Context: an optimization exercise on an open-source flow, tuned for small area. The choices shown serve that exercise and are no tape-out recipe.
At most, simulation tests tie the RTL to the original design; equivalence was not proved.
The series may have gaps, and a smaller design here may also do less where the tests do not look.
The RTL of run 3 was laid out without a check of its function.
The clock cells of runs 7 to 13 come from the design's own scripts or RTL, not from TritonCTS.
The clock input has no modelled driver; a real chip could not lean on it and would need a root buffer or a full tree.

==> flow/design.v <==
`timescale 1ns / 1ps
module adc_verilog(CLK_IN, RST, SPI_MISO, AD_CONV, SPI_SCK, SPI_SS_B, AMP_CS,
	SF_CE0, FPGA_INIT_B, DAC_CS, SPI_MOSI, AMP_SHDN, DATA);
	input CLK_IN;
	input RST;
	input SPI_MISO;
	output AMP_CS;
	output SPI_MOSI, AD_CONV, SPI_SCK;
	output SPI_SS_B, SF_CE0, FPGA_INIT_B, AMP_SHDN, DAC_CS;
	output [13:0] DATA;
	reg [4:0] L;
	reg [5:0] H;
	reg [13:0] data_in;
	reg [13:0] in_buffer;
	wire setup = H[5] & (H[4] | H[2]);
	wire wrap_l = setup ? (L == 5'd20) : (L[1:0] == 2'd3);
	wire last = setup & (H == 6'd63);
	wire sample = (L[1:0] == 2'd3);
	wire load = ~setup & (H == 6'd17) & sample;
	assign DATA = in_buffer;
	assign AMP_CS = ~(H[5] & H[4]);
	assign SPI_MOSI = H[5] & H[4] & H[2] & H[1];
	assign AD_CONV = (H == 6'd1);
	assign SPI_SCK = setup ? H[0] : ((H != 6'd0) & L[1]);
	assign SPI_SS_B = 1;
	assign SF_CE0 = 1;
	assign DAC_CS = 1;
	assign FPGA_INIT_B = 0;
	assign AMP_SHDN = 0;
	always @(posedge CLK_IN)
	begin
		if (RST)
		begin
			L <= 5'd0;
			H <= 6'd46;
		end
		else if (wrap_l)
		begin
			L <= last ? 5'd2 : 5'd0;
			H <= (~setup & (H == 6'd34)) ? 6'd0 : H + 6'd1;
		end
		else
			L <= L + 5'd1;
	end
	always @(posedge CLK_IN)
	begin
		if (sample)
			data_in <= {data_in[12:0], SPI_MISO};
	end
	always @(posedge CLK_IN)
	begin
		if (RST)
			in_buffer <= 14'b0;
		else if (load)
			in_buffer <= data_in;
	end
endmodule
==> flow/run.sh <==
#!/bin/bash
# synth_recipe.tcl (not shown) runs the flow's synth.tcl, then flattens the netlist and writes it again
# the make line also repeats each setting of config.mk as NAME=value (left out here)
make -C /OpenROAD-flow-scripts/flow DESIGN_CONFIG=/design/flow/config.mk WORK_HOME=/design/flow/orfs CLKGATE_MAP_FILE= SYNTH_SCRIPT=/design/flow/synth_recipe.tcl finish
==> flow/config.mk <==
export PLATFORM = sky130hd
export DESIGN_NAME = adc_verilog
export DESIGN_NICKNAME = adc_verilog
export VERILOG_FILES = /design/flow/design.v
export SDC_FILE = /design/flow/constraint.sdc
export NUM_CORES = 4
export LEC_CHECK = 0
export CAP_MARGIN = 20
export CORE_MARGIN = 2
export CORE_UTILIZATION = 40
export SLEW_MARGIN = 20
==> flow/constraint.sdc <==
create_clock -name core_clock -period 10.0 [get_ports {CLK_IN}]
set_input_delay 2.0000 -clock core_clock [delete_from_list [all_inputs] [get_ports {CLK_IN}]]
set_output_delay 2.0000 -clock core_clock [all_outputs]
set_load 0.01 [all_outputs]
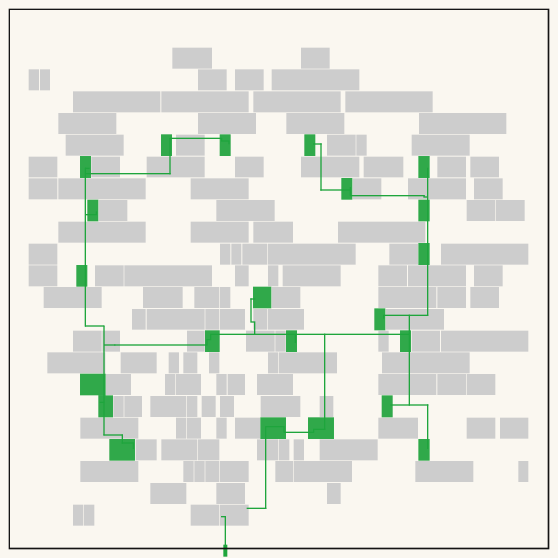
Fig. 1. Port wiring (run 1).
Scale: 8 px per um.
Key: green = RST [bits 1, direction input, edge bottom, end cells 22, wire 216 um]

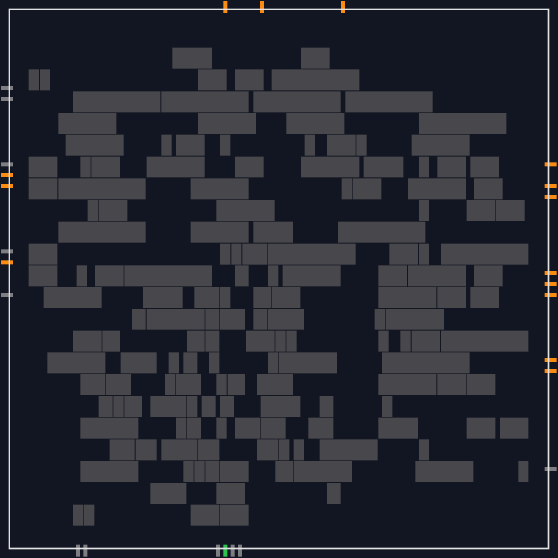
Fig. 2. Pin map (run 1).
Scale: 8 px per um. Pins as bars across the die edge, other pins in gray.
Key: orange = DATA [pins 14, direction output, edge 8 right, 3 left, 3 top]; green = RST [pins 1, direction input, edge bottom]
All pins by edge: 9 right, 8 left, 6 bottom, 3 top.

==> flow_summary.toml, run 1 <==
[outcome]
status = "timing/DRC/antenna clean"

[finish]
clk_share_pct = 4.368
multi_input_comb_area_um2 = 584.3
reg_top3 = "data_in (14), in_buffer (14), H (6)"
nFillCells = 349

[timing]
clock_skew_ns = 0.002778
max_freq_mhz = 264.1
rsz0062_at_grt = "false"
finalSetupTns_ns = 0
slew_headroom_pct = 42.82
whs_ns = 0.4543

[logic_synthesis]
yosysSeqAreaShare_pct = 57.59
synth_common_cells = "dfxtp_1 (25), nor2_1 (23), mux2i_1 (15)"
synth_top_area_share_pct = 31.30
ys_ff_latch = 39
synth_top_family_by_area = "simple AND/OR/NAND/NOR gates"
yosys_warnings = 1
synth_cell_types = 31
yosysMostFrequentCell = "dfxtp_1"
synthCells = 139

[place]
io_buffers = 20
place_area_um2 = 1780

[clock_tree]
clk_path_buf_depth = 2
htree_levels = 2
cts_resized = 0
postCtsHoldBufs = 0

[floorplanning]
start_util_pct = 42.71

[worst_setup_path]
critPathArrivalTime_ns = 1.79

[global_routing]
grt_max_degree = 23
antenna_found_initial = 0

[worst_hold_path]
hp-class = "register to register"
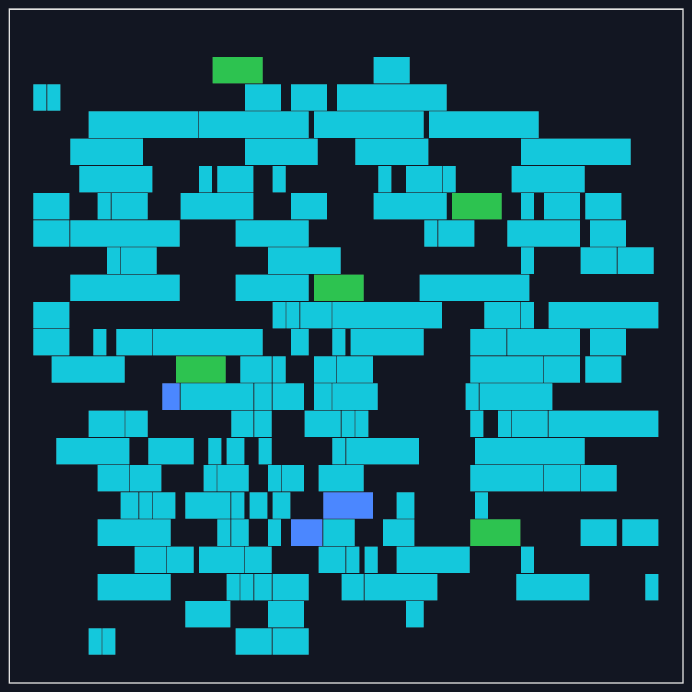
Fig. 3. Sizing map (run 1).
Scale: 10 px per um.
Key: green = x6 and larger [cells 5, share 3.1%]; cyan = x1 and smaller [cells 151, share 95%]; blue = x2 [cells 3, share 1.9%]
Non-clk bufs: 20
Worst Slack Setup Final: 6.213 ns

[run 1: metal layers]
metal | vias to the layer above | part of all wire (%) | track usage, % | routed length [um]
met1 | 486 | 47 | 16.38 | 1229
met5 | - | 0 | 0 | 0
li1 | 508 | - | - | -
met3 | 5 | 5.2 | 4.000 | 134
met2 | 25 | 45 | 20.79 | 1172
met4 | 0 | 2.0 | 6.888 | 53
[run 1: critical path, cell delays in order (launching register included)]
cell,delay [ns]
dfxtp_1,0.41
inv_1,0.10
ha_1,0.20
nand3b_1,0.08
nand3_1,0.08
o21ai_0,0.08
clkdlybuf4s50_1,0.55
[run 1: worst paths after layout]
kind | from | end | slack, ns | cells after the start
setup / recovery | H[0] | SPI_SCK | 6.21 | 6
hold / removal | data_in[7] | data_in[8] | 0.45 | 0
setup reg to reg | L[1] | in_buffer[12] | 7.53 | 4
hold reg to reg | data_in[7] | data_in[8] | 0.45 | 0
==> run 1 -> run 2 <==
==> flow/flow/run.sh (new file) <==
#!/bin/bash
# Standard ORFS layout with smaller port buffers, a lean clock tree and no
# tie-cell fan-out splitting. Each tool's output goes to the ORFS logs and
# to flow.log here.
set -euo pipefail
export BUFFER_PORTS_ARGS="-buffer_cell sky130_fd_sc_hd__buf_1"
export CTS_ARGS="-sink_clustering_enable -repair_clock_nets -dont_use_dummy_load -buf_list sky130_fd_sc_hd__clkbuf_4 -root_buf sky130_fd_sc_hd__clkbuf_4 -sink_clustering_size 40 -sink_clustering_max_diameter 200"
export SKIP_REPAIR_TIE_FANOUT=1
bash standard.sh > flow.log 2>&1
==> flow/standard.sh (new file) <==
#!/bin/bash
# synth_recipe.tcl (not shown) runs the flow's synth.tcl, then flattens the netlist and writes it again
# the make line also repeats each setting of config.mk as NAME=value (left out here)
make -C /OpenROAD-flow-scripts/flow DESIGN_CONFIG=/design/flow/config.mk WORK_HOME=/design/flow/orfs CLKGATE_MAP_FILE= SYNTH_SCRIPT=/design/flow/synth_recipe.tcl "${@:-finish}"
removed: flow/run.sh
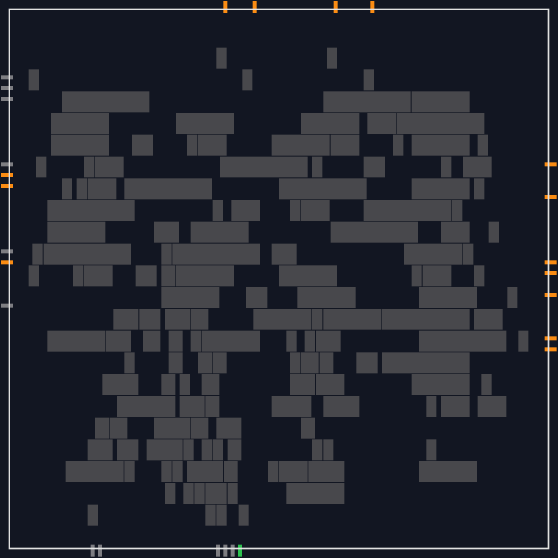
Fig. 4. Pin map (run 2).
Scale: 8 px per um. Pins as bars across the die edge, other pins in gray.
Die H: 67.23 um
die width: 67.23 um
count of buffers from port buffering: 20

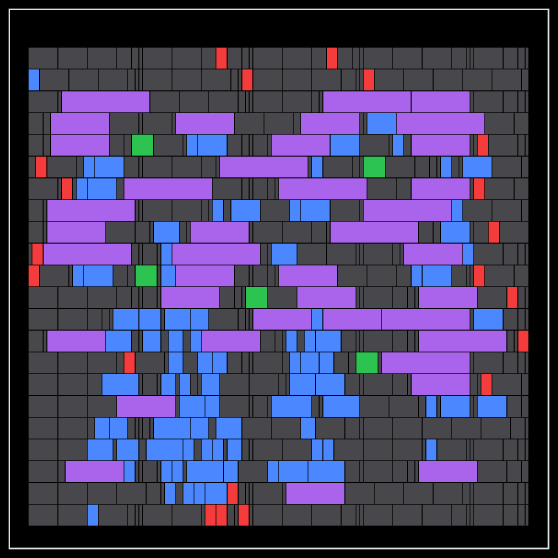
Fig. 5. Placed cells, one color a class (run 2).
Scale: 8 px per um. Fill, decap, tap and diode cells in gray.
Key: red = remaining buffers and delay cells [cells 20, share of their area 4.6%]; green = clock-net drivers [cells 5, share of their area 2.3%]; purple = registers [cells 39, share of their area 57%]; blue = remaining logic cells [cells 89, share of their area 36%]
final core occ: 44.92%
Seq area share: 54.76%
core footprint: 3744 um^2
final instance area: 1682 um^2
# rows: 22

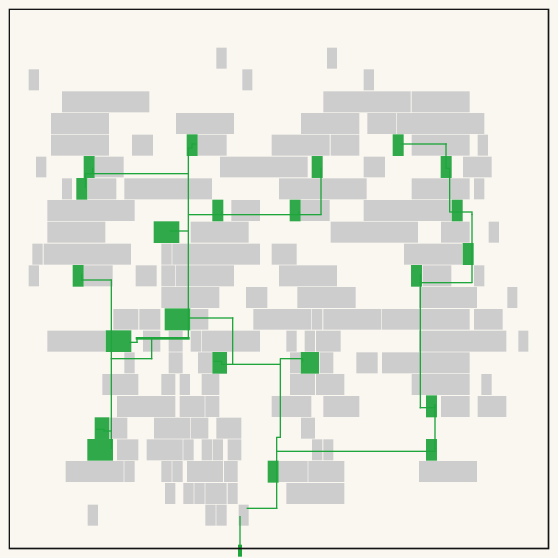
Fig. 6. Port wiring (run 2).
Scale: 8 px per um.
Key: green = RST [bits 1, direction input, edge bottom, end cells 22, wire 235 um]

==> run 2 against run 1 <==
Compared with the run above: synthesized cell count stayed put; final area is 9.7% lower; routed wire length is 0.66% lower; hold slack worse by 0.0015 ns; fmax is 10% higher; synthesized area stayed put; critical endpoint unchanged.
==> flow_summary.toml, run 2 <==
[logic_synthesis]
yosysMostFrequentCell = "dfxtp_1"
yosysSeqAreaShare_pct = 57.59
yosys_warnings = 1
synth_common_cells = "dfxtp_1 (25), nor2_1 (23), mux2i_1 (15)"
synthCells = 139
synth_cell_types = 31

[worst_setup_path]
critPathArrivalTime_ns = 1.44
crit_path_top_delay_cell = "dfxtp_1"
slowest_delay_ns = 0.40
critPathTopFamily = "simple AND/OR/NAND/NOR gates"

[clock_tree]
cts_resized = 0
postCtsHoldBufs = 0

[worst_hold_path]
hp-class = "register to register"

[drt]
routedLengthMet1_um = 1123
wl_met2_um = 1248
dr_wl_met3_um = 148
top_layer_used = "met4"

[finish]
reg_top3 = "data_in (14), in_buffer (14), H (6)"

[timing]
whs_ns = 0.4527
slew_headroom_pct = 34.52

[global_routing]
use_met1_pct = 14.72
grt_max_degree = 23

[outcome]
status = "timing/DRC/antenna clean"

[floorplanning]
start_util_pct = 42.71
==> run 2: cell type report <==
| cell class | count | area (um^2) | area share, % |
|---|---|---|---|
| Clock buffer | 5 | 37.54 | 2.232 |
| Inverter | 4 | 15.01 | 0.8929 |
| Multi-Input combinational cell | 85 | 573.1 | 34.08 |
| Sequential cell | 39 | 920.9 | 54.76 |
| Tap cell | 48 | 60.06 | 3.571 |
| Timing Repair Buffer | 20 | 75.07 | 4.464 |
==> run 2: path summary, 6_finish.rpt <==
check | start | to | slack (ns) | cells past startpoint
max reg2reg | L[0] | in_buffer[11] | 7.52 | 4
max | H[2] | SPI_SCK | 6.56 | 5
min reg2reg | data_in[5] | data_in[6] | 0.45 | 0
min | data_in[5] | data_in[6] | 0.45 | 0
==> run 2: cells by family after synthesis <==
logic type,share of synthesized area [%]
adder cells (fa/ha/maj),4.695
AND/OR/NAND/NOR,14.55
XOR/XNOR,1.643
buffers and inverters,6.572
flip-flops,57.59
multiplexers,10.25
AO/OA/AOI/OAI,4.226
other,0.4697
==> run 2 -> run 3 <==
==> flow/design.v (replaced) <==
`timescale 1ns / 1ps
module adc_verilog(CLK_IN, RST, SPI_MISO, AD_CONV, SPI_SCK, SPI_SS_B, AMP_CS,
	SF_CE0, FPGA_INIT_B, DAC_CS, SPI_MOSI, AMP_SHDN, DATA);
	input CLK_IN;		 
	input RST;			 
	input SPI_MISO;		 
	output reg AMP_CS;											 
	output SPI_MOSI, AD_CONV, SPI_SCK;							 
	output SPI_SS_B, SF_CE0, FPGA_INIT_B, AMP_SHDN, DAC_CS;		 
	output [13:0] DATA;											 
	integer counter_adc;			 
	integer counter_preamp;			 
	integer clk_divider_adc;		 
	integer clk_divider_preamp;		 
	reg init;			 
	reg data_conv;		 
	reg [13:0] data_in;		 
	reg [13:0] in_buffer;	 
	reg SPI_SCK_REG;		 
	reg SPI_MOSI_REG;		 
	reg AD_CONV_REG;		 
	reg CLK_AMP;			 
	reg CLK_ADC;			 
	wire adc_fall = (clk_divider_adc == 1) && CLK_ADC;
	wire amp_fall = (clk_divider_preamp == 20) && CLK_AMP;
	parameter preamp_gain = 8'b00010001;	 
	assign DATA = in_buffer;						 
	assign SPI_MOSI = SPI_MOSI_REG;					 
	assign SPI_SCK = init ? SPI_SCK_REG : CLK_AMP;	 
	assign AD_CONV = AD_CONV_REG;					 
	assign SPI_SS_B = 1; 							 
	assign SF_CE0 = 1;								 
	assign DAC_CS = 1;								 
	assign FPGA_INIT_B = 0;							 
	assign AMP_SHDN = 0;							 
	always@(posedge CLK_IN)
	begin
		if(RST)
		begin
			CLK_ADC <= 0;
			clk_divider_adc <= 0;
		end
		else if(clk_divider_adc == 1)
		begin
			CLK_ADC <= ~CLK_ADC;
			clk_divider_adc <= 0;
		end
		else
			clk_divider_adc <= clk_divider_adc + 1;
	end
	always@(posedge CLK_IN)
	begin
		if(RST)
		begin
			clk_divider_preamp <= 0;
			CLK_AMP <= 0;
		end
		else if(clk_divider_preamp == 20)
		begin
			clk_divider_preamp <= 0;
			CLK_AMP <= ~CLK_AMP;
		end
		else
			clk_divider_preamp <= clk_divider_preamp + 1;
	end
	always@(CLK_ADC, data_conv)
	begin
		SPI_SCK_REG = data_conv ? CLK_ADC : 0;
	end
	always@(posedge CLK_IN)
	begin
		if(RST)
		begin
			AD_CONV_REG <= 0;
			data_conv <= 0;
			counter_adc <= 0;
			data_in <= 14'b0;
			in_buffer <= 14'b0;
		end
		else if(adc_fall && init == 1)
		begin
			if(data_conv == 0)
			begin
				AD_CONV_REG <= 1;
				data_conv <= 1;
				counter_adc <= 0;
				data_in <= 14'b0;
			end
			else if(data_conv == 1)
			begin
				AD_CONV_REG <= 0;
				data_in[13:1] <= data_in[12:0];
				data_in[0] <= SPI_MISO;
				counter_adc <= counter_adc + 1;
				if(counter_adc == 16)
					in_buffer <= data_in;
				else if(counter_adc == 33)
				begin
					counter_adc <= 0;
					data_conv <= 0;
				end
			end
		end
	end
	always@(posedge CLK_IN)
	begin
		if(RST)
		begin
			AMP_CS <= 1;
			SPI_MOSI_REG <= 0;
			counter_preamp <= 0;
			init <= 0;
		end
		else if(amp_fall && init == 0)
		begin
			AMP_CS <= 0;
			SPI_MOSI_REG <= preamp_gain[7 - counter_preamp];
			counter_preamp <= counter_preamp + 1;
			if(counter_preamp == 8)
			begin
				SPI_MOSI_REG <= 0;
				counter_preamp <= 0;
				init <= 1;
				AMP_CS <= 1;
			end
		end
	end
endmodule
==> flow/run.sh (new file) <==
#!/bin/bash
# synth_recipe.tcl (not shown) runs the flow's synth.tcl, then flattens the netlist and writes it again
# the make line also repeats each setting of config.mk as NAME=value (left out here)
make -C /OpenROAD-flow-scripts/flow DESIGN_CONFIG=/design/flow/config.mk WORK_HOME=/design/flow/orfs CLKGATE_MAP_FILE= SYNTH_SCRIPT=/design/flow/synth_recipe.tcl finish
removed: flow/flow/run.sh
removed: flow/standard.sh
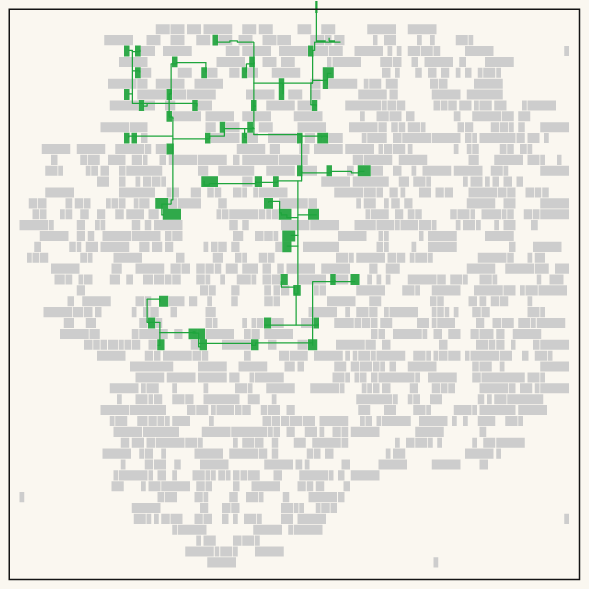
Fig. 7. Port wiring (run 3).
Scale: 4 px per um.
Key: green = RST [bits 1, direction input, edge top, end cells 57, wire 473 um]

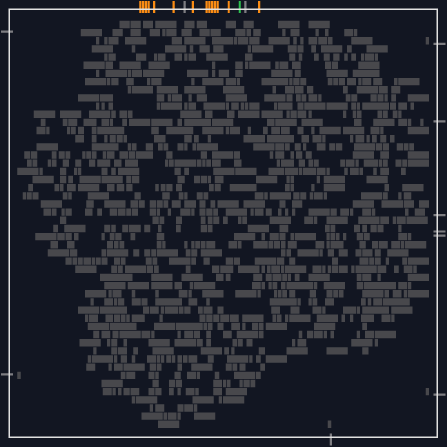
Fig. 8. Pin map (run 3).
Scale: 3 px per um. Pins as bars across the die edge, other pins in gray.
die width: 142.2 um
Die H: 142.2 um

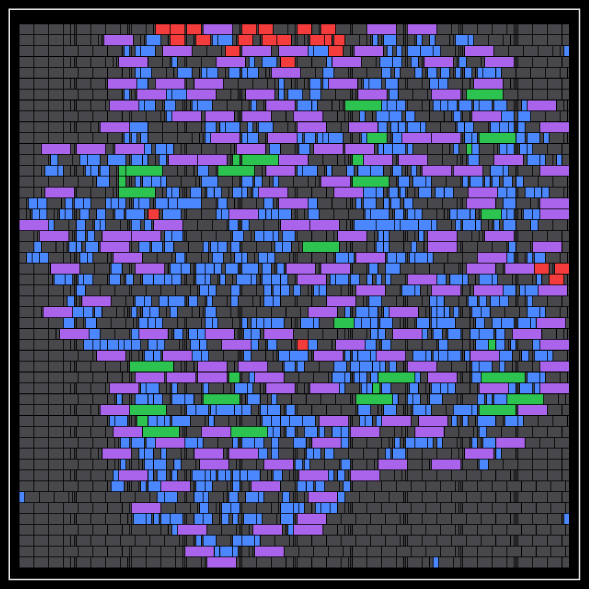
Fig. 9. Placed cells, one color a class (run 3).
Scale: 4 px per um. Fill, decap, tap and diode cells in gray.
Key: green = clock drivers and dummy loads [cells 31, share of their area 7.0%]; purple = registers [cells 163, share of their area 40%]; blue = remaining logic cells [cells 704, share of their area 51%]; red = remaining buffers and delay cells [cells 23, share of their area 2.6%]

==> run 3 against run 2 <==
Compared with the run above: still clean on timing, DRC and antenna; sequential share of layout area down 17 points; die area rose to 4.5 times the previous value; non-clock buffer count up 3; register-to-register slack worse by 0.34 ns; global-route usage up 3.6 points; final area rose to 5.1 times the previous value; clock-buffer cell count up 16; synthesized cell count rose to 6.6 times the previous value.
==> flow_summary.toml, run 3 <==
[floorplanning]
tap-cell-count = 234
core_um2 = 18710

[finish]
seqAreaFraction_pct = 38.23
buf_share_pct = 2.551
final_core_util_pct = 45.63
final_cell_area_um2 = 8536
seq_cells = 163
nNonClkBuffers = 23
inverters = 25

[timing]
max_freq_mhz = 271.2
clock_skew_ns = 0.007092
whs_ns = 0.4548
slew_headroom_pct = 40.45
worst_slack_ns = 6.312
finalSetupTns_ns = 0

[drt]
top_layer_used = "met4"
wl_met2_um = 7258
routedLengthMet1_um = 8188
dr_wl_met3_um = 507

[global_routing]
met3_usage_pct = 4.038
busiest_layer = "met2"
grtUsageMet2_pct = 25.88
antenna_found_initial = 0
grt_max_degree = 58

[logic_synthesis]
ys_ff_latch = 163
synthCells = 913
synth_cell_types = 50

[outcome]
status = "timing/DRC/antenna clean"

[clock_tree]
cts_resized = 0

[worst_setup_path]
reg2reg_slack_ns = 7.18

[worst_hold_path]
hp-class = "register to register"
run 3: cell types whose count changed after synthesis, sizes merged, moves of 39 or more:
cell | before | now
dfxtp | 25 | 163
nor2 | 23 | 141
xnor2 | 1 | 45
nand3 | 5 | 46
nand2 | 6 | 46
xor2 | 2 | 41
run 3: critical path: stages (launching register included):
cell and delay (ns):
dfxtp_1 0.41, nand3_1 0.17, nand2_1 0.15, clkdlybuf4s50_1 0.54
run 3: cell families (layout without fill, tap and decap cells):
family / count (synthesis) / in the layout / synth area share [%]
mux: 14 / 14 / 1.835
flops: 163 / 163 / 42.73
compound gates: 109 / 109 / 8.535
fa+ha+maj: 10 / 10 / 1.638
other cells: 2 / 5 / 0.09833
simple gates: 455 / 455 / 31.26
xor+xnor: 86 / 86 / 9.862
buf+inv: 74 / 79 / 4.047
run 3: path summary, 6_finish.rpt:
kind,startpoint,cells past startpoint,to
max reg2reg,counter_adc[14],6,counter_adc[12]
max,data_conv,3,SPI_SCK
min,AMP_CS,1,AMP_CS
min reg2reg,AMP_CS,1,AMP_CS
--- run 4 (changed files replaced; the others as in run 3) ---
removed: flow/run.sh
==> flow/design.v <==
`timescale 1ns / 1ps
module adc_verilog(CLK_IN, RST, SPI_MISO, AD_CONV, SPI_SCK, SPI_SS_B, AMP_CS,
	SF_CE0, FPGA_INIT_B, DAC_CS, SPI_MOSI, AMP_SHDN, DATA);
	input CLK_IN;
	input RST;
	input SPI_MISO;
	output AD_CONV;
	output SPI_SCK;
	output SPI_SS_B;
	output AMP_CS;
	output SF_CE0;
	output FPGA_INIT_B;
	output DAC_CS;
	output SPI_MOSI;
	output AMP_SHDN;
	output [13:0] DATA;
	wire n5;
	wire n6;
	wire n8;
	wire n10;
	wire n11;
	wire n12;
	wire n13;
	wire n14;
	wire n15;
	wire n16;
	wire n17;
	wire n18;
	wire n19;
	wire n20;
	wire n21;
	wire n22;
	wire n23;
	wire n24;
	wire n25;
	wire n26;
	wire n27;
	wire n28;
	wire n29;
	wire n30;
	wire n31;
	wire n32;
	wire n33;
	wire n34;
	wire n35;
	wire n36;
	wire n37;
	wire n38;
	wire n39;
	wire n40;
	wire n41;
	wire n42;
	wire n43;
	wire n44;
	wire n45;
	wire n46;
	wire n47;
	wire n48;
	wire n49;
	wire n50;
	wire n51;
	wire n52;
	wire n53;
	wire n54;
	wire n55;
	wire n56;
	wire n57;
	wire n58;
	wire n59;
	wire n60;
	wire n61;
	wire n62;
	wire n63;
	wire n64;
	wire n65;
	wire n66;
	wire n67;
	wire n68;
	wire n69;
	wire n70;
	wire n71;
	wire n72;
	wire n73;
	wire n74;
	wire n75;
	wire n76;
	wire n77;
	wire n78;
	wire n79;
	wire n80;
	wire n81;
	wire n82;
	wire n83;
	wire n84;
	wire n85;
	wire n86;
	wire n87;
	wire n88;
	wire n89;
	wire n90;
	wire n91;
	wire n92;
	wire n93;
	wire n94;
	wire n95;
	wire n96;
	wire n97;
	wire n98;
	wire n99;
	wire n100;
	wire n101;
	wire n102;
	wire n103;
	wire n104;
	wire n105;
	wire n106;
	wire n107;
	wire n108;
	wire n109;
	wire n110;
	wire n111;
	wire n112;
	wire n113;
	wire n114;
	wire n115;
	wire n116;
	wire n117;
	wire n118;
	wire n119;
	wire n120;
	wire n121;
	wire n122;
	wire n123;
	wire n124;
	wire n125;
	wire n126;
	wire n127;
	wire n128;
	wire n7 = 1'b1;
	wire n9 = 1'b0;
	reg r_r_0;
	always @(posedge CLK_IN) r_r_0 <= n86;
	assign n55 = r_r_0;
	reg r_r_1;
	always @(posedge CLK_IN) r_r_1 <= n84;
	assign n51 = r_r_1;
	reg r_r_2;
	always @(posedge CLK_IN) r_r_2 <= n53;
	assign n57 = r_r_2;
	reg r_q_0;
	always @(posedge CLK_IN) r_q_0 <= n83;
	assign n25 = r_q_0;
	reg r_q_1;
	always @(posedge CLK_IN) r_q_1 <= n54;
	assign n27 = r_q_1;
	reg r_H_0;
	always @(posedge CLK_IN) r_H_0 <= n82;
	assign n35 = r_H_0;
	reg r_H_1;
	always @(posedge CLK_IN) r_H_1 <= n78;
	assign n37 = r_H_1;
	reg r_H_2;
	always @(posedge CLK_IN) r_H_2 <= n73;
	assign n32 = r_H_2;
	reg r_H_3;
	always @(posedge CLK_IN) r_H_3 <= n70;
	assign n33 = r_H_3;
	reg r_H_4;
	always @(posedge CLK_IN) r_H_4 <= n66;
	assign n29 = r_H_4;
	reg r_H_5;
	always @(posedge CLK_IN) r_H_5 <= n81;
	assign n39 = r_H_5;
	reg r_DATA_0;
	always @(posedge CLK_IN) r_DATA_0 <= n87;
	assign n11 = r_DATA_0;
	reg r_DATA_1;
	always @(posedge CLK_IN) r_DATA_1 <= n88;
	assign n12 = r_DATA_1;
	reg r_DATA_2;
	always @(posedge CLK_IN) r_DATA_2 <= n89;
	assign n13 = r_DATA_2;
	reg r_DATA_3;
	always @(posedge CLK_IN) r_DATA_3 <= n90;
	assign n14 = r_DATA_3;
	reg r_DATA_4;
	always @(posedge CLK_IN) r_DATA_4 <= n91;
	assign n15 = r_DATA_4;
	reg r_DATA_5;
	always @(posedge CLK_IN) r_DATA_5 <= n92;
	assign n16 = r_DATA_5;
	reg r_DATA_6;
	always @(posedge CLK_IN) r_DATA_6 <= n93;
	assign n17 = r_DATA_6;
	reg r_DATA_7;
	always @(posedge CLK_IN) r_DATA_7 <= n94;
	assign n18 = r_DATA_7;
	reg r_DATA_8;
	always @(posedge CLK_IN) r_DATA_8 <= n95;
	assign n19 = r_DATA_8;
	reg r_DATA_9;
	always @(posedge CLK_IN) r_DATA_9 <= n96;
	assign n20 = r_DATA_9;
	reg r_DATA_10;
	always @(posedge CLK_IN) r_DATA_10 <= n97;
	assign n21 = r_DATA_10;
	reg r_DATA_11;
	always @(posedge CLK_IN) r_DATA_11 <= n98;
	assign n22 = r_DATA_11;
	reg r_DATA_12;
	always @(posedge CLK_IN) r_DATA_12 <= n99;
	assign n23 = r_DATA_12;
	reg r_DATA_13;
	always @(posedge CLK_IN) r_DATA_13 <= n100;
	assign n24 = r_DATA_13;
	reg r_data_in_0;
	always @(posedge CLK_IN) r_data_in_0 <= n101;
	assign n102 = r_data_in_0;
	reg r_data_in_1;
	always @(posedge CLK_IN) r_data_in_1 <= n103;
	assign n104 = r_data_in_1;
	reg r_data_in_2;
	always @(posedge CLK_IN) r_data_in_2 <= n105;
	assign n106 = r_data_in_2;
	reg r_data_in_3;
	always @(posedge CLK_IN) r_data_in_3 <= n107;
	assign n108 = r_data_in_3;
	reg r_data_in_4;
	always @(posedge CLK_IN) r_data_in_4 <= n109;
	assign n110 = r_data_in_4;
	reg r_data_in_5;
	always @(posedge CLK_IN) r_data_in_5 <= n111;
	assign n112 = r_data_in_5;
	reg r_data_in_6;
	always @(posedge CLK_IN) r_data_in_6 <= n113;
	assign n114 = r_data_in_6;
	reg r_data_in_7;
	always @(posedge CLK_IN) r_data_in_7 <= n115;
	assign n116 = r_data_in_7;
	reg r_data_in_8;
	always @(posedge CLK_IN) r_data_in_8 <= n117;
	assign n118 = r_data_in_8;
	reg r_data_in_9;
	always @(posedge CLK_IN) r_data_in_9 <= n119;
	assign n120 = r_data_in_9;
	reg r_data_in_10;
	always @(posedge CLK_IN) r_data_in_10 <= n121;
	assign n122 = r_data_in_10;
	reg r_data_in_11;
	always @(posedge CLK_IN) r_data_in_11 <= n123;
	assign n124 = r_data_in_11;
	reg r_data_in_12;
	always @(posedge CLK_IN) r_data_in_12 <= n125;
	assign n126 = r_data_in_12;
	reg r_data_in_13;
	always @(posedge CLK_IN) r_data_in_13 <= n127;
	assign n128 = r_data_in_13;
	g_clkinv_1 u0 (.A(n25), .Y(n26));
	g_nor2_1 u1 (.A(n26), .B(n27), .Y(n28));
	g_clkinv_1 u2 (.A(n29), .Y(n30));
	g_clkinv_1 u3 (.A(n28), .Y(n31));
	g_nor2_1 u4 (.A(n32), .B(n33), .Y(n34));
	g_clkinv_1 u5 (.A(n35), .Y(n36));
	g_nor2_1 u6 (.A(n36), .B(n37), .Y(n38));
	g_clkinv_1 u7 (.A(n39), .Y(n40));
	g_nand3_1 u8 (.A(n34), .B(n38), .C(n40), .Y(n41));
	g_nor3_1 u9 (.A(n30), .B(n31), .C(n41), .Y(n42));
	g_nor2_1 u10 (.A(RST), .B(n42), .Y(n43));
	g_nor2b_1 u11 (.A(RST), .B_N(n42), .Y(n44));
	g_o21ai_0 u12 (.A1(n32), .A2(n29), .B1(n39), .Y(n45));
	g_nor3_1 u13 (.A(n32), .B(n33), .C(n29), .Y(n46));
	g_clkinv_1 u14 (.A(n37), .Y(n47));
	g_nand3_1 u15 (.A(n40), .B(n46), .C(n47), .Y(n48));
	g_a21oi_1 u16 (.A1(n48), .A2(n45), .B1(n35), .Y(n49));
	g_a21oi_1 u17 (.A1(n27), .A2(n45), .B1(n49), .Y(n6));
	g_nor2_1 u18 (.A(n29), .B(n41), .Y(n5));
	g_nand2_1 u19 (.A(n39), .B(n29), .Y(n8));
	g_clkinv_1 u20 (.A(n32), .Y(n50));
	g_nor3_1 u21 (.A(n47), .B(n50), .C(n8), .Y(n10));
	g_clkinv_1 u22 (.A(n51), .Y(n52));
	g_nor2_1 u23 (.A(RST), .B(n52), .Y(n53));
	g_nor2_1 u24 (.A(n26), .B(RST), .Y(n54));
	g_clkinv_1 u25 (.A(n55), .Y(n56));
	g_nor2b_1 u26 (.A(n51), .B_N(n57), .Y(n58));
	g_nand3_1 u27 (.A(n27), .B(n56), .C(n58), .Y(n59));
	g_clkinv_1 u28 (.A(n45), .Y(n60));
	g_o22ai_1 u29 (.A1(n45), .A2(n59), .B1(n31), .B2(n60), .Y(n61));
	g_clkinv_1 u30 (.A(n61), .Y(n62));
	g_nor4_1 u31 (.A(n47), .B(n50), .C(n36), .D(n62), .Y(n63));
	g_nand2_1 u32 (.A(n33), .B(n63), .Y(n64));
	g_nor2_1 u33 (.A(n30), .B(n64), .Y(n65));
	g_a211oi_1 u34 (.A1(n30), .A2(n64), .B1(n65), .C1(RST), .Y(n66));
	g_clkinv_1 u35 (.A(n64), .Y(n67));
	g_nor2_1 u36 (.A(n33), .B(n63), .Y(n68));
	g_clkinv_1 u37 (.A(RST), .Y(n69));
	g_o21ai_0 u38 (.A1(n67), .A2(n68), .B1(n69), .Y(n70));
	g_nor2_1 u39 (.A(n36), .B(n62), .Y(n71));
	g_a21oi_1 u40 (.A1(n37), .A2(n71), .B1(n32), .Y(n72));
	g_o21ai_0 u41 (.A1(n63), .A2(n72), .B1(n69), .Y(n73));
	g_nor2_1 u42 (.A(n35), .B(n47), .Y(n74));
	g_nor2_1 u43 (.A(n38), .B(n74), .Y(n75));
	g_nand3_1 u44 (.A(n39), .B(n46), .C(n74), .Y(n76));
	g_nand2_1 u45 (.A(n61), .B(n76), .Y(n77));
	g_o221ai_1 u46 (.A1(n75), .A2(n77), .B1(n47), .B2(n61), .C1(n69), .Y(n78));
	g_o22ai_1 u47 (.A1(n62), .A2(n76), .B1(n8), .B2(n64), .Y(n79));
	g_nor2_1 u48 (.A(n39), .B(n65), .Y(n80));
	g_o21ai_0 u49 (.A1(n79), .A2(n80), .B1(n69), .Y(n81));
	g_a211oi_1 u50 (.A1(n36), .A2(n77), .B1(RST), .C1(n71), .Y(n82));
	g_a211oi_1 u51 (.A1(n25), .A2(n60), .B1(n27), .C1(RST), .Y(n83));
	g_nor2_1 u52 (.A(RST), .B(n56), .Y(n84));
	g_nor2_1 u53 (.A(n52), .B(n57), .Y(n85));
	g_nor3_1 u54 (.A(RST), .B(n85), .C(n58), .Y(n86));
	adc_sel2 u55 (.a(n44), .b(n43), .x(n102), .y(n11), .z(n87));
	adc_sel2 u56 (.a(n44), .b(n43), .x(n122), .y(n21), .z(n97));
	adc_sel2 u57 (.a(n44), .b(n43), .x(n124), .y(n22), .z(n98));
	adc_sel2 u58 (.a(n44), .b(n43), .x(n126), .y(n23), .z(n99));
	adc_sel2 u59 (.a(n44), .b(n43), .x(n128), .y(n24), .z(n100));
	adc_sel2 u60 (.a(n44), .b(n43), .x(n104), .y(n12), .z(n88));
	adc_sel2 u61 (.a(n44), .b(n43), .x(n106), .y(n13), .z(n89));
	adc_sel2 u62 (.a(n44), .b(n43), .x(n108), .y(n14), .z(n90));
	adc_sel2 u63 (.a(n44), .b(n43), .x(n110), .y(n15), .z(n91));
	adc_sel2 u64 (.a(n44), .b(n43), .x(n112), .y(n16), .z(n92));
	adc_sel2 u65 (.a(n44), .b(n43), .x(n114), .y(n17), .z(n93));
	adc_sel2 u66 (.a(n44), .b(n43), .x(n116), .y(n18), .z(n94));
	adc_sel2 u67 (.a(n44), .b(n43), .x(n118), .y(n19), .z(n95));
	adc_sel2 u68 (.a(n44), .b(n43), .x(n120), .y(n20), .z(n96));
	adc_sel2 u69 (.a(n28), .b(n31), .x(SPI_MISO), .y(n102), .z(n101));
	adc_sel2 u70 (.a(n28), .b(n31), .x(n120), .y(n122), .z(n121));
	adc_sel2 u71 (.a(n28), .b(n31), .x(n122), .y(n124), .z(n123));
	adc_sel2 u72 (.a(n28), .b(n31), .x(n124), .y(n126), .z(n125));
	adc_sel2 u73 (.a(n28), .b(n31), .x(n126), .y(n128), .z(n127));
	adc_sel2 u74 (.a(n28), .b(n31), .x(n102), .y(n104), .z(n103));
	adc_sel2 u75 (.a(n28), .b(n31), .x(n104), .y(n106), .z(n105));
	adc_sel2 u76 (.a(n28), .b(n31), .x(n106), .y(n108), .z(n107));
	adc_sel2 u77 (.a(n28), .b(n31), .x(n108), .y(n110), .z(n109));
	adc_sel2 u78 (.a(n28), .b(n31), .x(n110), .y(n112), .z(n111));
	adc_sel2 u79 (.a(n28), .b(n31), .x(n112), .y(n114), .z(n113));
	adc_sel2 u80 (.a(n28), .b(n31), .x(n114), .y(n116), .z(n115));
	adc_sel2 u81 (.a(n28), .b(n31), .x(n116), .y(n118), .z(n117));
	adc_sel2 u82 (.a(n28), .b(n31), .x(n118), .y(n120), .z(n119));
	assign AD_CONV = n5;
	assign SPI_SCK = n6;
	assign SPI_SS_B = 1'b1;
	assign AMP_CS = n8;
	assign SF_CE0 = 1'b1;
	assign FPGA_INIT_B = 1'b0;
	assign DAC_CS = 1'b1;
	assign SPI_MOSI = n10;
	assign AMP_SHDN = 1'b0;
	assign DATA[0] = n11;
	assign DATA[1] = n12;
	assign DATA[2] = n13;
	assign DATA[3] = n14;
	assign DATA[4] = n15;
	assign DATA[5] = n16;
	assign DATA[6] = n17;
	assign DATA[7] = n18;
	assign DATA[8] = n19;
	assign DATA[9] = n20;
	assign DATA[10] = n21;
	assign DATA[11] = n22;
	assign DATA[12] = n23;
	assign DATA[13] = n24;
endmodule
module g_a211oi_1(A1, A2, B1, C1, Y);
	input A1, A2, B1, C1;
	output Y;
	assign Y = (~A1&~B1&~C1) | (~A2&~B1&~C1);
endmodule
module g_a21oi_1(A1, A2, B1, Y);
	input A1, A2, B1;
	output Y;
	assign Y = (~A1&~B1) | (~A2&~B1);
endmodule
module g_clkinv_1(A, Y);
	input A;
	output Y;
	assign Y = (~A);
endmodule
module g_nand2_1(A, B, Y);
	input A, B;
	output Y;
	assign Y = (~A) | (~B);
endmodule
module g_nand3_1(A, B, C, Y);
	input A, B, C;
	output Y;
	assign Y = (~A) | (~B) | (~C);
endmodule
module g_nor2_1(A, B, Y);
	input A, B;
	output Y;
	assign Y = (~A&~B);
endmodule
module g_nor2b_1(A, B_N, Y);
	input A, B_N;
	output Y;
	assign Y = (~A&B_N);
endmodule
module g_nor3_1(A, B, C, Y);
	input A, B, C;
	output Y;
	assign Y = (~A&~B&~C);
endmodule
module g_nor4_1(A, B, C, D, Y);
	input A, B, C, D;
	output Y;
	assign Y = (~A&~B&~C&~D);
endmodule
module g_o21ai_0(A1, A2, B1, Y);
	input A1, A2, B1;
	output Y;
	assign Y = (~A1&~A2) | (~B1);
endmodule
module g_o221ai_1(A1, A2, B1, B2, C1, Y);
	input A1, A2, B1, B2, C1;
	output Y;
	assign Y = (~B1&~B2) | (~A1&~A2) | (~C1);
endmodule
module g_o22ai_1(A1, A2, B1, B2, Y);
	input A1, A2, B1, B2;
	output Y;
	assign Y = (~B1&~B2) | (~A1&~A2);
endmodule
module adc_sel2(a, x, b, y, z);
	input a, x, b, y;
	output z;
	assign z = (a & x) | (b & y);
endmodule
==> flow/flow/run.sh <==
#!/bin/bash
# Standard ORFS layout (standard.sh) with:
#  - the smallest buffer on every port,
#  - combinational cells downsized after floorplan (the design has slack to spare),
#  - a small clock tree without dummy loads,
#  - tie cells left as synthesis made them.
# ORFS writes each step's full log under orfs/logs; make's output goes to flow.log.
set -euo pipefail
HERE=$(pwd)
export BUFFER_PORTS_ARGS="-buffer_cell sky130_fd_sc_hd__buf_1"
export POST_FLOORPLAN_TCL="$HERE/flow/downsize.tcl"
export CTS_ARGS="-sink_clustering_enable -repair_clock_nets -dont_use_dummy_load -buf_list sky130_fd_sc_hd__clkbuf_4 -root_buf sky130_fd_sc_hd__clkbuf_4 -sink_clustering_size 40 -sink_clustering_max_diameter 200"
export SKIP_REPAIR_TIE_FANOUT=1
bash standard.sh > "$HERE/flow.log" 2>&1
==> flow/flow/downsize.tcl <==
# Give every combinational cell the smallest drive strength of its function.
# Flip-flops, tie cells, tap cells and buffers are left as they are.
set db [ord::get_db]
set n 0
foreach inst [[ord::get_db_block] getInsts] {
  set master [$inst getMaster]
  set name [$master getName]
  if {![regexp {^(sky130_fd_sc_hd__[a-z0-9]+)_([0-9]+)$} $name -> base sz]} { continue }
  if {[regexp {__(df|edf|sdf|dl|conb|tap|fill|decap|buf|clkbuf|clkdly|dlygate|dlymetal)} $name]} { continue }
  set best $name
  set bestw [$master getWidth]
  foreach s {0 1 2 4 6 8 12 16} {
    set cm [$db findMaster ${base}_$s]
    if {$cm eq "NULL"} { continue }
    if {[$cm getWidth] < $bestw} {
      set best ${base}_$s
      set bestw [$cm getWidth]
    }
  }
  if {$best ne $name} {
    replace_cell [$inst getName] $best
    incr n
  }
}
puts "downsize.tcl: resized $n cells"
==> flow/standard.sh <==
#!/bin/bash
# synth_recipe.tcl (not shown) runs the flow's synth.tcl, then flattens the netlist and writes it again
# the make line also repeats each setting of config.mk as NAME=value (left out here)
make -C /OpenROAD-flow-scripts/flow DESIGN_CONFIG=/design/flow/config.mk WORK_HOME=/design/flow/orfs CLKGATE_MAP_FILE= SYNTH_SCRIPT=/design/flow/synth_recipe.tcl "${@:-finish}"
==> flow/config.mk <==
export PLATFORM = sky130hd
export DESIGN_NAME = adc_verilog
export DESIGN_NICKNAME = adc_verilog
export VERILOG_FILES = /design/flow/design.v
export SDC_FILE = /design/flow/constraint.sdc
export NUM_CORES = 4
export LEC_CHECK = 0
export CAP_MARGIN = 20
export CORE_MARGIN = 2
export CORE_UTILIZATION = 60
export SLEW_MARGIN = 20
export SYNTH_HIERARCHICAL = 1
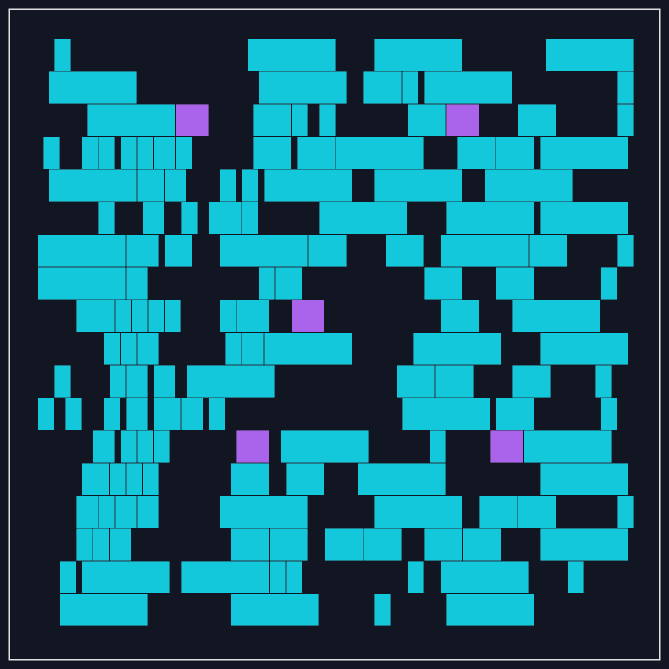
Fig. 10. Sizing map (run 4).
Scale: 12 px per um.
final instance area: 1438 um^2
P&R area growth vs syn: -4.409%
Worst Slack Setup Final: 6.612 ns

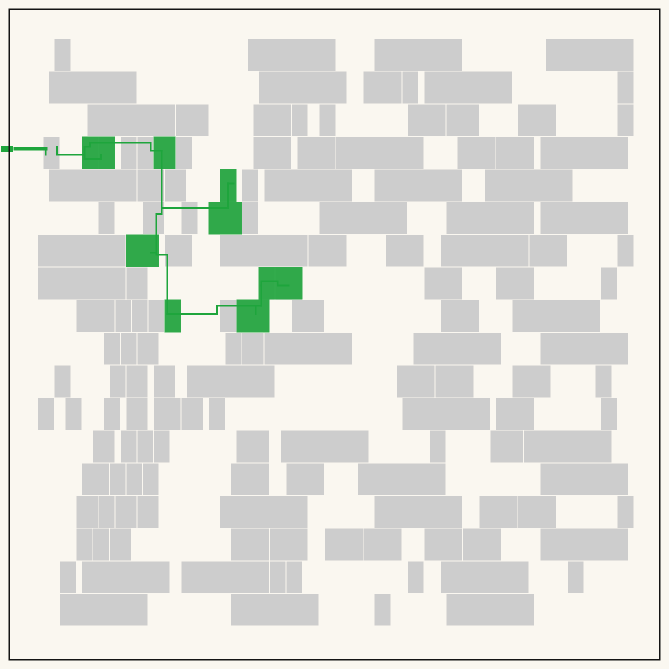
Fig. 11. Port wiring (run 4).
Scale: 12 px per um.
Key: green = RST [bits 1, direction input, edge left, end cells 10, wire 53.5 um]

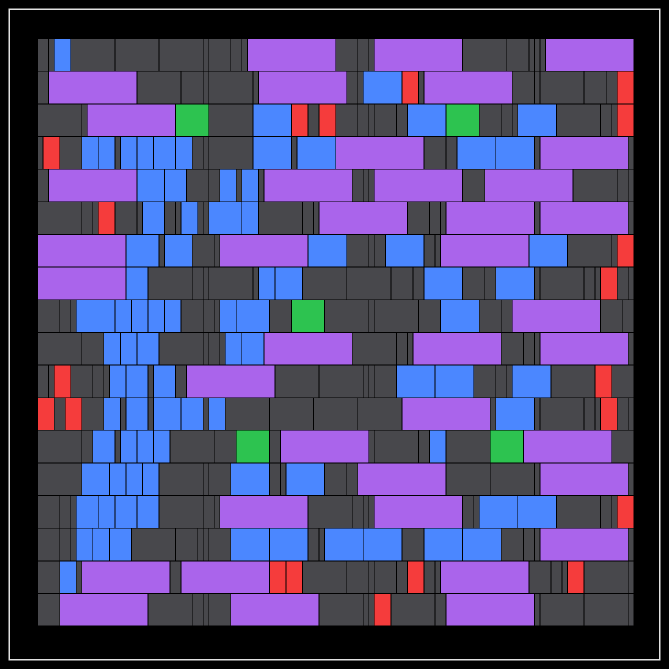
Fig. 12. Placed cells, one color a class (run 4).
Scale: 12 px per um. Fill, decap, tap and diode cells in gray.
Key: green = clock-net drivers [cells 5, share of their area 2.7%]; red = remaining buffers and delay cells [cells 20, share of their area 5.4%]; blue = remaining logic cells [cells 85, share of their area 36%]; purple = registers [cells 39, share of their area 56%]

==> run 4 against run 3 <==
Compared with the run above: still clean on timing, DRC and antenna; first-iteration DRC count down 98%; critical path depth up 2; synthesized area down 80%; final cell count down 85%; routed wire length down 86%; setup slack better by 0.30 ns; global-route usage up 2.4 points; sequential cell count down 124; sequential share of layout area up 16 points; critical path type unchanged; critical endpoint unchanged; largest cell class is now registers.
==> flow_summary.toml, run 4 <==
[logic_synthesis]
synth_fa_ha_area_share_pct = 0
synth_cell_types = 16
synth-xor-area-share_pct = 0
yosysSeqAreaShare_pct = 51.91
synth_common_cells = "dfxtp_1 (39), a22o_1 (28), buf_4 (19)"
ys_ff_latch = 39
yosys_warnings = 7

[floorplanning]
num_rows = 18
die_w_um = 54.07

[outcome]
status = "timing/DRC/antenna clean"

[drt]
dr_wl_met3_um = 114
wl_met2_um = 1080

[global_routing]
use_met1_pct = 22.11

[worst_setup_path]
worst-r2r-cell-count = 9
r2r-end = "r_H_5"
cp_num_buf_inv = 1

[finish]
nFillCells = 226
regArea_um2 = 780.7

[worst_hold_path]
holdPathEnd = "r_q_1"
min_from = "r_q_0"
hp-class = "register to register"
run 4: how the worst max path moves through the flow:
stage	end	slack, ns	cells after the start
after CTS	SPI_SCK	6.61	5
after floorplan	SPI_SCK	7.14	3
after global placement	r_DATA_1	6.67	3
final	SPI_SCK	6.61	5
after detailed placement	r_DATA_10	6.64	3
after global routing	r_H_5	6.30	9
run 4: cell families after synthesis:
family,Yosys count
DFF,39
buffers and inverters,32
other,2
AOI/OAI and AO/OA,41
and+or+nand+nor,29
run 4: cell type report:
type / count / area share, %
well taps: 30 / 2.611
multi-input cells: 72 / 31.85
inverters: 13 / 3.394
repair buffers: 20 / 5.222
clock buffers: 5 / 2.611
flip-flops and latches: 39 / 54.31
run 4: Yosys stat by module, one instance, submodules excluded, a selection:
module,times used,area (um^2),flip-flops and latches
adc_sel2,28,8.758,0
g_nor2_1,15,3.754,0
g_nand3_1,4,5.005,0
g_o221ai_1,1,15.01,0
g_o22ai_1,2,6.256,0
g_nor3_1,4,10.01,0
adc_verilog,1,930.9,39
g_nand2_1,3,3.754,0
g_nor4_1,1,12.51,0
g_a21oi_1,3,8.758,0
g_nor2b_1,2,13.76,0
==> run 4 -> run 5 <==
--- a/flow/config.mk
+++ b/flow/config.mk
@@ -7,6 +7,6 @@
 export LEC_CHECK = 0
 export CAP_MARGIN = 20
 export CORE_MARGIN = 2
-export CORE_UTILIZATION = 60
+export CORE_UTILIZATION = 80
 export SLEW_MARGIN = 20
 export SYNTH_HIERARCHICAL = 1
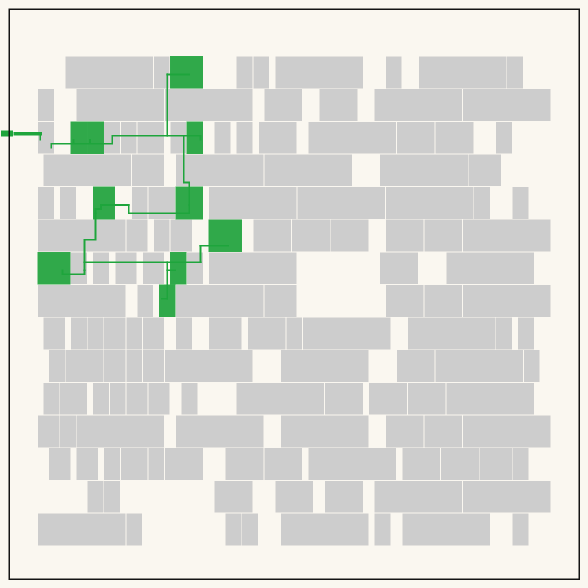
Fig. 13. Port wiring (run 5).
Scale: 12 px per um.
Key: green = RST [bits 1, direction input, edge left, end cells 10, wire 65.8 um]

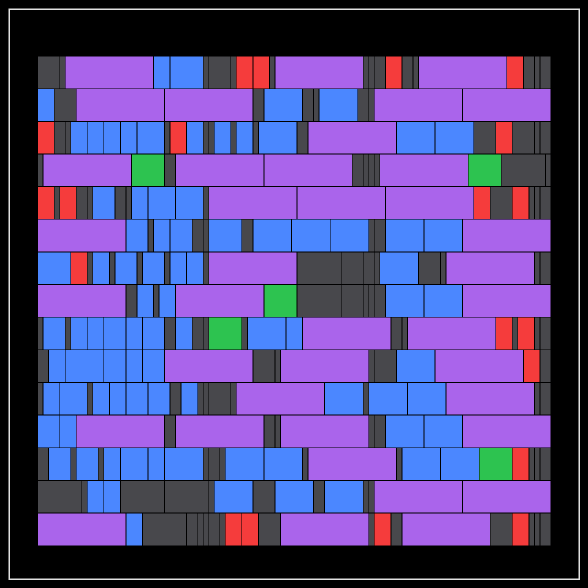
Fig. 14. Placed cells, one color a class (run 5).
Scale: 12 px per um. Fill, decap, tap and diode cells in gray.
Key: red = remaining buffers and delay cells [cells 20, share of their area 5.4%]; blue = remaining logic cells [cells 85, share of their area 36%]; purple = registers [cells 39, share of their area 56%]; green = clock-net drivers [cells 5, share of their area 2.7%]

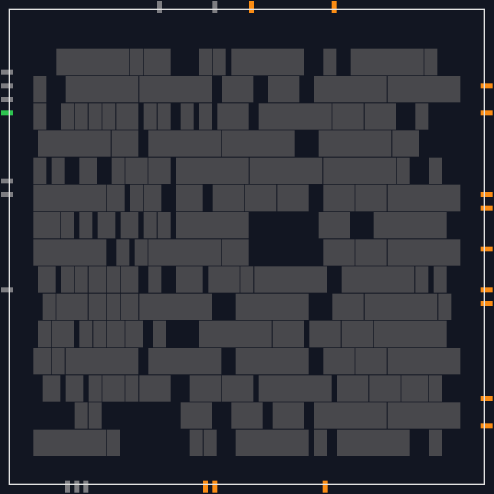
Fig. 15. Pin map (run 5).
Scale: 10 px per um. Pins as bars across the die edge, other pins in gray.
Key: green = RST [pins 1, direction input, edge left]; orange = DATA [pins 14, direction output, edge 9 right, 3 bottom, 2 top]
All pins by edge: 9 right, 7 left, 6 bottom, 4 top.

==> run 5 against run 4 <==
Compared with the run above: still clean on timing, DRC and antenna; routed wire length up 15%; register-to-register slack worse by 0.07 ns; final area down 0.44%; via count up 5.1%; global-route usage up 7.1 points; clock skew down 0.0065 ns; die area down 23%; critical endpoint unchanged.
==> flow_summary.toml, run 5 <==
[logic_synthesis]
synthSimpleGateAreaFrac_pct = 11.15
synthCells = 143
synth_compound_area_share_pct = 23.71
synth-xor-area-share_pct = 0
ys_ff_latch = 39

[floorplanning]
tap-cell-count = 25
start_util_pct = 86.16
die_w_um = 47.36
num_rows = 15
core_um2 = 1745

[finish]
dominant_cells = "registers"
nClkBuffers = 5
inverters = 13
final_cell_area_um2 = 1431
clk_share_pct = 2.622

[timing]
clock_skew_ns = 0.01778
slew_headroom_pct = 35.46
worst_slack_ns = 6.627

[outcome]
status = "timing/DRC/antenna clean"

[worst_hold_path]
hp-class = "register to register"

[place]
place_area_um2 = 1394

[worst_setup_path]
critPathArrivalTime_ns = 1.37
==> run 5: cell counts after synthesis <==
Identical to the previous run, type by type.
==> run 5: metal layers <==
metal  GRT usage (%)  routed length (um)
met5               0                   0
met4           14.44                  65
met3           8.462                 153
met2           42.70                1323
met1           30.19                1105
==> run 5: Yosys stat by module (local to each module, per instance), excerpt <==
module	copies in the design	cells
g_nor2_1	15	1
g_o22ai_1	2	1
g_clkinv_1	13	1
g_o21ai_0	4	1
g_a21oi_1	3	1
g_nand2_1	3	1
adc_sel2	28	1
g_a211oi_1	3	1
adc_verilog	1	60
==> run 5: critical path, stage by stage (launching register included) <==
cell     delay [ns]
dfxtp_1        0.36
o21ai_1        0.27
a21oi_1        0.11
a21oi_1        0.12
buf_1          0.17
==> run 5: path summary, 6_finish.rpt <==
path / start / end / slack, ns / cells past startpoint
worst max-delay path: r_H_4 / SPI_SCK / 6.63 / 4
worst min-delay path: r_q_0 / r_q_1 / 0.46 / 2
worst max register to register: r_q_0 / r_H_5 / 6.73 / 10
worst min register to register: r_q_0 / r_q_1 / 0.46 / 2
==> run 5: cells by family after synthesis <==
logic type	count (synthesis)
compound gates	41
simple gates	29
other cells	2
buf+inv	32
flops	39
==> run 5 -> run 6 <==
--- a/flow/config.mk
+++ b/flow/config.mk
@@ -7,6 +7,6 @@
 export LEC_CHECK = 0
 export CAP_MARGIN = 20
 export CORE_MARGIN = 2
-export CORE_UTILIZATION = 80
+export CORE_UTILIZATION = 40
 export SLEW_MARGIN = 20
 export SYNTH_HIERARCHICAL = 1
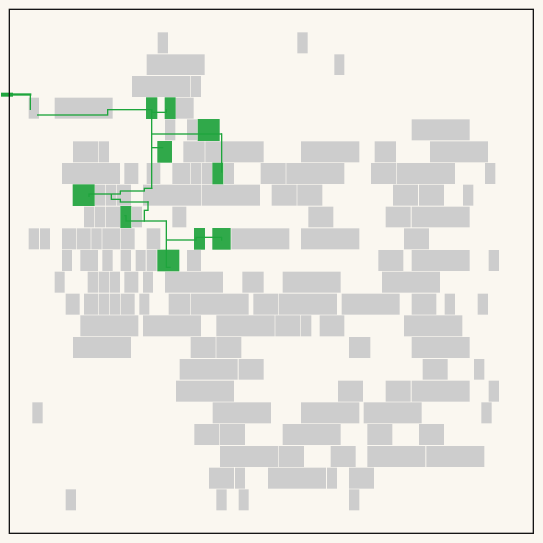
Fig. 16. Port wiring (run 6).
Scale: 8 px per um.
# IOs: 26

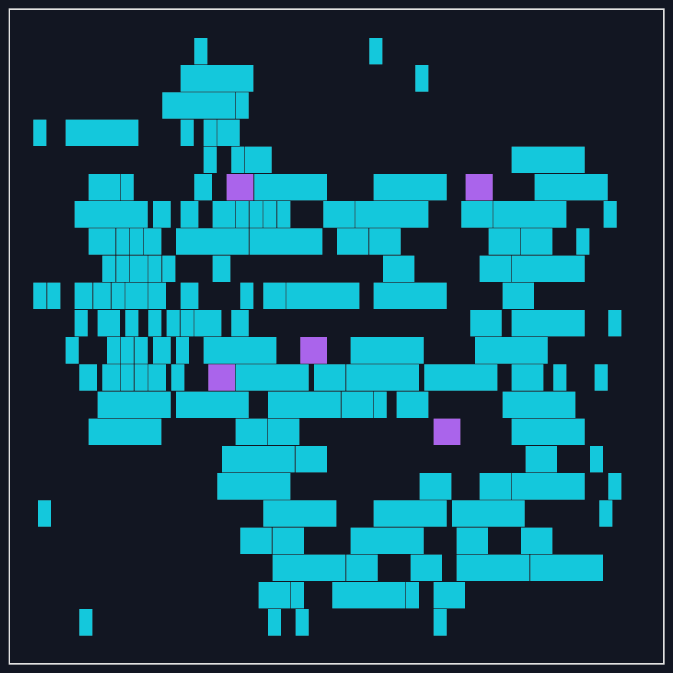
Fig. 17. Sizing map (run 6).
Scale: 10 px per um.
Worst Slack Setup Final: 6.637 ns
final instance area: 1460 um^2

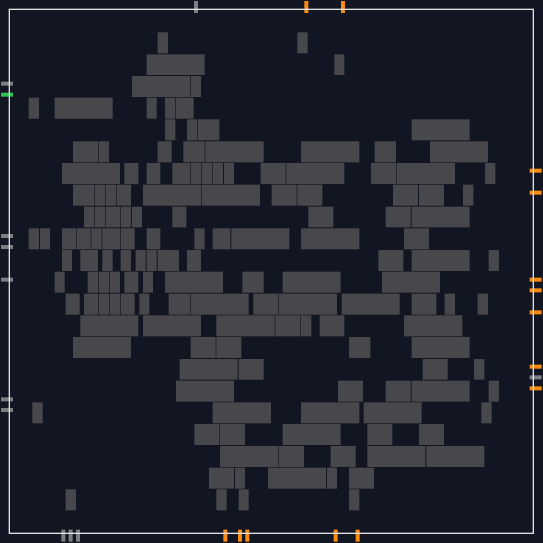
Fig. 18. Pin map (run 6).
Scale: 8 px per um. Pins as bars across the die edge, other pins in gray.
Die H: 65.32 um
die width: 65.32 um

==> run 6 against run 5 <==
Compared with the run above: sequential share of layout area decreased by 1.1 points; synthesized area unchanged; hold slack improved by 0.0012 ns; synthesized cell count unchanged; register-to-register slack about the same; first-iteration DRC count increased to 2.5 times the previous value; critical path type unchanged; highest routed layer unchanged.
==> flow_summary.toml, run 6 <==
[logic_synthesis]
synth_cell_types = 16
yosys_warnings = 7
yosysSeqAreaShare_pct = 51.91
synth_top_area_share_pct = 51.91

[timing]
max_freq_mhz = 297.3
rsz0062_at_grt = "false"
slew_headroom_pct = 28.17

[outcome]
status = "timing/DRC/antenna clean"

[floorplanning]
num_rows = 22
tap-cell-count = 48

[finish]
area_delta_synth_final_pct = -2.912
buf_share_pct = 5.141
regArea_um2 = 780.7
final_core_util_pct = 40.19
seqAreaFraction_pct = 53.47
dominant_cells = "registers"

[worst_hold_path]
hp-class = "register to register"

[global_routing]
antenna_found_initial = 0
use_met1_pct = 14.84

[drt]
top_layer_used = "met4"

[worst_setup_path]
reg2reg_slack_ns = 6.74

[place]
io_buffers = 20
[run 6: cell counts after synthesis]
No cell type changed its count.
[run 6: per-module statistics from Yosys, one instance, submodules excluded, excerpt]
module / cells inside / copies in the design / flops+latches
g_clkinv_1: 1 / 13 / 0
g_nand3_1: 1 / 4 / 0
adc_sel2: 1 / 28 / 0
g_o22ai_1: 1 / 2 / 0
adc_verilog: 60 / 1 / 39
g_o21ai_0: 1 / 4 / 0
g_nor3_1: 1 / 4 / 0
g_a211oi_1: 1 / 3 / 0
[run 6: cells by family (layout without fill, tap and decap cells)]
family	count (synthesis)	in the layout	synth area share, %
compound gates	41	41	23.71
buf+inv	32	38	12.73
flops	39	39	51.91
other cells	2	2	0.4994
simple gates	29	29	11.15
[run 6: critical path: stages (launching register included)]
cell,delay (ns)
dfxtp_1,0.36
o21ai_1,0.26
a21oi_1,0.11
a21oi_1,0.14
buf_1,0.17
[run 6: worst paths after layout]
| kind | from | to | cells after the start |
|---|---|---|---|
| max | r_H_4 | SPI_SCK | 4 |
| min reg2reg | r_q_0 | r_q_1 | 2 |
| min | r_q_0 | r_q_1 | 2 |
| max reg2reg | r_q_0 | r_H_5 | 10 |
==> run 6 -> run 7 <==
==> flow/flow/run.sh (replaced) <==
#!/bin/bash
# Standard ORFS layout (standard.sh) with:
#  - the smallest buffer on every port,
#  - combinational cells downsized and tie cells merged after floorplan
#    (flow/downsize.tcl; the design has slack to spare),
#  - CTS's tree replaced by one level of clock buffers (flow/clock.tcl),
#  - tie cells left as synthesis made them.
# ORFS writes each step's full log under orfs/logs; make's output goes to flow.log.
set -euo pipefail
HERE=$(pwd)
export BUFFER_PORTS_ARGS="-buffer_cell sky130_fd_sc_hd__buf_1"
export POST_FLOORPLAN_TCL="$HERE/flow/downsize.tcl"
export POST_CTS_TCL="$HERE/flow/clock.tcl"
export CTS_ARGS="-sink_clustering_enable -repair_clock_nets -dont_use_dummy_load -buf_list sky130_fd_sc_hd__clkbuf_4 -root_buf sky130_fd_sc_hd__clkbuf_4 -sink_clustering_size 40 -sink_clustering_max_diameter 200"
export SKIP_REPAIR_TIE_FANOUT=1
bash standard.sh > "$HERE/flow.log" 2>&1
==> flow/flow/clock.tcl (new file) <==
# Replace the clock tree built by CTS with one level of clock buffers driven
# straight from the clock port: sinks are split into equal groups by location
# (recursive median bisection) and each group gets one buffer at its centre.
set cbuf [expr {[info exists ::env(CLK_LEAF_BUF)] ? $::env(CLK_LEAF_BUF) : "sky130_fd_sc_hd__clkbuf_8"}]
set ngroups [expr {[info exists ::env(CLK_GROUPS)] ? $::env(CLK_GROUPS) : 2}]
set block [ord::get_db_block]
set db [ord::get_db]
set clk [$block findNet CLK_IN]

# remove the existing clock buffers (everything CTS put between port and flops)
set changed 1
while {$changed} {
  set changed 0
  foreach it [$clk getITerms] {
    set inst [$it getInst]
    set m [[$inst getMaster] getName]
    if {![regexp {clkbuf|clkinv|buf_} $m]} { continue }
    set out [[$inst findITerm X] getNet]
    foreach s [$out getITerms] {
      if {[$s getInst] eq $inst} { continue }
      $s disconnect
      $s connect $clk
    }
    [$inst findITerm A] disconnect
    [$inst findITerm X] disconnect
    odb::dbInst_destroy $inst
    odb::dbNet_destroy $out
    set changed 1
    break
  }
}
set sinks {}
foreach it [$clk getITerms] { lappend sinks $it }
set n [llength $sinks]

# balanced split: recursive bisection at the median along the wider side
set pts {}
set i 0
foreach s $sinks {
  set b [[$s getInst] getBBox]
  lappend pts [list [expr {([$b xMin]+[$b xMax])/2.0}] [expr {([$b yMin]+[$b yMax])/2.0}] $i]
  incr i
}
proc split_groups {pts k} {
  if {$k <= 1} { return [list $pts] }
  set xs {}; set ys {}
  foreach p $pts { lappend xs [lindex $p 0]; lappend ys [lindex $p 1] }
  set xs [lsort -real $xs]; set ys [lsort -real $ys]
  set dim [expr {([lindex $xs end]-[lindex $xs 0]) >= ([lindex $ys end]-[lindex $ys 0]) ? 0 : 1}]
  set sorted [lsort -real -index $dim $pts]
  set k1 [expr {$k / 2}]
  set n1 [expr {int(round([llength $pts] * double($k1) / $k))}]
  return [concat [split_groups [lrange $sorted 0 [expr {$n1-1}]] $k1] [split_groups [lrange $sorted $n1 end] [expr {$k-$k1}]]]
}
set groups [split_groups $pts $ngroups]
set asg [lrepeat [llength $sinks] 0]
set cent {}
set g 0
foreach grp $groups {
  set sx 0; set sy 0
  foreach p $grp { set sx [expr {$sx+[lindex $p 0]}]; set sy [expr {$sy+[lindex $p 1]}]; lset asg [lindex $p 2] $g }
  lappend cent [list [expr {$sx/[llength $grp]}] [expr {$sy/[llength $grp]}]]
  incr g
}
set master [$db findMaster $cbuf]
for {set g 0} {$g < $ngroups} {incr g} {
  set inst [odb::dbInst_create $block $master "clkbuf_leaf_$g"]
  set net [odb::dbNet_create $block "clknet_leaf_$g"]
  $net setSigType CLOCK
  set c [lindex $cent $g]
  $inst setLocation [expr {int([lindex $c 0])}] [expr {int([lindex $c 1])}]
  $inst setPlacementStatus PLACED
  [$inst findITerm A] connect $clk
  [$inst findITerm X] connect $net
  set k 0
  foreach s $sinks a $asg {
    if {$a == $g} { $s disconnect; $s connect $net; incr k }
  }
  puts "clock.tcl: group $g has $k sinks"
}
detailed_placement
estimate_parasitics -placement
--- a/flow/flow/downsize.tcl
+++ b/flow/flow/downsize.tcl
@@ -23,3 +23,33 @@
   }
 }
 puts "downsize.tcl: resized $n cells"
+
+# One tie cell has both a high and a low output: let a single conb_1 drive
+# every constant net.
+set ties {}
+foreach inst [[ord::get_db_block] getInsts] {
+  if {[[$inst getMaster] getName] eq "sky130_fd_sc_hd__conb_1"} { lappend ties $inst }
+}
+if {[llength $ties] > 1} {
+  set keep [lindex $ties 0]
+  foreach inst [lrange $ties 1 end] {
+    foreach pin {HI LO} {
+      set net [[$inst findITerm $pin] getNet]
+      if {$net eq "NULL"} { continue }
+      set kt [$keep findITerm $pin]
+      if {[$kt getNet] ne "NULL"} {
+        # keep's pin is already used: move this net's loads onto keep's net
+        set knet [$kt getNet]
+        foreach it [$net getITerms] { if {[$it getInst] ne $inst} { $it disconnect; $it connect $knet } }
+        foreach bt [$net getBTerms] { $bt disconnect; $bt connect $knet }
+        [$inst findITerm $pin] disconnect
+        odb::dbNet_destroy $net
+      } else {
+        [$inst findITerm $pin] disconnect
+        $kt connect $net
+      }
+    }
+    odb::dbInst_destroy $inst
+  }
+  puts "downsize.tcl: merged [llength $ties] tie cells into one"
+}
--- a/flow/config.mk
+++ b/flow/config.mk
@@ -7,6 +7,6 @@
 export LEC_CHECK = 0
 export CAP_MARGIN = 20
 export CORE_MARGIN = 2
-export CORE_UTILIZATION = 40
+export CORE_UTILIZATION = 60
 export SLEW_MARGIN = 20
 export SYNTH_HIERARCHICAL = 1
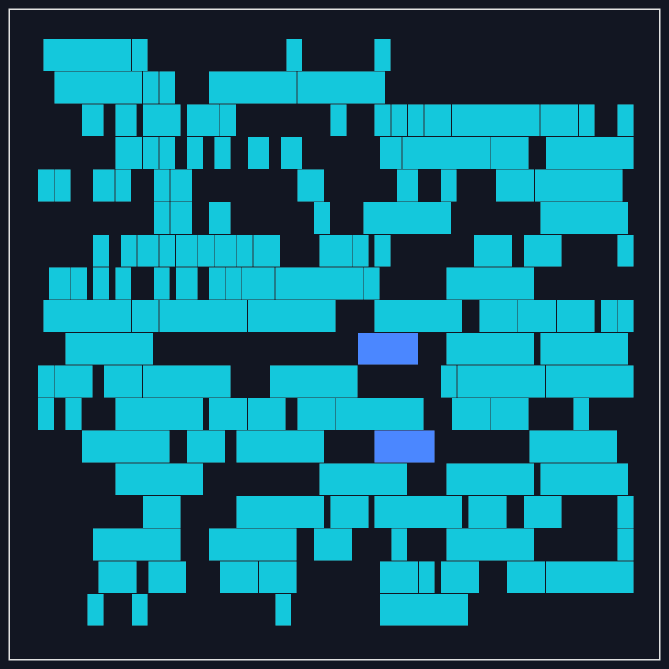
Fig. 19. Sizing map (run 7).
Scale: 12 px per um.
Worst Slack Setup Final: 6.773 ns
P&R area growth vs syn: -5.324%

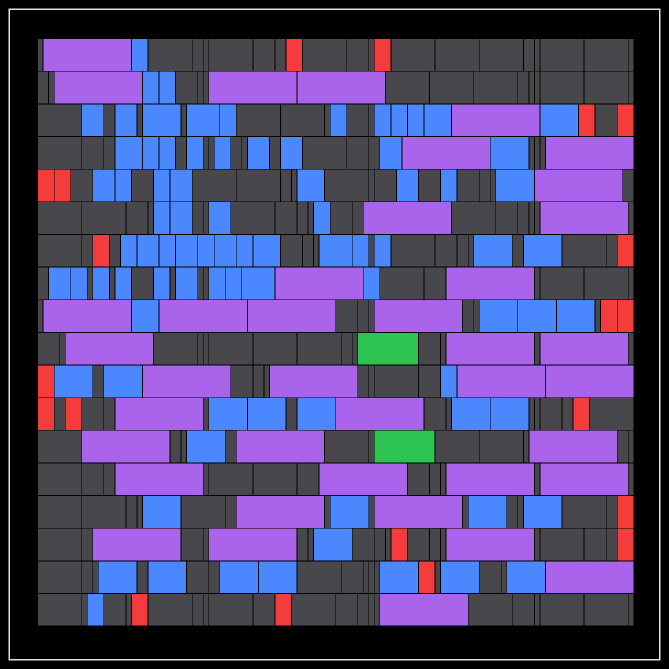
Fig. 20. Placed cells, one color a class (run 7).
Scale: 12 px per um. Fill, decap, tap and diode cells in gray.
Key: red = remaining buffers and delay cells [cells 20, share of their area 5.4%]; blue = remaining logic cells [cells 84, share of their area 36%]; green = clock-net drivers [cells 2, share of their area 2.0%]; purple = registers [cells 39, share of their area 56%]

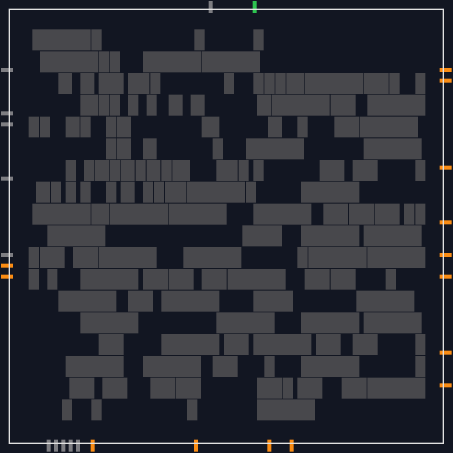
Fig. 21. Pin map (run 7).
Scale: 8 px per um. Pins as bars across the die edge, other pins in gray.
die width: 54.07 um
Die H: 54.07 um

==> run 7 against run 6 <==
Compared with the run above: still clean; register-to-register slack better by 0.03 ns; via count is 4.8% lower; synthesized cell count stayed put; hold slack worse by 0.012 ns; critical path type is now register to register; critical endpoint is now r_H_5; highest routed layer unchanged.
==> flow_summary.toml, run 7 <==
[logic_synthesis]
synth-xor-area-share_pct = 0
synth_top_area_share_pct = 51.91
yosysSeqAreaShare_pct = 51.91
synthCells = 143
synth_common_cells = "dfxtp_1 (39), a22o_1 (28), buf_4 (19)"
synth_cell_types = 16
synth_compound_area_share_pct = 23.71
ys_ff_latch = 39
synthSimpleGateAreaFrac_pct = 11.15
yosysMostFrequentCell = "dfxtp_1"
muxShareOfSynthArea_pct = 0

[floorplanning]
io_pins = 26
start_util_pct = 61.83

[global_routing]
busiest_layer = "met1"
antenna_found_initial = 0
met3_usage_pct = 3.333
grt_max_degree = 21

[timing]
clock_skew_ns = 0.003409
max_freq_mhz = 309.8
whs_ns = 0.4469
finalSetupTns_ns = 0
rsz0062_at_grt = "false"
slew_headroom_pct = 33.23

[drt]
dr_wl_met3_um = 88
routedLengthMet1_um = 1231

[worst_hold_path]
hp-class = "register to register"

[place]
io_buffers = 20

[worst_setup_path]
crit_chain = "inv_1, nor2_1, inv_1, o22ai_1, inv_1, nor4_1, nand2_1, nor2_1, nor2_1, o21ai_1"
slowest_delay_ns = 0.75
critPathArrivalTime_ns = 3.33

[finish]
final_cell_area_um2 = 1424
nFillCells = 213

[outcome]
status = "timing/DRC/antenna clean"
## run 7: cell counts after synthesis
No cell type changed its count.
## run 7: critical path: cells and delay by family (launching register included)
| kind | cells | cell delay (ns) |
|---|---|---|
| buf+inv | 3 | 0.70 |
| flops | 1 | 0.34 |
| compound gates | 2 | 0.52 |
| simple gates | 5 | 1.62 |
## run 7: kinds of logic (layout without fill, tap and decap cells)
| logic type | count (synthesis) | count (layout) |
|---|---|---|
| DFF | 39 | 39 |
| and+or+nand+nor | 29 | 29 |
| AOI/OAI and AO/OA | 41 | 41 |
| other | 2 | 1 |
| buffers and inverters | 32 | 35 |
## run 7: worst paths after layout
kind / endpoint / start / slack (ns) / depth (start not counted)
worst max register to register: r_H_5 / r_q_0 / 6.77 / 10
worst min register to register: r_r_1 / r_r_0 / 0.45 / 2
worst max-delay path: r_H_5 / r_q_0 / 6.77 / 10
worst min-delay path: r_r_1 / r_r_0 / 0.45 / 2
## run 7: area by class of cell
type                    count  area (um^2)  share of cell area, %
plain buffers               2        27.53                  1.933
inverters                  13        48.80                  3.427
multi-input cells          71        454.2                  31.90
flip-flops and latches     39        780.7                  54.83
well taps                  30        37.54                  2.636
repair buffers             20        75.07                  5.272
==> run 7 -> run 8 <==
--- a/flow/config.mk
+++ b/flow/config.mk
@@ -6,7 +6,7 @@
 export NUM_CORES = 4
 export LEC_CHECK = 0
 export CAP_MARGIN = 20
-export CORE_MARGIN = 2
-export CORE_UTILIZATION = 60
+export CORE_AREA = 2 2 46 46
+export DIE_AREA = 0 0 48 48
 export SLEW_MARGIN = 20
 export SYNTH_HIERARCHICAL = 1
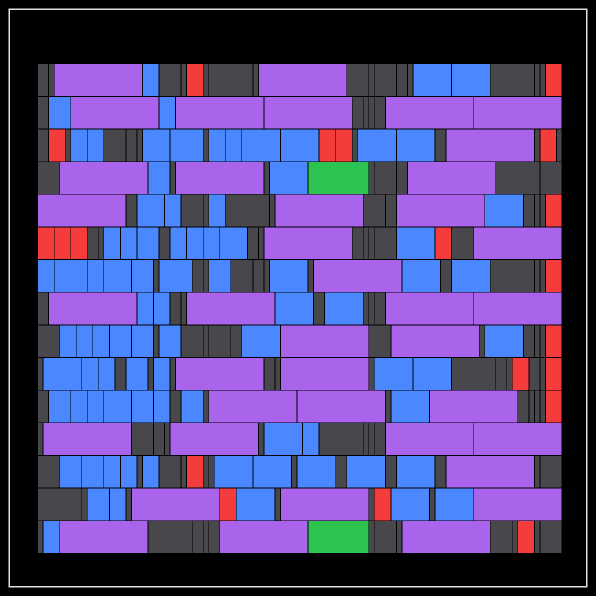
Fig. 22. Placed cells, one color a class (run 8).
Scale: 12 px per um. Fill, decap, tap and diode cells in gray.
Key: blue = remaining logic cells [cells 84, share of their area 36%]; green = clock-net drivers [cells 2, share of their area 2.0%]; purple = registers [cells 39, share of their area 56%]; red = remaining buffers and delay cells [cells 20, share of their area 5.4%]

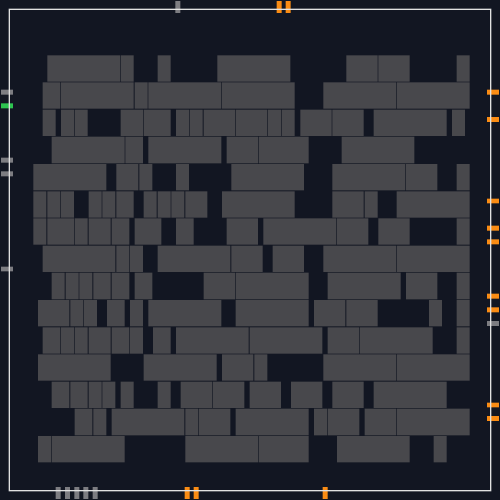
Fig. 23. Pin map (run 8).
Scale: 10 px per um. Pins as bars across the die edge, other pins in gray.
Key: orange = DATA [pins 14, direction output, edge 9 right, 3 bottom, 2 top]; green = RST [pins 1, direction input, edge left]
All pins by edge: 10 right, 8 bottom, 5 left, 3 top.
die width: 48 um
Die H: 48 um

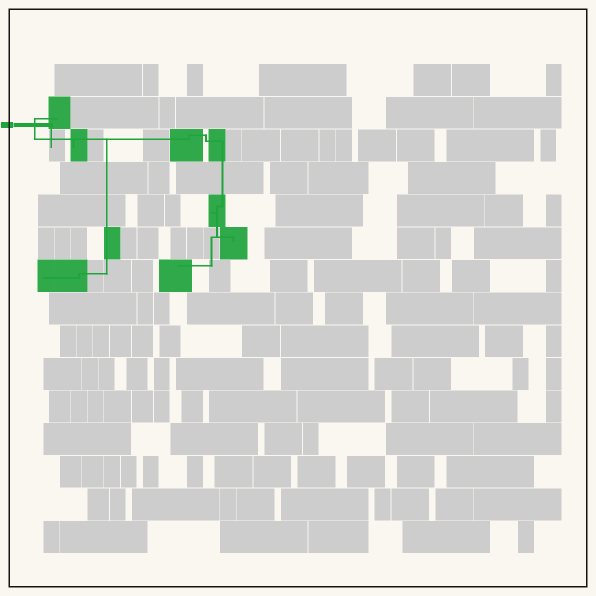
Fig. 24. Port wiring (run 8).
Scale: 12 px per um.
Key: green = RST [bits 1, direction input, edge left, end cells 10, wire 58.5 um]

==> run 8 against run 7 <==
Compared with the run above: final cell count down 2.9%; hold slack better by 0.019 ns; setup slack got worse by 0.0079 ns; global-route usage increased by 5.9 points; die area decreased by 21%; fmax fell by 0.24%; clock skew up 0.0033 ns; critical endpoint is now SPI_SCK.
==> flow_summary.toml, run 8 <==
[outcome]
status = "timing/DRC/antenna clean"

[global_routing]
use_met1_pct = 29.81
grtUsageMet2_pct = 37.87
busiest_layer = "met2"
met3_usage_pct = 3.774
antenna_found_initial = 0
grt_max_degree = 21

[timing]
worst_slack_ns = 6.765
finalSetupTns_ns = 0
clock_skew_ns = 0.006756
max_freq_mhz = 309.1
slew_headroom_pct = 34.71

[floorplanning]
num_rows = 15
io_pins = 26
core_um2 = 1783
start_util_pct = 84.35

[logic_synthesis]
yosysMostFrequentCell = "dfxtp_1"
synth_common_cells = "dfxtp_1 (39), a22o_1 (28), buf_4 (19)"
synth_top_family_by_area = "compound AO/OA/AOI/OAI gates"
synth_compound_area_share_pct = 23.71
synth_cell_types = 16
synth_top_area_share_pct = 51.91
synth-xor-area-share_pct = 0
synthSimpleGateAreaFrac_pct = 11.15
yosysSeqAreaShare_pct = 51.91

[worst_hold_path]
holdPathEnd = "r_q_0"
min_from = "r_q_0"
whs_path_depth = 1

[finish]
final_cell_area_um2 = 1418
area_delta_synth_final_pct = -5.740

[worst_setup_path]
critPathArrivalTime_ns = 1.24
worst-r2r-cell-count = 10
slowest_delay_ns = 0.37
r2r-end = "r_H_5"
crit_top_cell = "a21oi_1"
reg2reg_from = "r_q_0"
crit_chain = "o21ai_1, a21oi_1, a21oi_1, buf_1"

[drt]
dr_wl_met3_um = 79
wl_met2_um = 1155
top_layer_used = "met4"
routedLengthMet1_um = 1053

[place]
io_buffers = 20
place_area_um2 = 1390
[run 8: cell counts after synthesis]
Identical to the previous run, type by type.
[run 8: how the worst max path moves through the flow]
stage               startpoint         to  slack, ns  cells after the start
floorplan                r_H_4    SPI_SCK       7.14                      3
global placement           RST   r_DATA_5       6.71                      3
detailed placement         RST  r_DATA_13       6.64                      3
global route             r_q_0      r_H_5       6.42                     10
finish                   r_H_4    SPI_SCK       6.76                      4
[run 8: stage by stage]
step / hold WS, ns / util (%)
floorplan: 0.4119 / -
finish: 0.4658 / 79.51
global route: 0.4958 / 79.51
detailed placement: 0.4355 / 77.96
global placement: 0.4266 / 77.96
[run 8: layout make-up]
| type | instances | area (um^2) |
|---|---|---|
| buffer | 2 | 27.53 |
| fill | 121 | 365.4 |
| inverter | 13 | 48.80 |
| multi-input combinational | 71 | 454.2 |
| sequential | 39 | 780.7 |
| tap | 25 | 31.28 |
| timing repair buffer | 20 | 75.07 |
[run 8: worst max-delay path: cells and delay by family (launching register included)]
kind                   cells  cell delay, ns
AO/OA/AOI/OAI              3            0.52
flip-flops                 1            0.37
buffers and inverters      1            0.17
==> run 8 -> run 9 <==
--- a/flow/config.mk
+++ b/flow/config.mk
@@ -6,7 +6,8 @@
 export NUM_CORES = 4
 export LEC_CHECK = 0
 export CAP_MARGIN = 20
-export CORE_AREA = 2 2 46 46
-export DIE_AREA = 0 0 48 48
+export CORE_AREA = 2 2 59 59
+export DIE_AREA = 0 0 61 61
+export PLACE_DENSITY = 0.85
 export SLEW_MARGIN = 20
 export SYNTH_HIERARCHICAL = 1
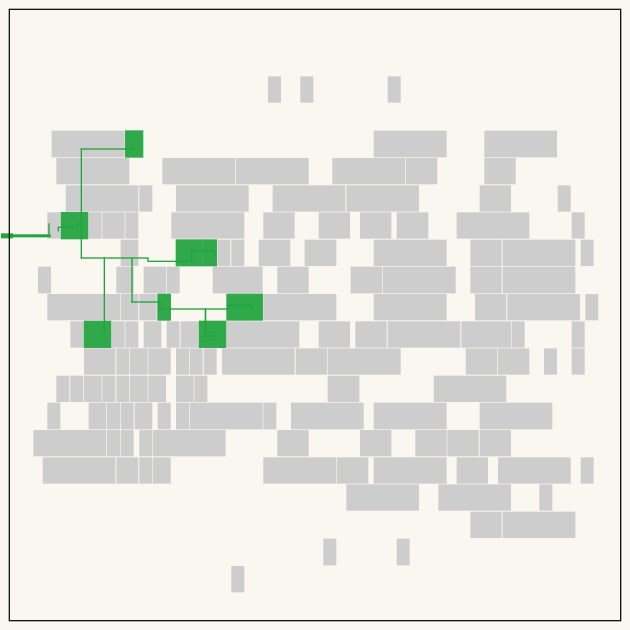
Fig. 25. Port wiring (run 9).
Scale: 10 px per um.
Key: green = RST [bits 1, direction input, edge left, end cells 10, wire 68.1 um]

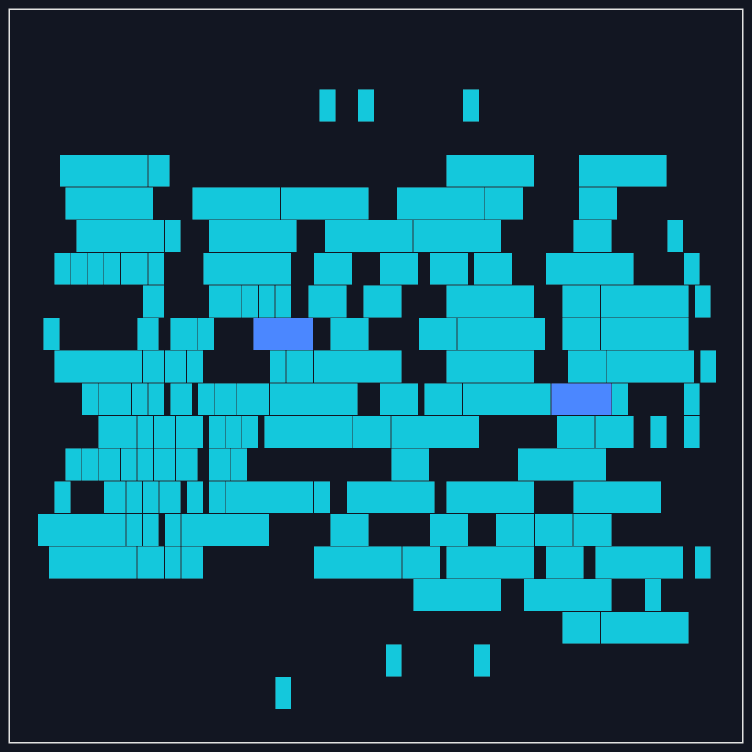
Fig. 26. Sizing map (run 9).
Scale: 12 px per um.
Worst Slack Setup Final: 6.729 ns
final instance area: 1441 um^2
P&R area growth vs syn: -4.160%

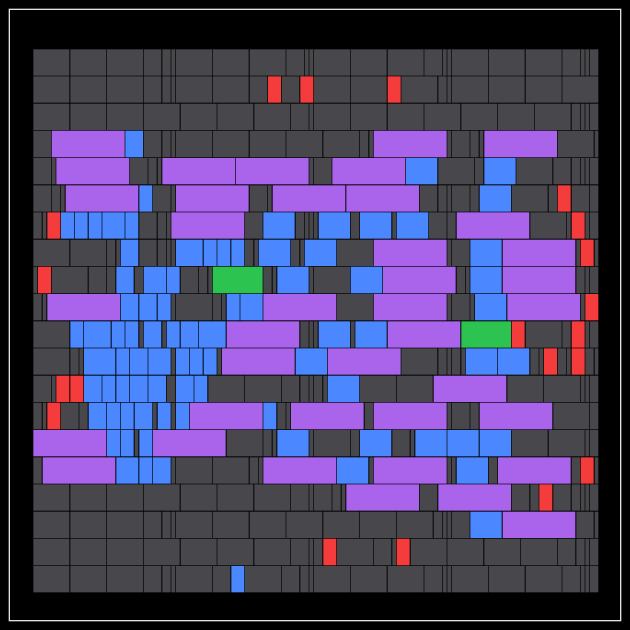
Fig. 27. Placed cells, one color a class (run 9).
Scale: 10 px per um. Fill, decap, tap and diode cells in gray.
Key: red = remaining buffers and delay cells [cells 20, share of their area 5.4%]; green = clock-net drivers [cells 2, share of their area 2.0%]; blue = remaining logic cells [cells 84, share of their area 36%]; purple = registers [cells 39, share of their area 56%]

==> run 9 against run 8 <==
Compared with the run above: final cell count grew 11%; sequential cell count unchanged; first-iteration DRC count grew 84%.
==> flow_summary.toml, run 9 <==
[outcome]
status = "timing/DRC/antenna clean"

[timing]
slew_headroom_pct = 34.71
whs_ns = 0.4472
clock_skew_ns = 0.009980
finalSetupTns_ns = 0
rsz0062_at_grt = "false"
max_freq_mhz = 305.7
hold_viol = 0

[worst_setup_path]
startpoint = "r_q_0"
cp_num_buf_inv = 3
slowest_delay_ns = 0.69
crit_chain = "inv_1, nor2_1, inv_1, o22ai_1, inv_1, nor4_1, nand2_1, nor2_1, nor2_1, o21ai_1"

[finish]
regArea_um2 = 780.7
layout-drive-gt1-share_pct = 1.379
multi_input_comb_area_um2 = 454.2
nFillCells = 299

[logic_synthesis]
muxShareOfSynthArea_pct = 0
synth_compound_area_share_pct = 23.71
synth_cell_types = 16
synthCells = 143
synth_fa_ha_area_share_pct = 0
yosysMostFrequentCell = "dfxtp_1"
synth_top_area_share_pct = 51.91
yosysSeqAreaShare_pct = 51.91
synth_top_family_by_area = "compound AO/OA/AOI/OAI gates"
synthSimpleGateAreaFrac_pct = 11.15
netlist_area_um2 = 1504
synth_common_cells = "dfxtp_1 (39), a22o_1 (28), buf_4 (19)"
synth-xor-area-share_pct = 0

[drt]
top_layer_used = "met4"
routedLengthMet1_um = 1114
dr_wl_met3_um = 157

[worst_hold_path]
min_from = "r_r_0"
hp-class = "register to register"

[global_routing]
antenna_found_initial = 0
grt_max_degree = 21

[floorplanning]
start_util_pct = 48.86
num_rows = 20
core_um2 = 3078
io_pins = 26

[place]
io_buffers = 20
## run 9: cell counts after synthesis
Identical to the previous run, type by type.
## run 9: routing by layer
metal	GRT usage [%]	vias to the layer above
met4	1.553	0
li1	-	490
met3	4.264	6
met5	0	-
met2	21.04	40
met1	18.41	477
## run 9: per-stage QoR
step,std cells,util [%],area [um^2],setup WS (ns)
floorplan,143,-,1504,7.140
global placement,187,45.93,1414,6.751
detailed placement,187,45.93,1414,6.654
global route,189,46.83,1441,6.426
finish,189,46.83,1441,6.729
## run 9: cell type report
cell class	instances	share of cell area, %
Inverter	13	3.385
Buffer	2	1.910
Tap cell	44	3.819
Timing Repair Buffer	20	5.208
Multi-Input combinational cell	71	31.51
Sequential cell	39	54.17
## run 9: worst paths after layout
path              endpoint  slack, ns  depth (start not counted)
hold / removal       r_r_1       0.45                          2
setup reg to reg     r_H_5       6.73                         10
setup / recovery     r_H_5       6.73                         10
hold reg to reg      r_r_1       0.45                          2
## run 9: kinds of logic after synthesis
family,after synthesis
buffers and inverters,32
AND/OR/NAND/NOR,29
other,2
flip-flops,39
AO/OA/AOI/OAI,41
## run 9: worst min-delay path, stage by stage (launching register included)
cell	delay [ns]
dfxtp_1	0.32
inv_1	0.06
nor2_1	0.04
==> run 9 -> run 10 <==
--- a/flow/config.mk
+++ b/flow/config.mk
@@ -8,6 +8,5 @@
 export CAP_MARGIN = 20
 export CORE_AREA = 2 2 59 59
 export DIE_AREA = 0 0 61 61
-export PLACE_DENSITY = 0.85
 export SLEW_MARGIN = 20
 export SYNTH_HIERARCHICAL = 1
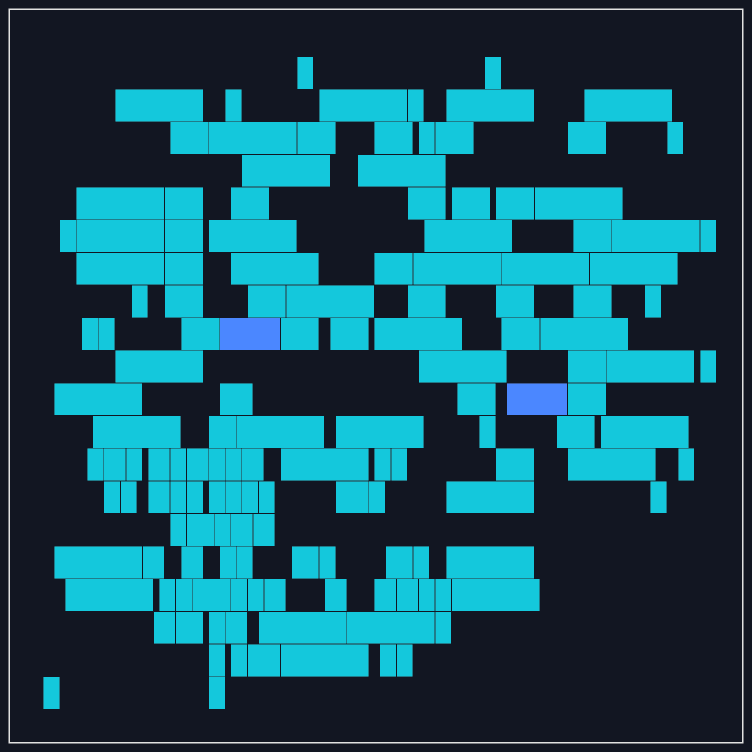
Fig. 28. Sizing map (run 10).
Scale: 12 px per um.
Key: cyan = x1 and smaller [cells 143, share 99%]; blue = x6 and larger [cells 2, share 1.4%]

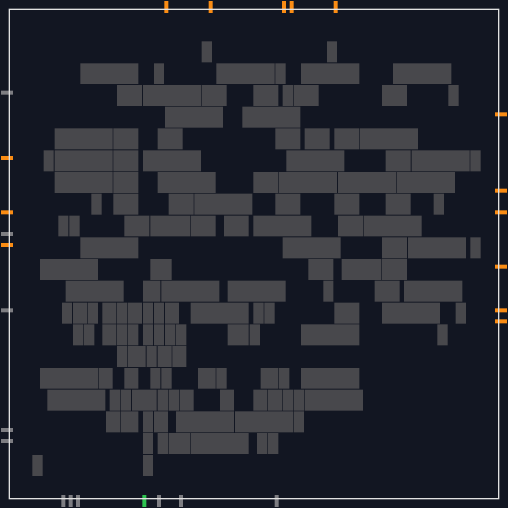
Fig. 29. Pin map (run 10).
Scale: 8 px per um. Pins as bars across the die edge, other pins in gray.
Die H: 61 um
die width: 61 um

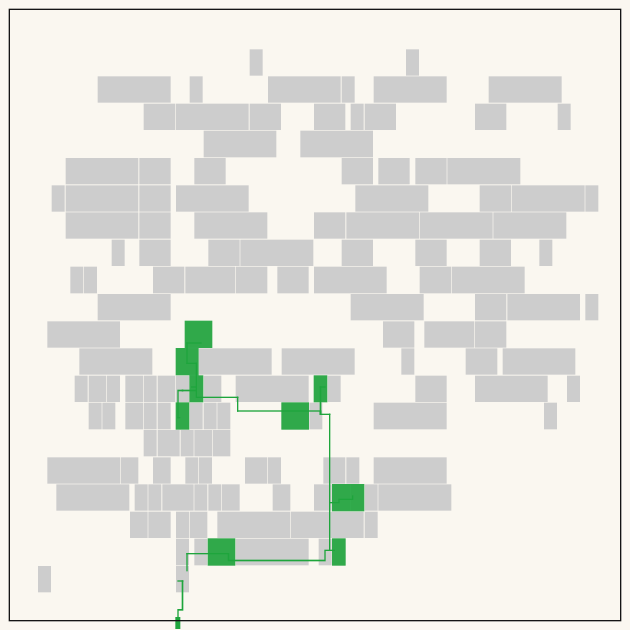
Fig. 30. Port wiring (run 10).
Scale: 10 px per um.
Key: green = RST [bits 1, direction input, edge bottom, end cells 10, wire 70.3 um]

==> run 10 against run 9 <==
Compared with the run above: first-iteration DRC count grew to 2.6 times the previous value; clock skew decreased by 0.0063 ns; synthesized area unchanged; sequential share of layout area stayed put; fmax fell by 0.70%; final cell count is the same; setup slack lost 0.023 ns; register-to-register slack better by 0.06 ns; sequential cell count unchanged; largest cell class unchanged.
==> flow_summary.toml, run 10 <==
[worst_setup_path]
cp-endpoint = "SPI_SCK"
crit_cells = 5
slowest_delay_ns = 0.37
crit_top_cell = "a21oi_1"
crit_path_top_delay_cell = "dfxtp_1"
reg2reg_slack_ns = 6.79
reg2reg_from = "r_q_0"
startpoint = "r_H_2"
worst-r2r-cell-count = 10
critPathArrivalTime_ns = 1.29
cp_num_buf_inv = 1

[place]
io_buffers = 20

[finish]
nFillCells = 290
dominant_cells = "registers"
regArea_um2 = 780.7
layout-drive-gt1-share_pct = 1.379
inverters = 13
multi_input_gates = 71
area_delta_synth_final_pct = -4.160
final_core_util_pct = 46.83
multi_input_comb_area_um2 = 454.2

[timing]
rsz0062_at_grt = "false"
max_freq_mhz = 303.6
finalSetupTns_ns = 0
hold_viol = 0
whs_ns = 0.4432
clock_skew_ns = 0.003706

[worst_hold_path]
min_from = "r_r_0"
whs_path_depth = 2
hp-class = "register to register"

[floorplanning]
start_util_pct = 48.86
core_um2 = 3078
num_rows = 20

[logic_synthesis]
synth_fa_ha_area_share_pct = 0
yosysSeqAreaShare_pct = 51.91
synthSimpleGateAreaFrac_pct = 11.15
synth_common_cells = "dfxtp_1 (39), a22o_1 (28), buf_4 (19)"
yosys_warnings = 7
synth_compound_area_share_pct = 23.71
synth_top_area_share_pct = 51.91
synth-xor-area-share_pct = 0
netlist_area_um2 = 1504
yosysMostFrequentCell = "dfxtp_1"
synthCells = 143

[outcome]
status = "timing/DRC/antenna clean"

[drt]
wl_met2_um = 1008
top_layer_used = "met4"
dr_wl_met3_um = 95

[global_routing]
busiest_layer = "met2"
grtUsageMet2_pct = 23.50
met3_usage_pct = 4.264
antenna_found_initial = 0
use_met1_pct = 19.42
==> run 10: cell counts after synthesis <==
No cell type changed its count.
==> run 10: per-module statistics from Yosys (local to each module, per instance), excerpt <==
| module | area [um^2] | copies in the design | cells |
|---|---|---|---|
| adc_verilog | 930.9 | 1 | 60 |
| g_o221ai_1 | 15.01 | 1 | 1 |
| g_nor2b_1 | 13.76 | 2 | 1 |
| g_nor4_1 | 12.51 | 1 | 1 |
| g_a211oi_1 | 12.51 | 3 | 1 |
| adc_sel2 | 8.758 | 28 | 1 |
| g_a21oi_1 | 8.758 | 3 | 1 |
| g_o22ai_1 | 6.256 | 2 | 1 |
| g_o21ai_0 | 5.005 | 4 | 1 |
| g_nand3_1 | 5.005 | 4 | 1 |
| g_nor2_1 | 3.754 | 15 | 1 |
| g_nand2_1 | 3.754 | 3 | 1 |
==> run 10: stage by stage <==
step	std cells	worst slack (ns)	area [um^2]
after floorplan	143	7.140	1504
after global placement	187	6.647	1414
after detailed placement	187	6.654	1414
after global routing	189	6.388	1441
final	189	6.706	1441
## Run 11: large edit since run 10, in outline
flow/design.v: 429 -> 423 lines; modules unchanged: 11
  adc_verilog: edited, 363 -> 347 lines
  g_a211o_1: new, 5 lines
  g_nand2b_1: new, 5 lines
  g_o32ai_1: new, 5 lines
  g_or3_1: new, 5 lines
  removed: g_o221ai_1, g_o22ai_1
==> module g_a211o_1 as of run 11 <==
module g_a211o_1(A1, A2, B1, C1, X);
	input A1, A2, B1, C1;
	output X;
	assign X = (A1&A2) | (B1) | (C1);
endmodule
==> module g_or3_1 as of run 11 <==
module g_or3_1(A, B, C, X);
	input A, B, C;
	output X;
	assign X = (A) | (B) | (C);
endmodule
==> module g_nand2b_1 as of run 11 <==
module g_nand2b_1(A_N, B, Y);
	input A_N, B;
	output Y;
	assign Y = (A_N) | (~B);
endmodule
==> module g_o32ai_1 as of run 11 <==
module g_o32ai_1(A1, A2, A3, B1, B2, Y);
	input A1, A2, A3, B1, B2;
	output Y;
	assign Y = (~A1&~A2&~A3) | (~B1&~B2);
endmodule
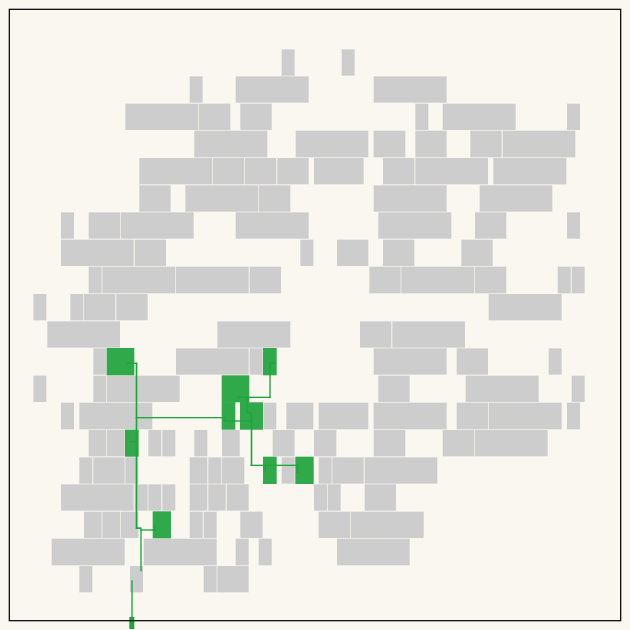
Fig. 31. Port wiring (run 11).
Scale: 10 px per um.

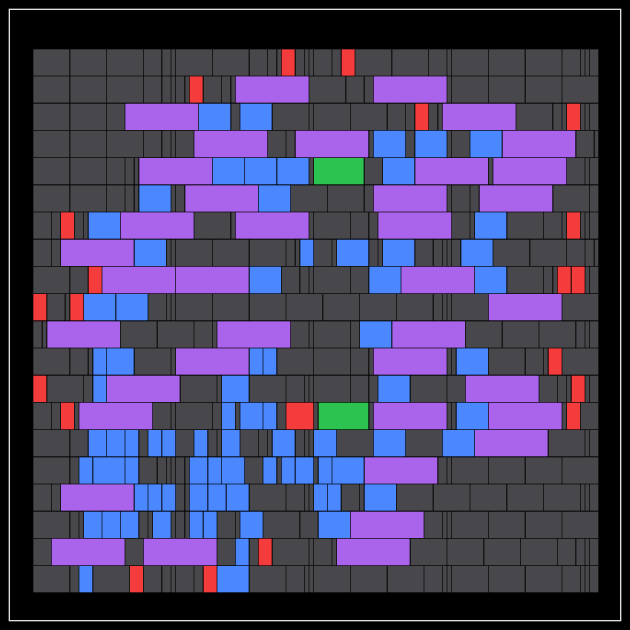
Fig. 32. Placed cells, one color a class (run 11).
Scale: 10 px per um. Fill, decap, tap and diode cells in gray.
Key: green = clock-net drivers [cells 2, share of their area 2.0%]; blue = remaining logic cells [cells 78, share of their area 36%]; red = remaining buffers and delay cells [cells 21, share of their area 6.0%]; purple = registers [cells 38, share of their area 56%]

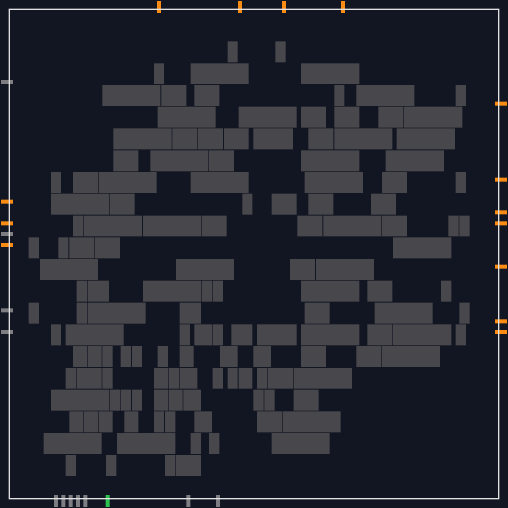
Fig. 33. Pin map (run 11).
Scale: 8 px per um. Pins as bars across the die edge, other pins in gray.

==> run 11 against run 10 <==
Compared with the run above: still clean on timing, DRC and antenna; fmax decreased by 8.7%; register-to-register slack improved by 0.70 ns; final cell count decreased by 3.2%; core utilization decreased by 0.69 points; die area unchanged; clock skew about the same; hold slack improved by 0.0058 ns; setup slack got worse by 0.31 ns; synthesized cell count decreased by 4.9%; critical endpoint unchanged.
==> flow_summary.toml, run 11 <==
[outcome]
status = "timing/DRC/antenna clean"

[place]
place_area_um2 = 1393
place_inst = 181
io_buffers = 20

[floorplanning]
io_pins = 26
core_um2 = 3078
fp.dieH_um = 61
start_util_pct = 47.76
die_w_um = 61

[timing]
hold_viol = 0
worst_slack_ns = 6.392
whs_ns = 0.4490
finalSetupTns_ns = 0
slew_headroom_pct = 30.20
clock_skew_ns = 0.003337

[finish]
final_core_util_pct = 46.14
final_cell_area_um2 = 1420
layout-drive-gt1-share_pct = 2.158
instances_no_fill = 183

[global_routing]
grt_max_degree = 20
antenna_found_initial = 0

[logic_synthesis]
yosys_warnings = 7
ys_ff_latch = 38
yosysSeqAreaShare_pct = 51.74
synthCells = 136
synthSimpleGateAreaFrac_pct = 11.57
netlist_area_um2 = 1470
yosysMostFrequentCell = "dfxtp_1"
synth_cell_types = 18

[worst_hold_path]
hp-class = "register to register"

[worst_setup_path]
cp_num_buf_inv = 1
crit_chain = "nor2_1, nand3_1, or3_1, nor2_1, o32ai_1, buf_1"
critPathTopFamily = "simple AND/OR/NAND/NOR gates"
run 11: worst paths after layout:
path                            start       end  slack, ns  cells after the start
worst max-delay path            r_H_3   SPI_SCK       6.39                      6
worst min-delay path            r_q_0     r_q_0       0.45                      1
worst max register to register  r_q_0  r_DATA_2       7.49                      7
worst min register to register  r_q_0     r_q_0       0.45                      1
run 11: cell families (layout without fill, tap and decap cells):
logic type | Yosys count | in the layout
DFF | 38 | 38
and+or+nand+nor | 27 | 27
AOI/OAI and AO/OA | 41 | 41
other | 2 | 1
buffers and inverters | 28 | 32
run 11: cell type report:
type	count	area [um^2]
flip-flops and latches	38	760.7
inverters	9	33.78
repair buffers	21	82.58
plain buffers	2	27.53
fillers	307	1658
well taps	44	55.05
multi-input cells	69	460.4
run 11: metal layers:
| layer | wire length (um) | track usage [%] | part of all wire, % |
|---|---|---|---|
| met4 | 27 | 4.658 | 1.2 |
| met1 | 1144 | 18.68 | 52 |
| met2 | 908 | 20.12 | 42 |
| met3 | 107 | 2.985 | 4.9 |
| met5 | 0 | 0 | 0 |
==> run 11 -> run 12 <==
--- a/flow/flow/downsize.tcl
+++ b/flow/flow/downsize.tcl
@@ -1,5 +1,7 @@
-# Give every combinational cell the smallest drive strength of its function.
+# Remove the buffers synthesis inserted (global placement does this only when
+# it is timing driven), then give every combinational cell the smallest drive strength of its function.
 # Flip-flops, tie cells, tap cells and buffers are left as they are.
+remove_buffers
 set db [ord::get_db]
 set n 0
 foreach inst [[ord::get_db_block] getInsts] {
--- a/flow/config.mk
+++ b/flow/config.mk
@@ -8,5 +8,6 @@
 export CAP_MARGIN = 20
 export CORE_AREA = 2 2 59 59
 export DIE_AREA = 0 0 61 61
+export GPL_TIMING_DRIVEN = 0
 export SLEW_MARGIN = 20
 export SYNTH_HIERARCHICAL = 1
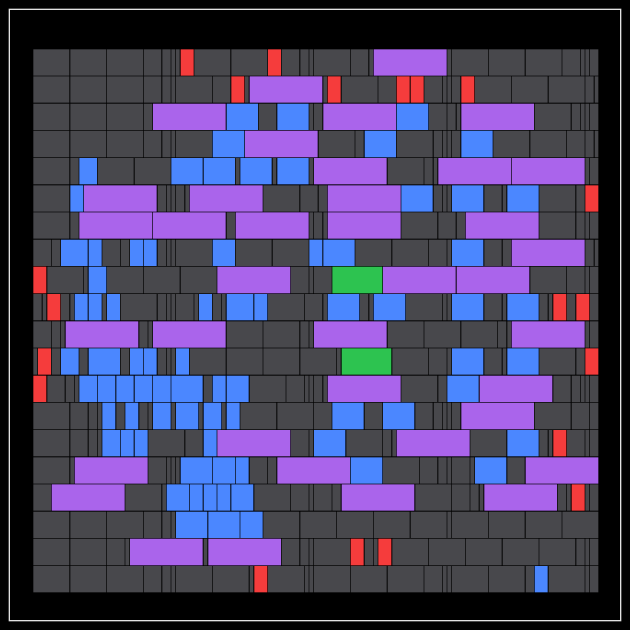
Fig. 34. Placed cells, one color a class (run 12).
Scale: 10 px per um. Fill, decap, tap and diode cells in gray.
core footprint: 3078 um^2
Seq area share: 53.76%

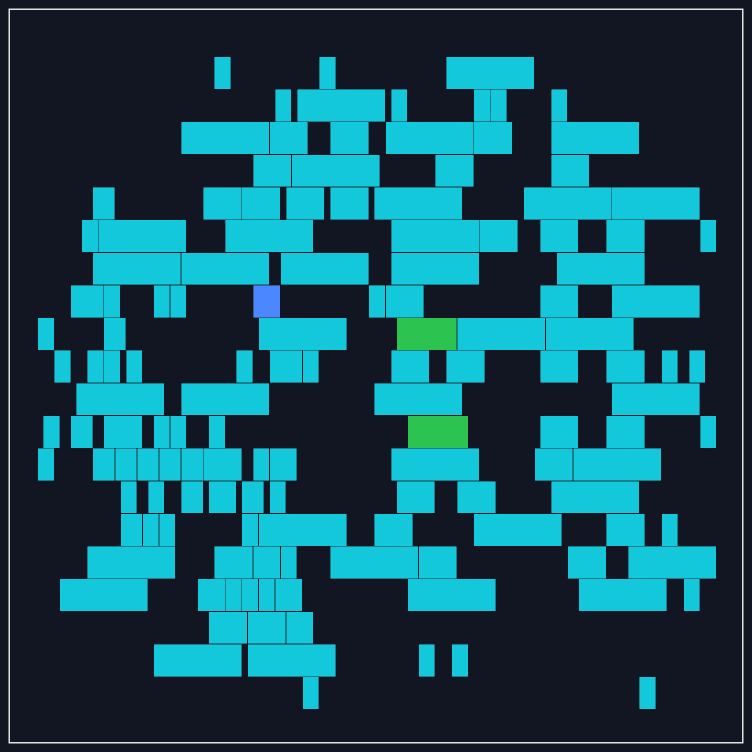
Fig. 35. Sizing map (run 12).
Scale: 12 px per um.
Key: blue = x2 [cells 1, share 0.72%]; green = x6 and larger [cells 2, share 1.4%]; cyan = x1 and smaller [cells 135, share 98%]

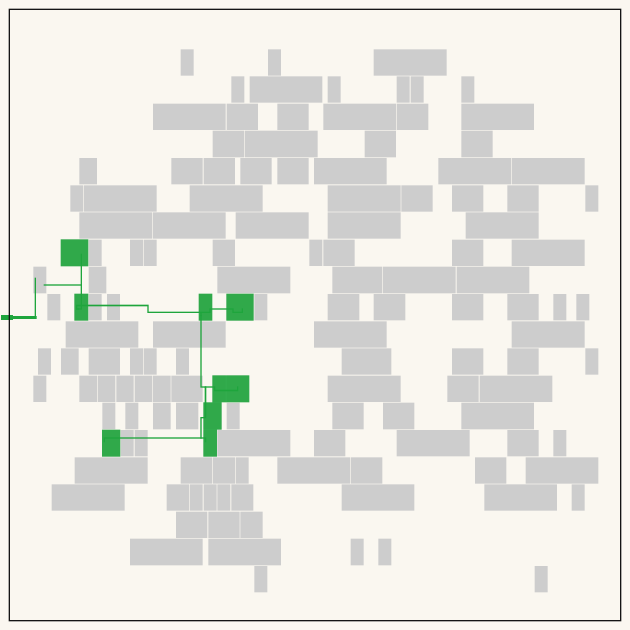
Fig. 36. Port wiring (run 12).
Scale: 10 px per um.

==> run 12 against run 11 <==
Compared with the run above: still clean on timing, DRC and antenna; synthesized area did not move; highest routed layer unchanged; critical path depth did not move; routed wire length rose by 2.8%; core utilization fell by 0.16 points; die area did not move.
==> flow_summary.toml, run 12 <==
[logic_synthesis]
synth-xor-area-share_pct = 0
synthCells = 136
yosysMostFrequentCell = "dfxtp_1"
ys_ff_latch = 38
netlist_area_um2 = 1470
yosys_warnings = 7

[worst_hold_path]
whs_path_depth = 1
holdPathEnd = "r_q_0"
min_from = "r_q_0"

[timing]
max_freq_mhz = 272.1
whs_ns = 0.4468

[finish]
seq_cells = 38
layout-drive-gt1-share_pct = 2.174
area_delta_synth_final_pct = -3.744
inverters = 9
multi_input_area_share_pct = 32.71
instances_no_fill = 182

[floorplanning]
num_rows = 20
io_pins = 26
tap-cell-count = 44

[place]
pre_cts_slack_ns = 6.517
place_inst = 180

[outcome]
status = "timing/DRC/antenna clean"

[worst_setup_path]
worst-r2r-cell-count = 6
slowest_delay_ns = 0.41
crit_path_top_delay_cell = "or3_1"

[drt]
routedLengthMet1_um = 1056
dr_wl_met3_um = 88
top_layer_used = "met4"

[global_routing]
use_met1_pct = 17.74
-- run 12: worst max-delay path: cells and delay by family, from the launching register on --
| kind | cells | cell delay (ns) |
|---|---|---|
| simple gates | 4 | 0.93 |
| buf+inv | 1 | 0.14 |
| compound gates | 1 | 0.09 |
| flops | 1 | 0.34 |
-- run 12: kinds of logic after synthesis --
group,Yosys count
buf+inv,28
flops,38
compound gates,41
simple gates,27
other cells,2
-- run 12: worst max path at each step --
| stage | start | endpoint | slack [ns] | cells past startpoint |
|---|---|---|---|---|
| after floorplan | r_H_4 | SPI_SCK | 6.62 | 5 |
| after global placement | r_H_4 | SPI_SCK | 6.55 | 6 |
| after detailed placement | r_H_3 | SPI_SCK | 6.52 | 6 |
| after global routing | r_H_3 | SPI_SCK | 6.18 | 6 |
| final | r_H_3 | SPI_SCK | 6.33 | 6 |
==> run 12 -> run 13 <==
--- a/flow/flow/run.sh
+++ b/flow/flow/run.sh
@@ -11,6 +11,7 @@
 export BUFFER_PORTS_ARGS="-buffer_cell sky130_fd_sc_hd__buf_1"
 export POST_FLOORPLAN_TCL="$HERE/flow/downsize.tcl"
 export POST_CTS_TCL="$HERE/flow/clock.tcl"
+export CLK_GROUPS=3 CLK_LEAF_BUF=sky130_fd_sc_hd__clkbuf_4
 export CTS_ARGS="-sink_clustering_enable -repair_clock_nets -dont_use_dummy_load -buf_list sky130_fd_sc_hd__clkbuf_4 -root_buf sky130_fd_sc_hd__clkbuf_4 -sink_clustering_size 40 -sink_clustering_max_diameter 200"
 export SKIP_REPAIR_TIE_FANOUT=1
 bash standard.sh > "$HERE/flow.log" 2>&1
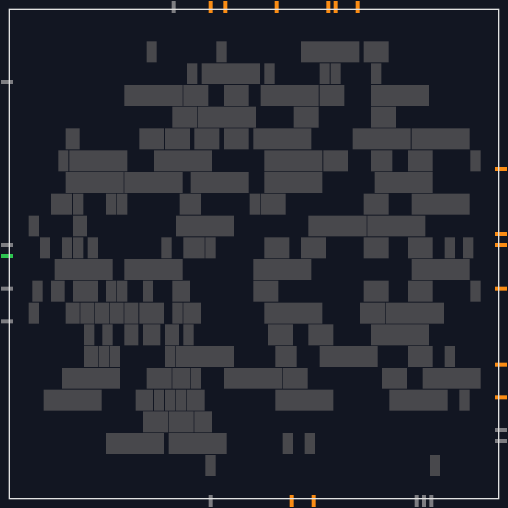
Fig. 37. Pin map (run 13).
Scale: 8 px per um. Pins as bars across the die edge, other pins in gray.
Key: green = RST [pins 1, direction input, edge left]; orange = DATA [pins 14, direction output, edge 6 top, 6 right, 2 bottom]

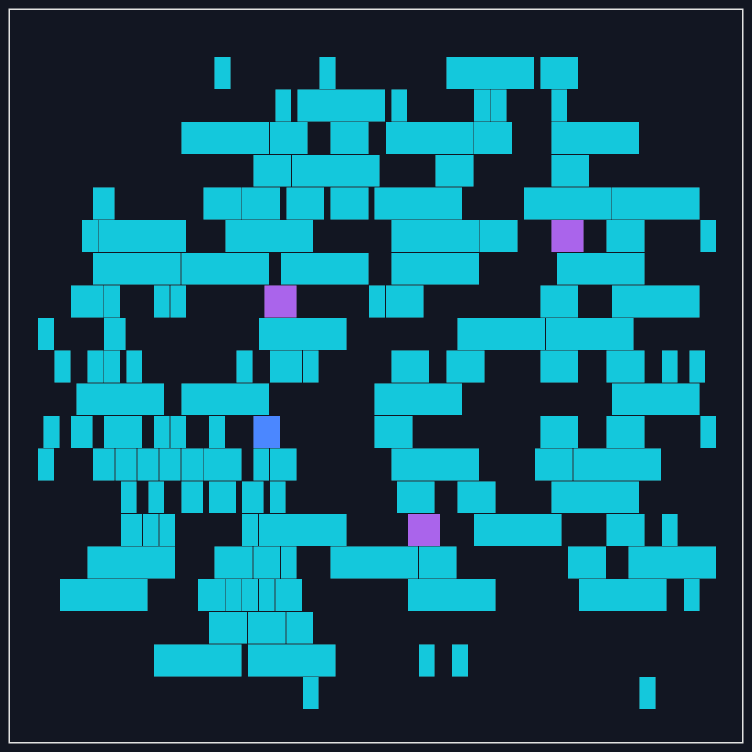
Fig. 38. Sizing map (run 13).
Scale: 12 px per um.
Key: purple = x3 and x4 [cells 3, share 2.2%]; blue = x2 [cells 1, share 0.72%]; cyan = x1 and smaller [cells 135, share 97%]
final instance area: 1410 um^2
Worst Slack Setup Final: 6.286 ns
P&R area growth vs syn: -4.085%

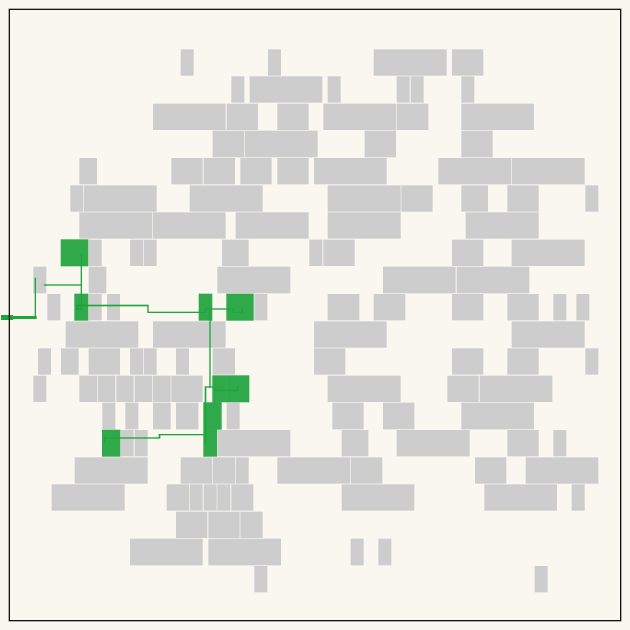
Fig. 39. Port wiring (run 13).
Scale: 10 px per um.
Key: green = RST [bits 1, direction input, edge left, end cells 9, wire 62.3 um]

==> run 13 against run 12 <==
Compared with the run above: still clean; setup slack lost 0.039 ns; critical path type unchanged; clock skew fell by 0.0012 ns; synthesized cell count is the same; global-route usage grew 0.70 points.
==> flow_summary.toml, run 13 <==
[worst_setup_path]
cp_num_buf_inv = 1
crit_top_cell = "nor2_1"
worst-r2r-cell-count = 6
reg2reg_from = "r_q_0"
critPathTopFamily = "simple AND/OR/NAND/NOR gates"

[logic_synthesis]
ys_ff_latch = 38
synth_top_family_by_area = "compound AO/OA/AOI/OAI gates"
yosys_warnings = 7
synth_top_area_share_pct = 51.74
synth_cell_types = 18
synthSimpleGateAreaFrac_pct = 11.57

[place]
place_inst = 180
pre_cts_slack_ns = 6.517
io_buffers = 20

[timing]
hold_viol = 0
rsz0062_at_grt = "false"
whs_ns = 0.4475

[global_routing]
grt_max_degree = 18
antenna_found_initial = 0

[worst_hold_path]
whs_path_depth = 1
hp-class = "register to register"

[floorplanning]
num_rows = 20
core_um2 = 3078
die_w_um = 61

[finish]
instances_no_fill = 183
final_core_util_pct = 45.81

[outcome]
status = "timing/DRC/antenna clean"
==> run 13: cell counts after synthesis <==
No cell type changed its count.
==> run 13: worst max-delay path by stage <==
stage          startpoint      end  slack, ns  depth (start not counted)
6_report            r_H_3  SPI_SCK       6.29                          6
5_1_grt             r_H_3  SPI_SCK       6.15                          6
3_5_place_dp        r_H_3  SPI_SCK       6.52                          6
3_3_place_gp        r_H_4  SPI_SCK       6.55                          6
2_1_floorplan       r_H_4  SPI_SCK       6.62                          5
==> run 13: cell type report <==
type / count / area (um^2)
Fill cell: 320 / 1668
Inverter: 9 / 33.78
Tap cell: 44 / 55.05
Timing Repair Buffer: 20 / 75.07
Multi-Input combinational cell: 69 / 462.9
Sequential cell: 38 / 760.7
Buffer: 3 / 22.52
==> run 13: metal layers <==
| metal | vias to the layer above | track usage (%) | wire length (um) |
|---|---|---|---|
| met2 | 20 | 23.35 | 1112 |
| met5 | - | 0 | 0 |
| li1 | 479 | - | - |
| met4 | 0 | 4.658 | 23 |
| met1 | 443 | 17.87 | 1095 |
| met3 | 2 | 4.478 | 89 |

## Gallery

Pin map.
Scale: 8 px per um. Pins as bars across the die edge, other pins in gray.
image #1
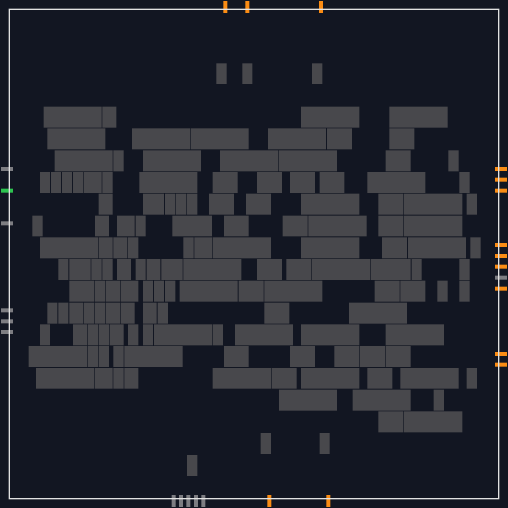
image #2
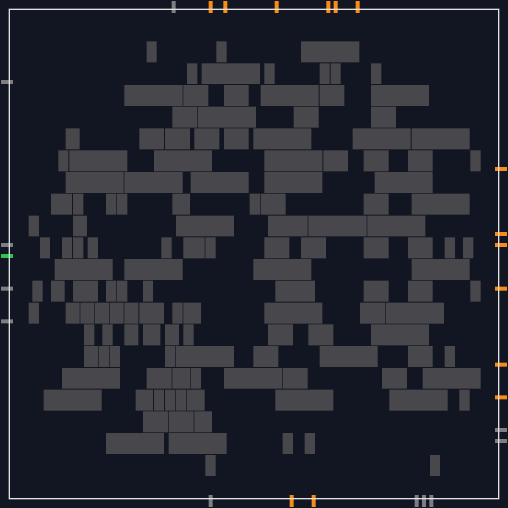
image #3
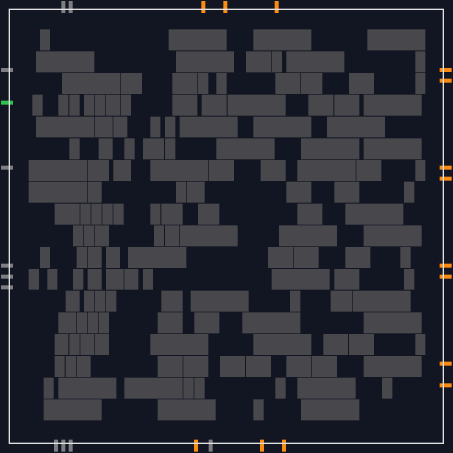
| from | picture |
|---|---|
| run 4 | image #3 |
| run 12 | image #2 |
| run 9 | image #1 |
Of these, smallest die: image #3


==> notes/layouts.md <==
Pictures saved along the way, in no particular order.

Sizing map.
(a)
Scale: 10 px per um.
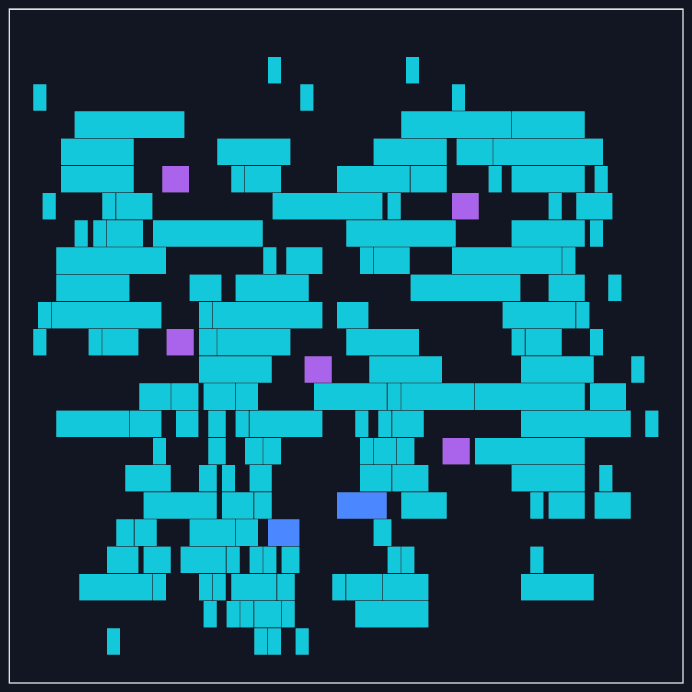
(b)
Scale: 12 px per um.
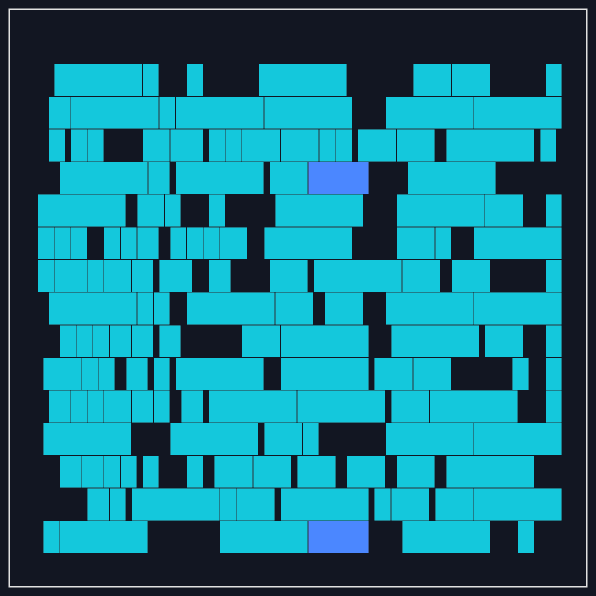
(c)
Scale: 4 px per um.
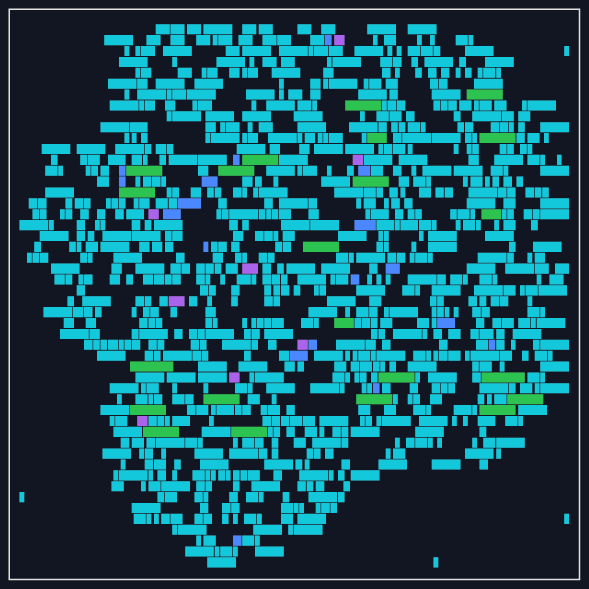
(d)
Scale: 12 px per um.
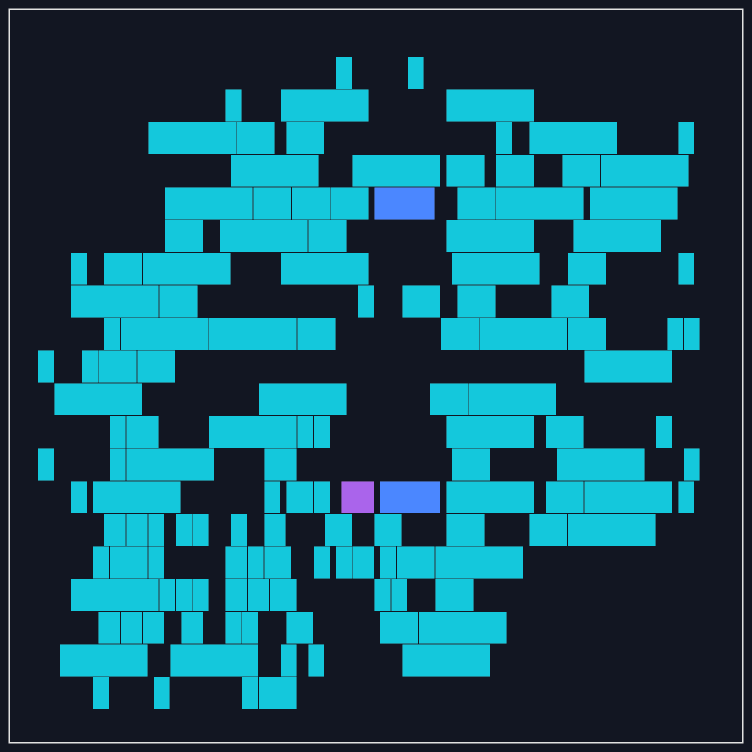
(e)
Scale: 12 px per um.
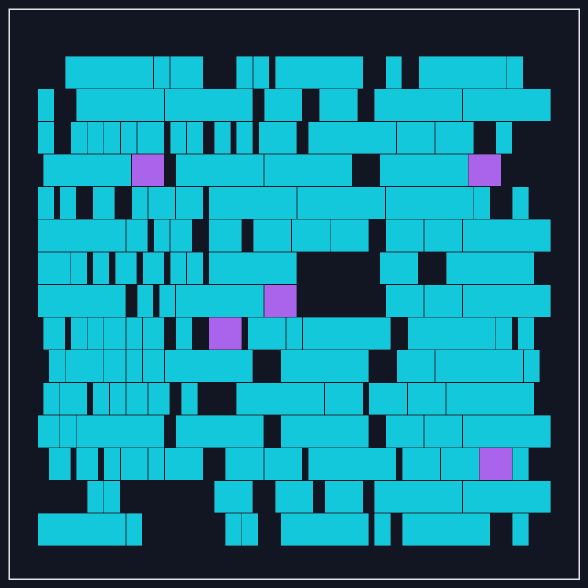
| from | picture |
|---|---|
| run 2 | (a) |
| run 8 | (b) |
| run 5 | (e) |
| run 11 | (d) |
| run 3 | (c) |
The one with the most cells is (c).

==> separate check: timing with driven ports <==
The results above use ideal ports. As a check the final layouts listed here were re-extracted and re-timed, cells and wires unchanged. Step 1: set_driving_cell puts a clkbuf_16 on CLK_IN and a buf_2 on each other input, an assumption about the parent block. Step 2, shift: input delay + t, output delay - t, t = (earliest + latest rising clock arrival at the registers) / 2. This alone moves slack from input paths to output paths. Slacks: ideal ports / drivers / drivers and shift; pairs: ideal ports / drivers.
| run | t (ns) | setup WS [ns] | worst data-port slew with drivers (ns) | cell pins on the clock port's net |
|---|---|---|---|---|
| run 1 | 0.308 | 6.213 / 6.191 / 6.499 | 0.03 | 1 |
| run 2 | 0.351 | 6.564 / 6.541 / 6.838 | 0.03 | 1 |
| run 3 | 0.459 | 6.312 / 6.269 / 6.311 | 0.03 | 1 |
| run 4 | 0.343 | 6.612 / 6.590 / 6.637 | 0.03 | 1 |
| run 5 | 0.350 | 6.627 / 6.607 / 6.638 | 0.03 | 1 |
| run 6 | 0.352 | 6.637 / 6.612 / 6.551 | 0.03 | 1 |
| run 7 | 0.197 | 6.773 / 6.772 / 6.653 | 0.03 | 2 |
| run 8 | 0.193 | 6.765 / 6.732 / 6.670 | 0.03 | 2 |
| run 9 | 0.192 | 6.729 / 6.729 / 6.658 | 0.03 | 2 |
| run 10 | 0.194 | 6.706 / 6.673 / 6.591 | 0.03 | 2 |
| run 11 | 0.194 | 6.392 / 6.359 / 6.552 | 0.03 | 2 |
| run 12 | 0.197 | 6.326 / 6.294 / 6.490 | 0.03 | 2 |
| run 13 | 0.212 | 6.286 / 6.251 / 6.463 | 0.03 | 3 |
After both steps every run listed still meets setup and hold. For run 7, which loses most, drivers alone change the setup slack by -0.001 ns; drivers and shift together by -0.120 ns.
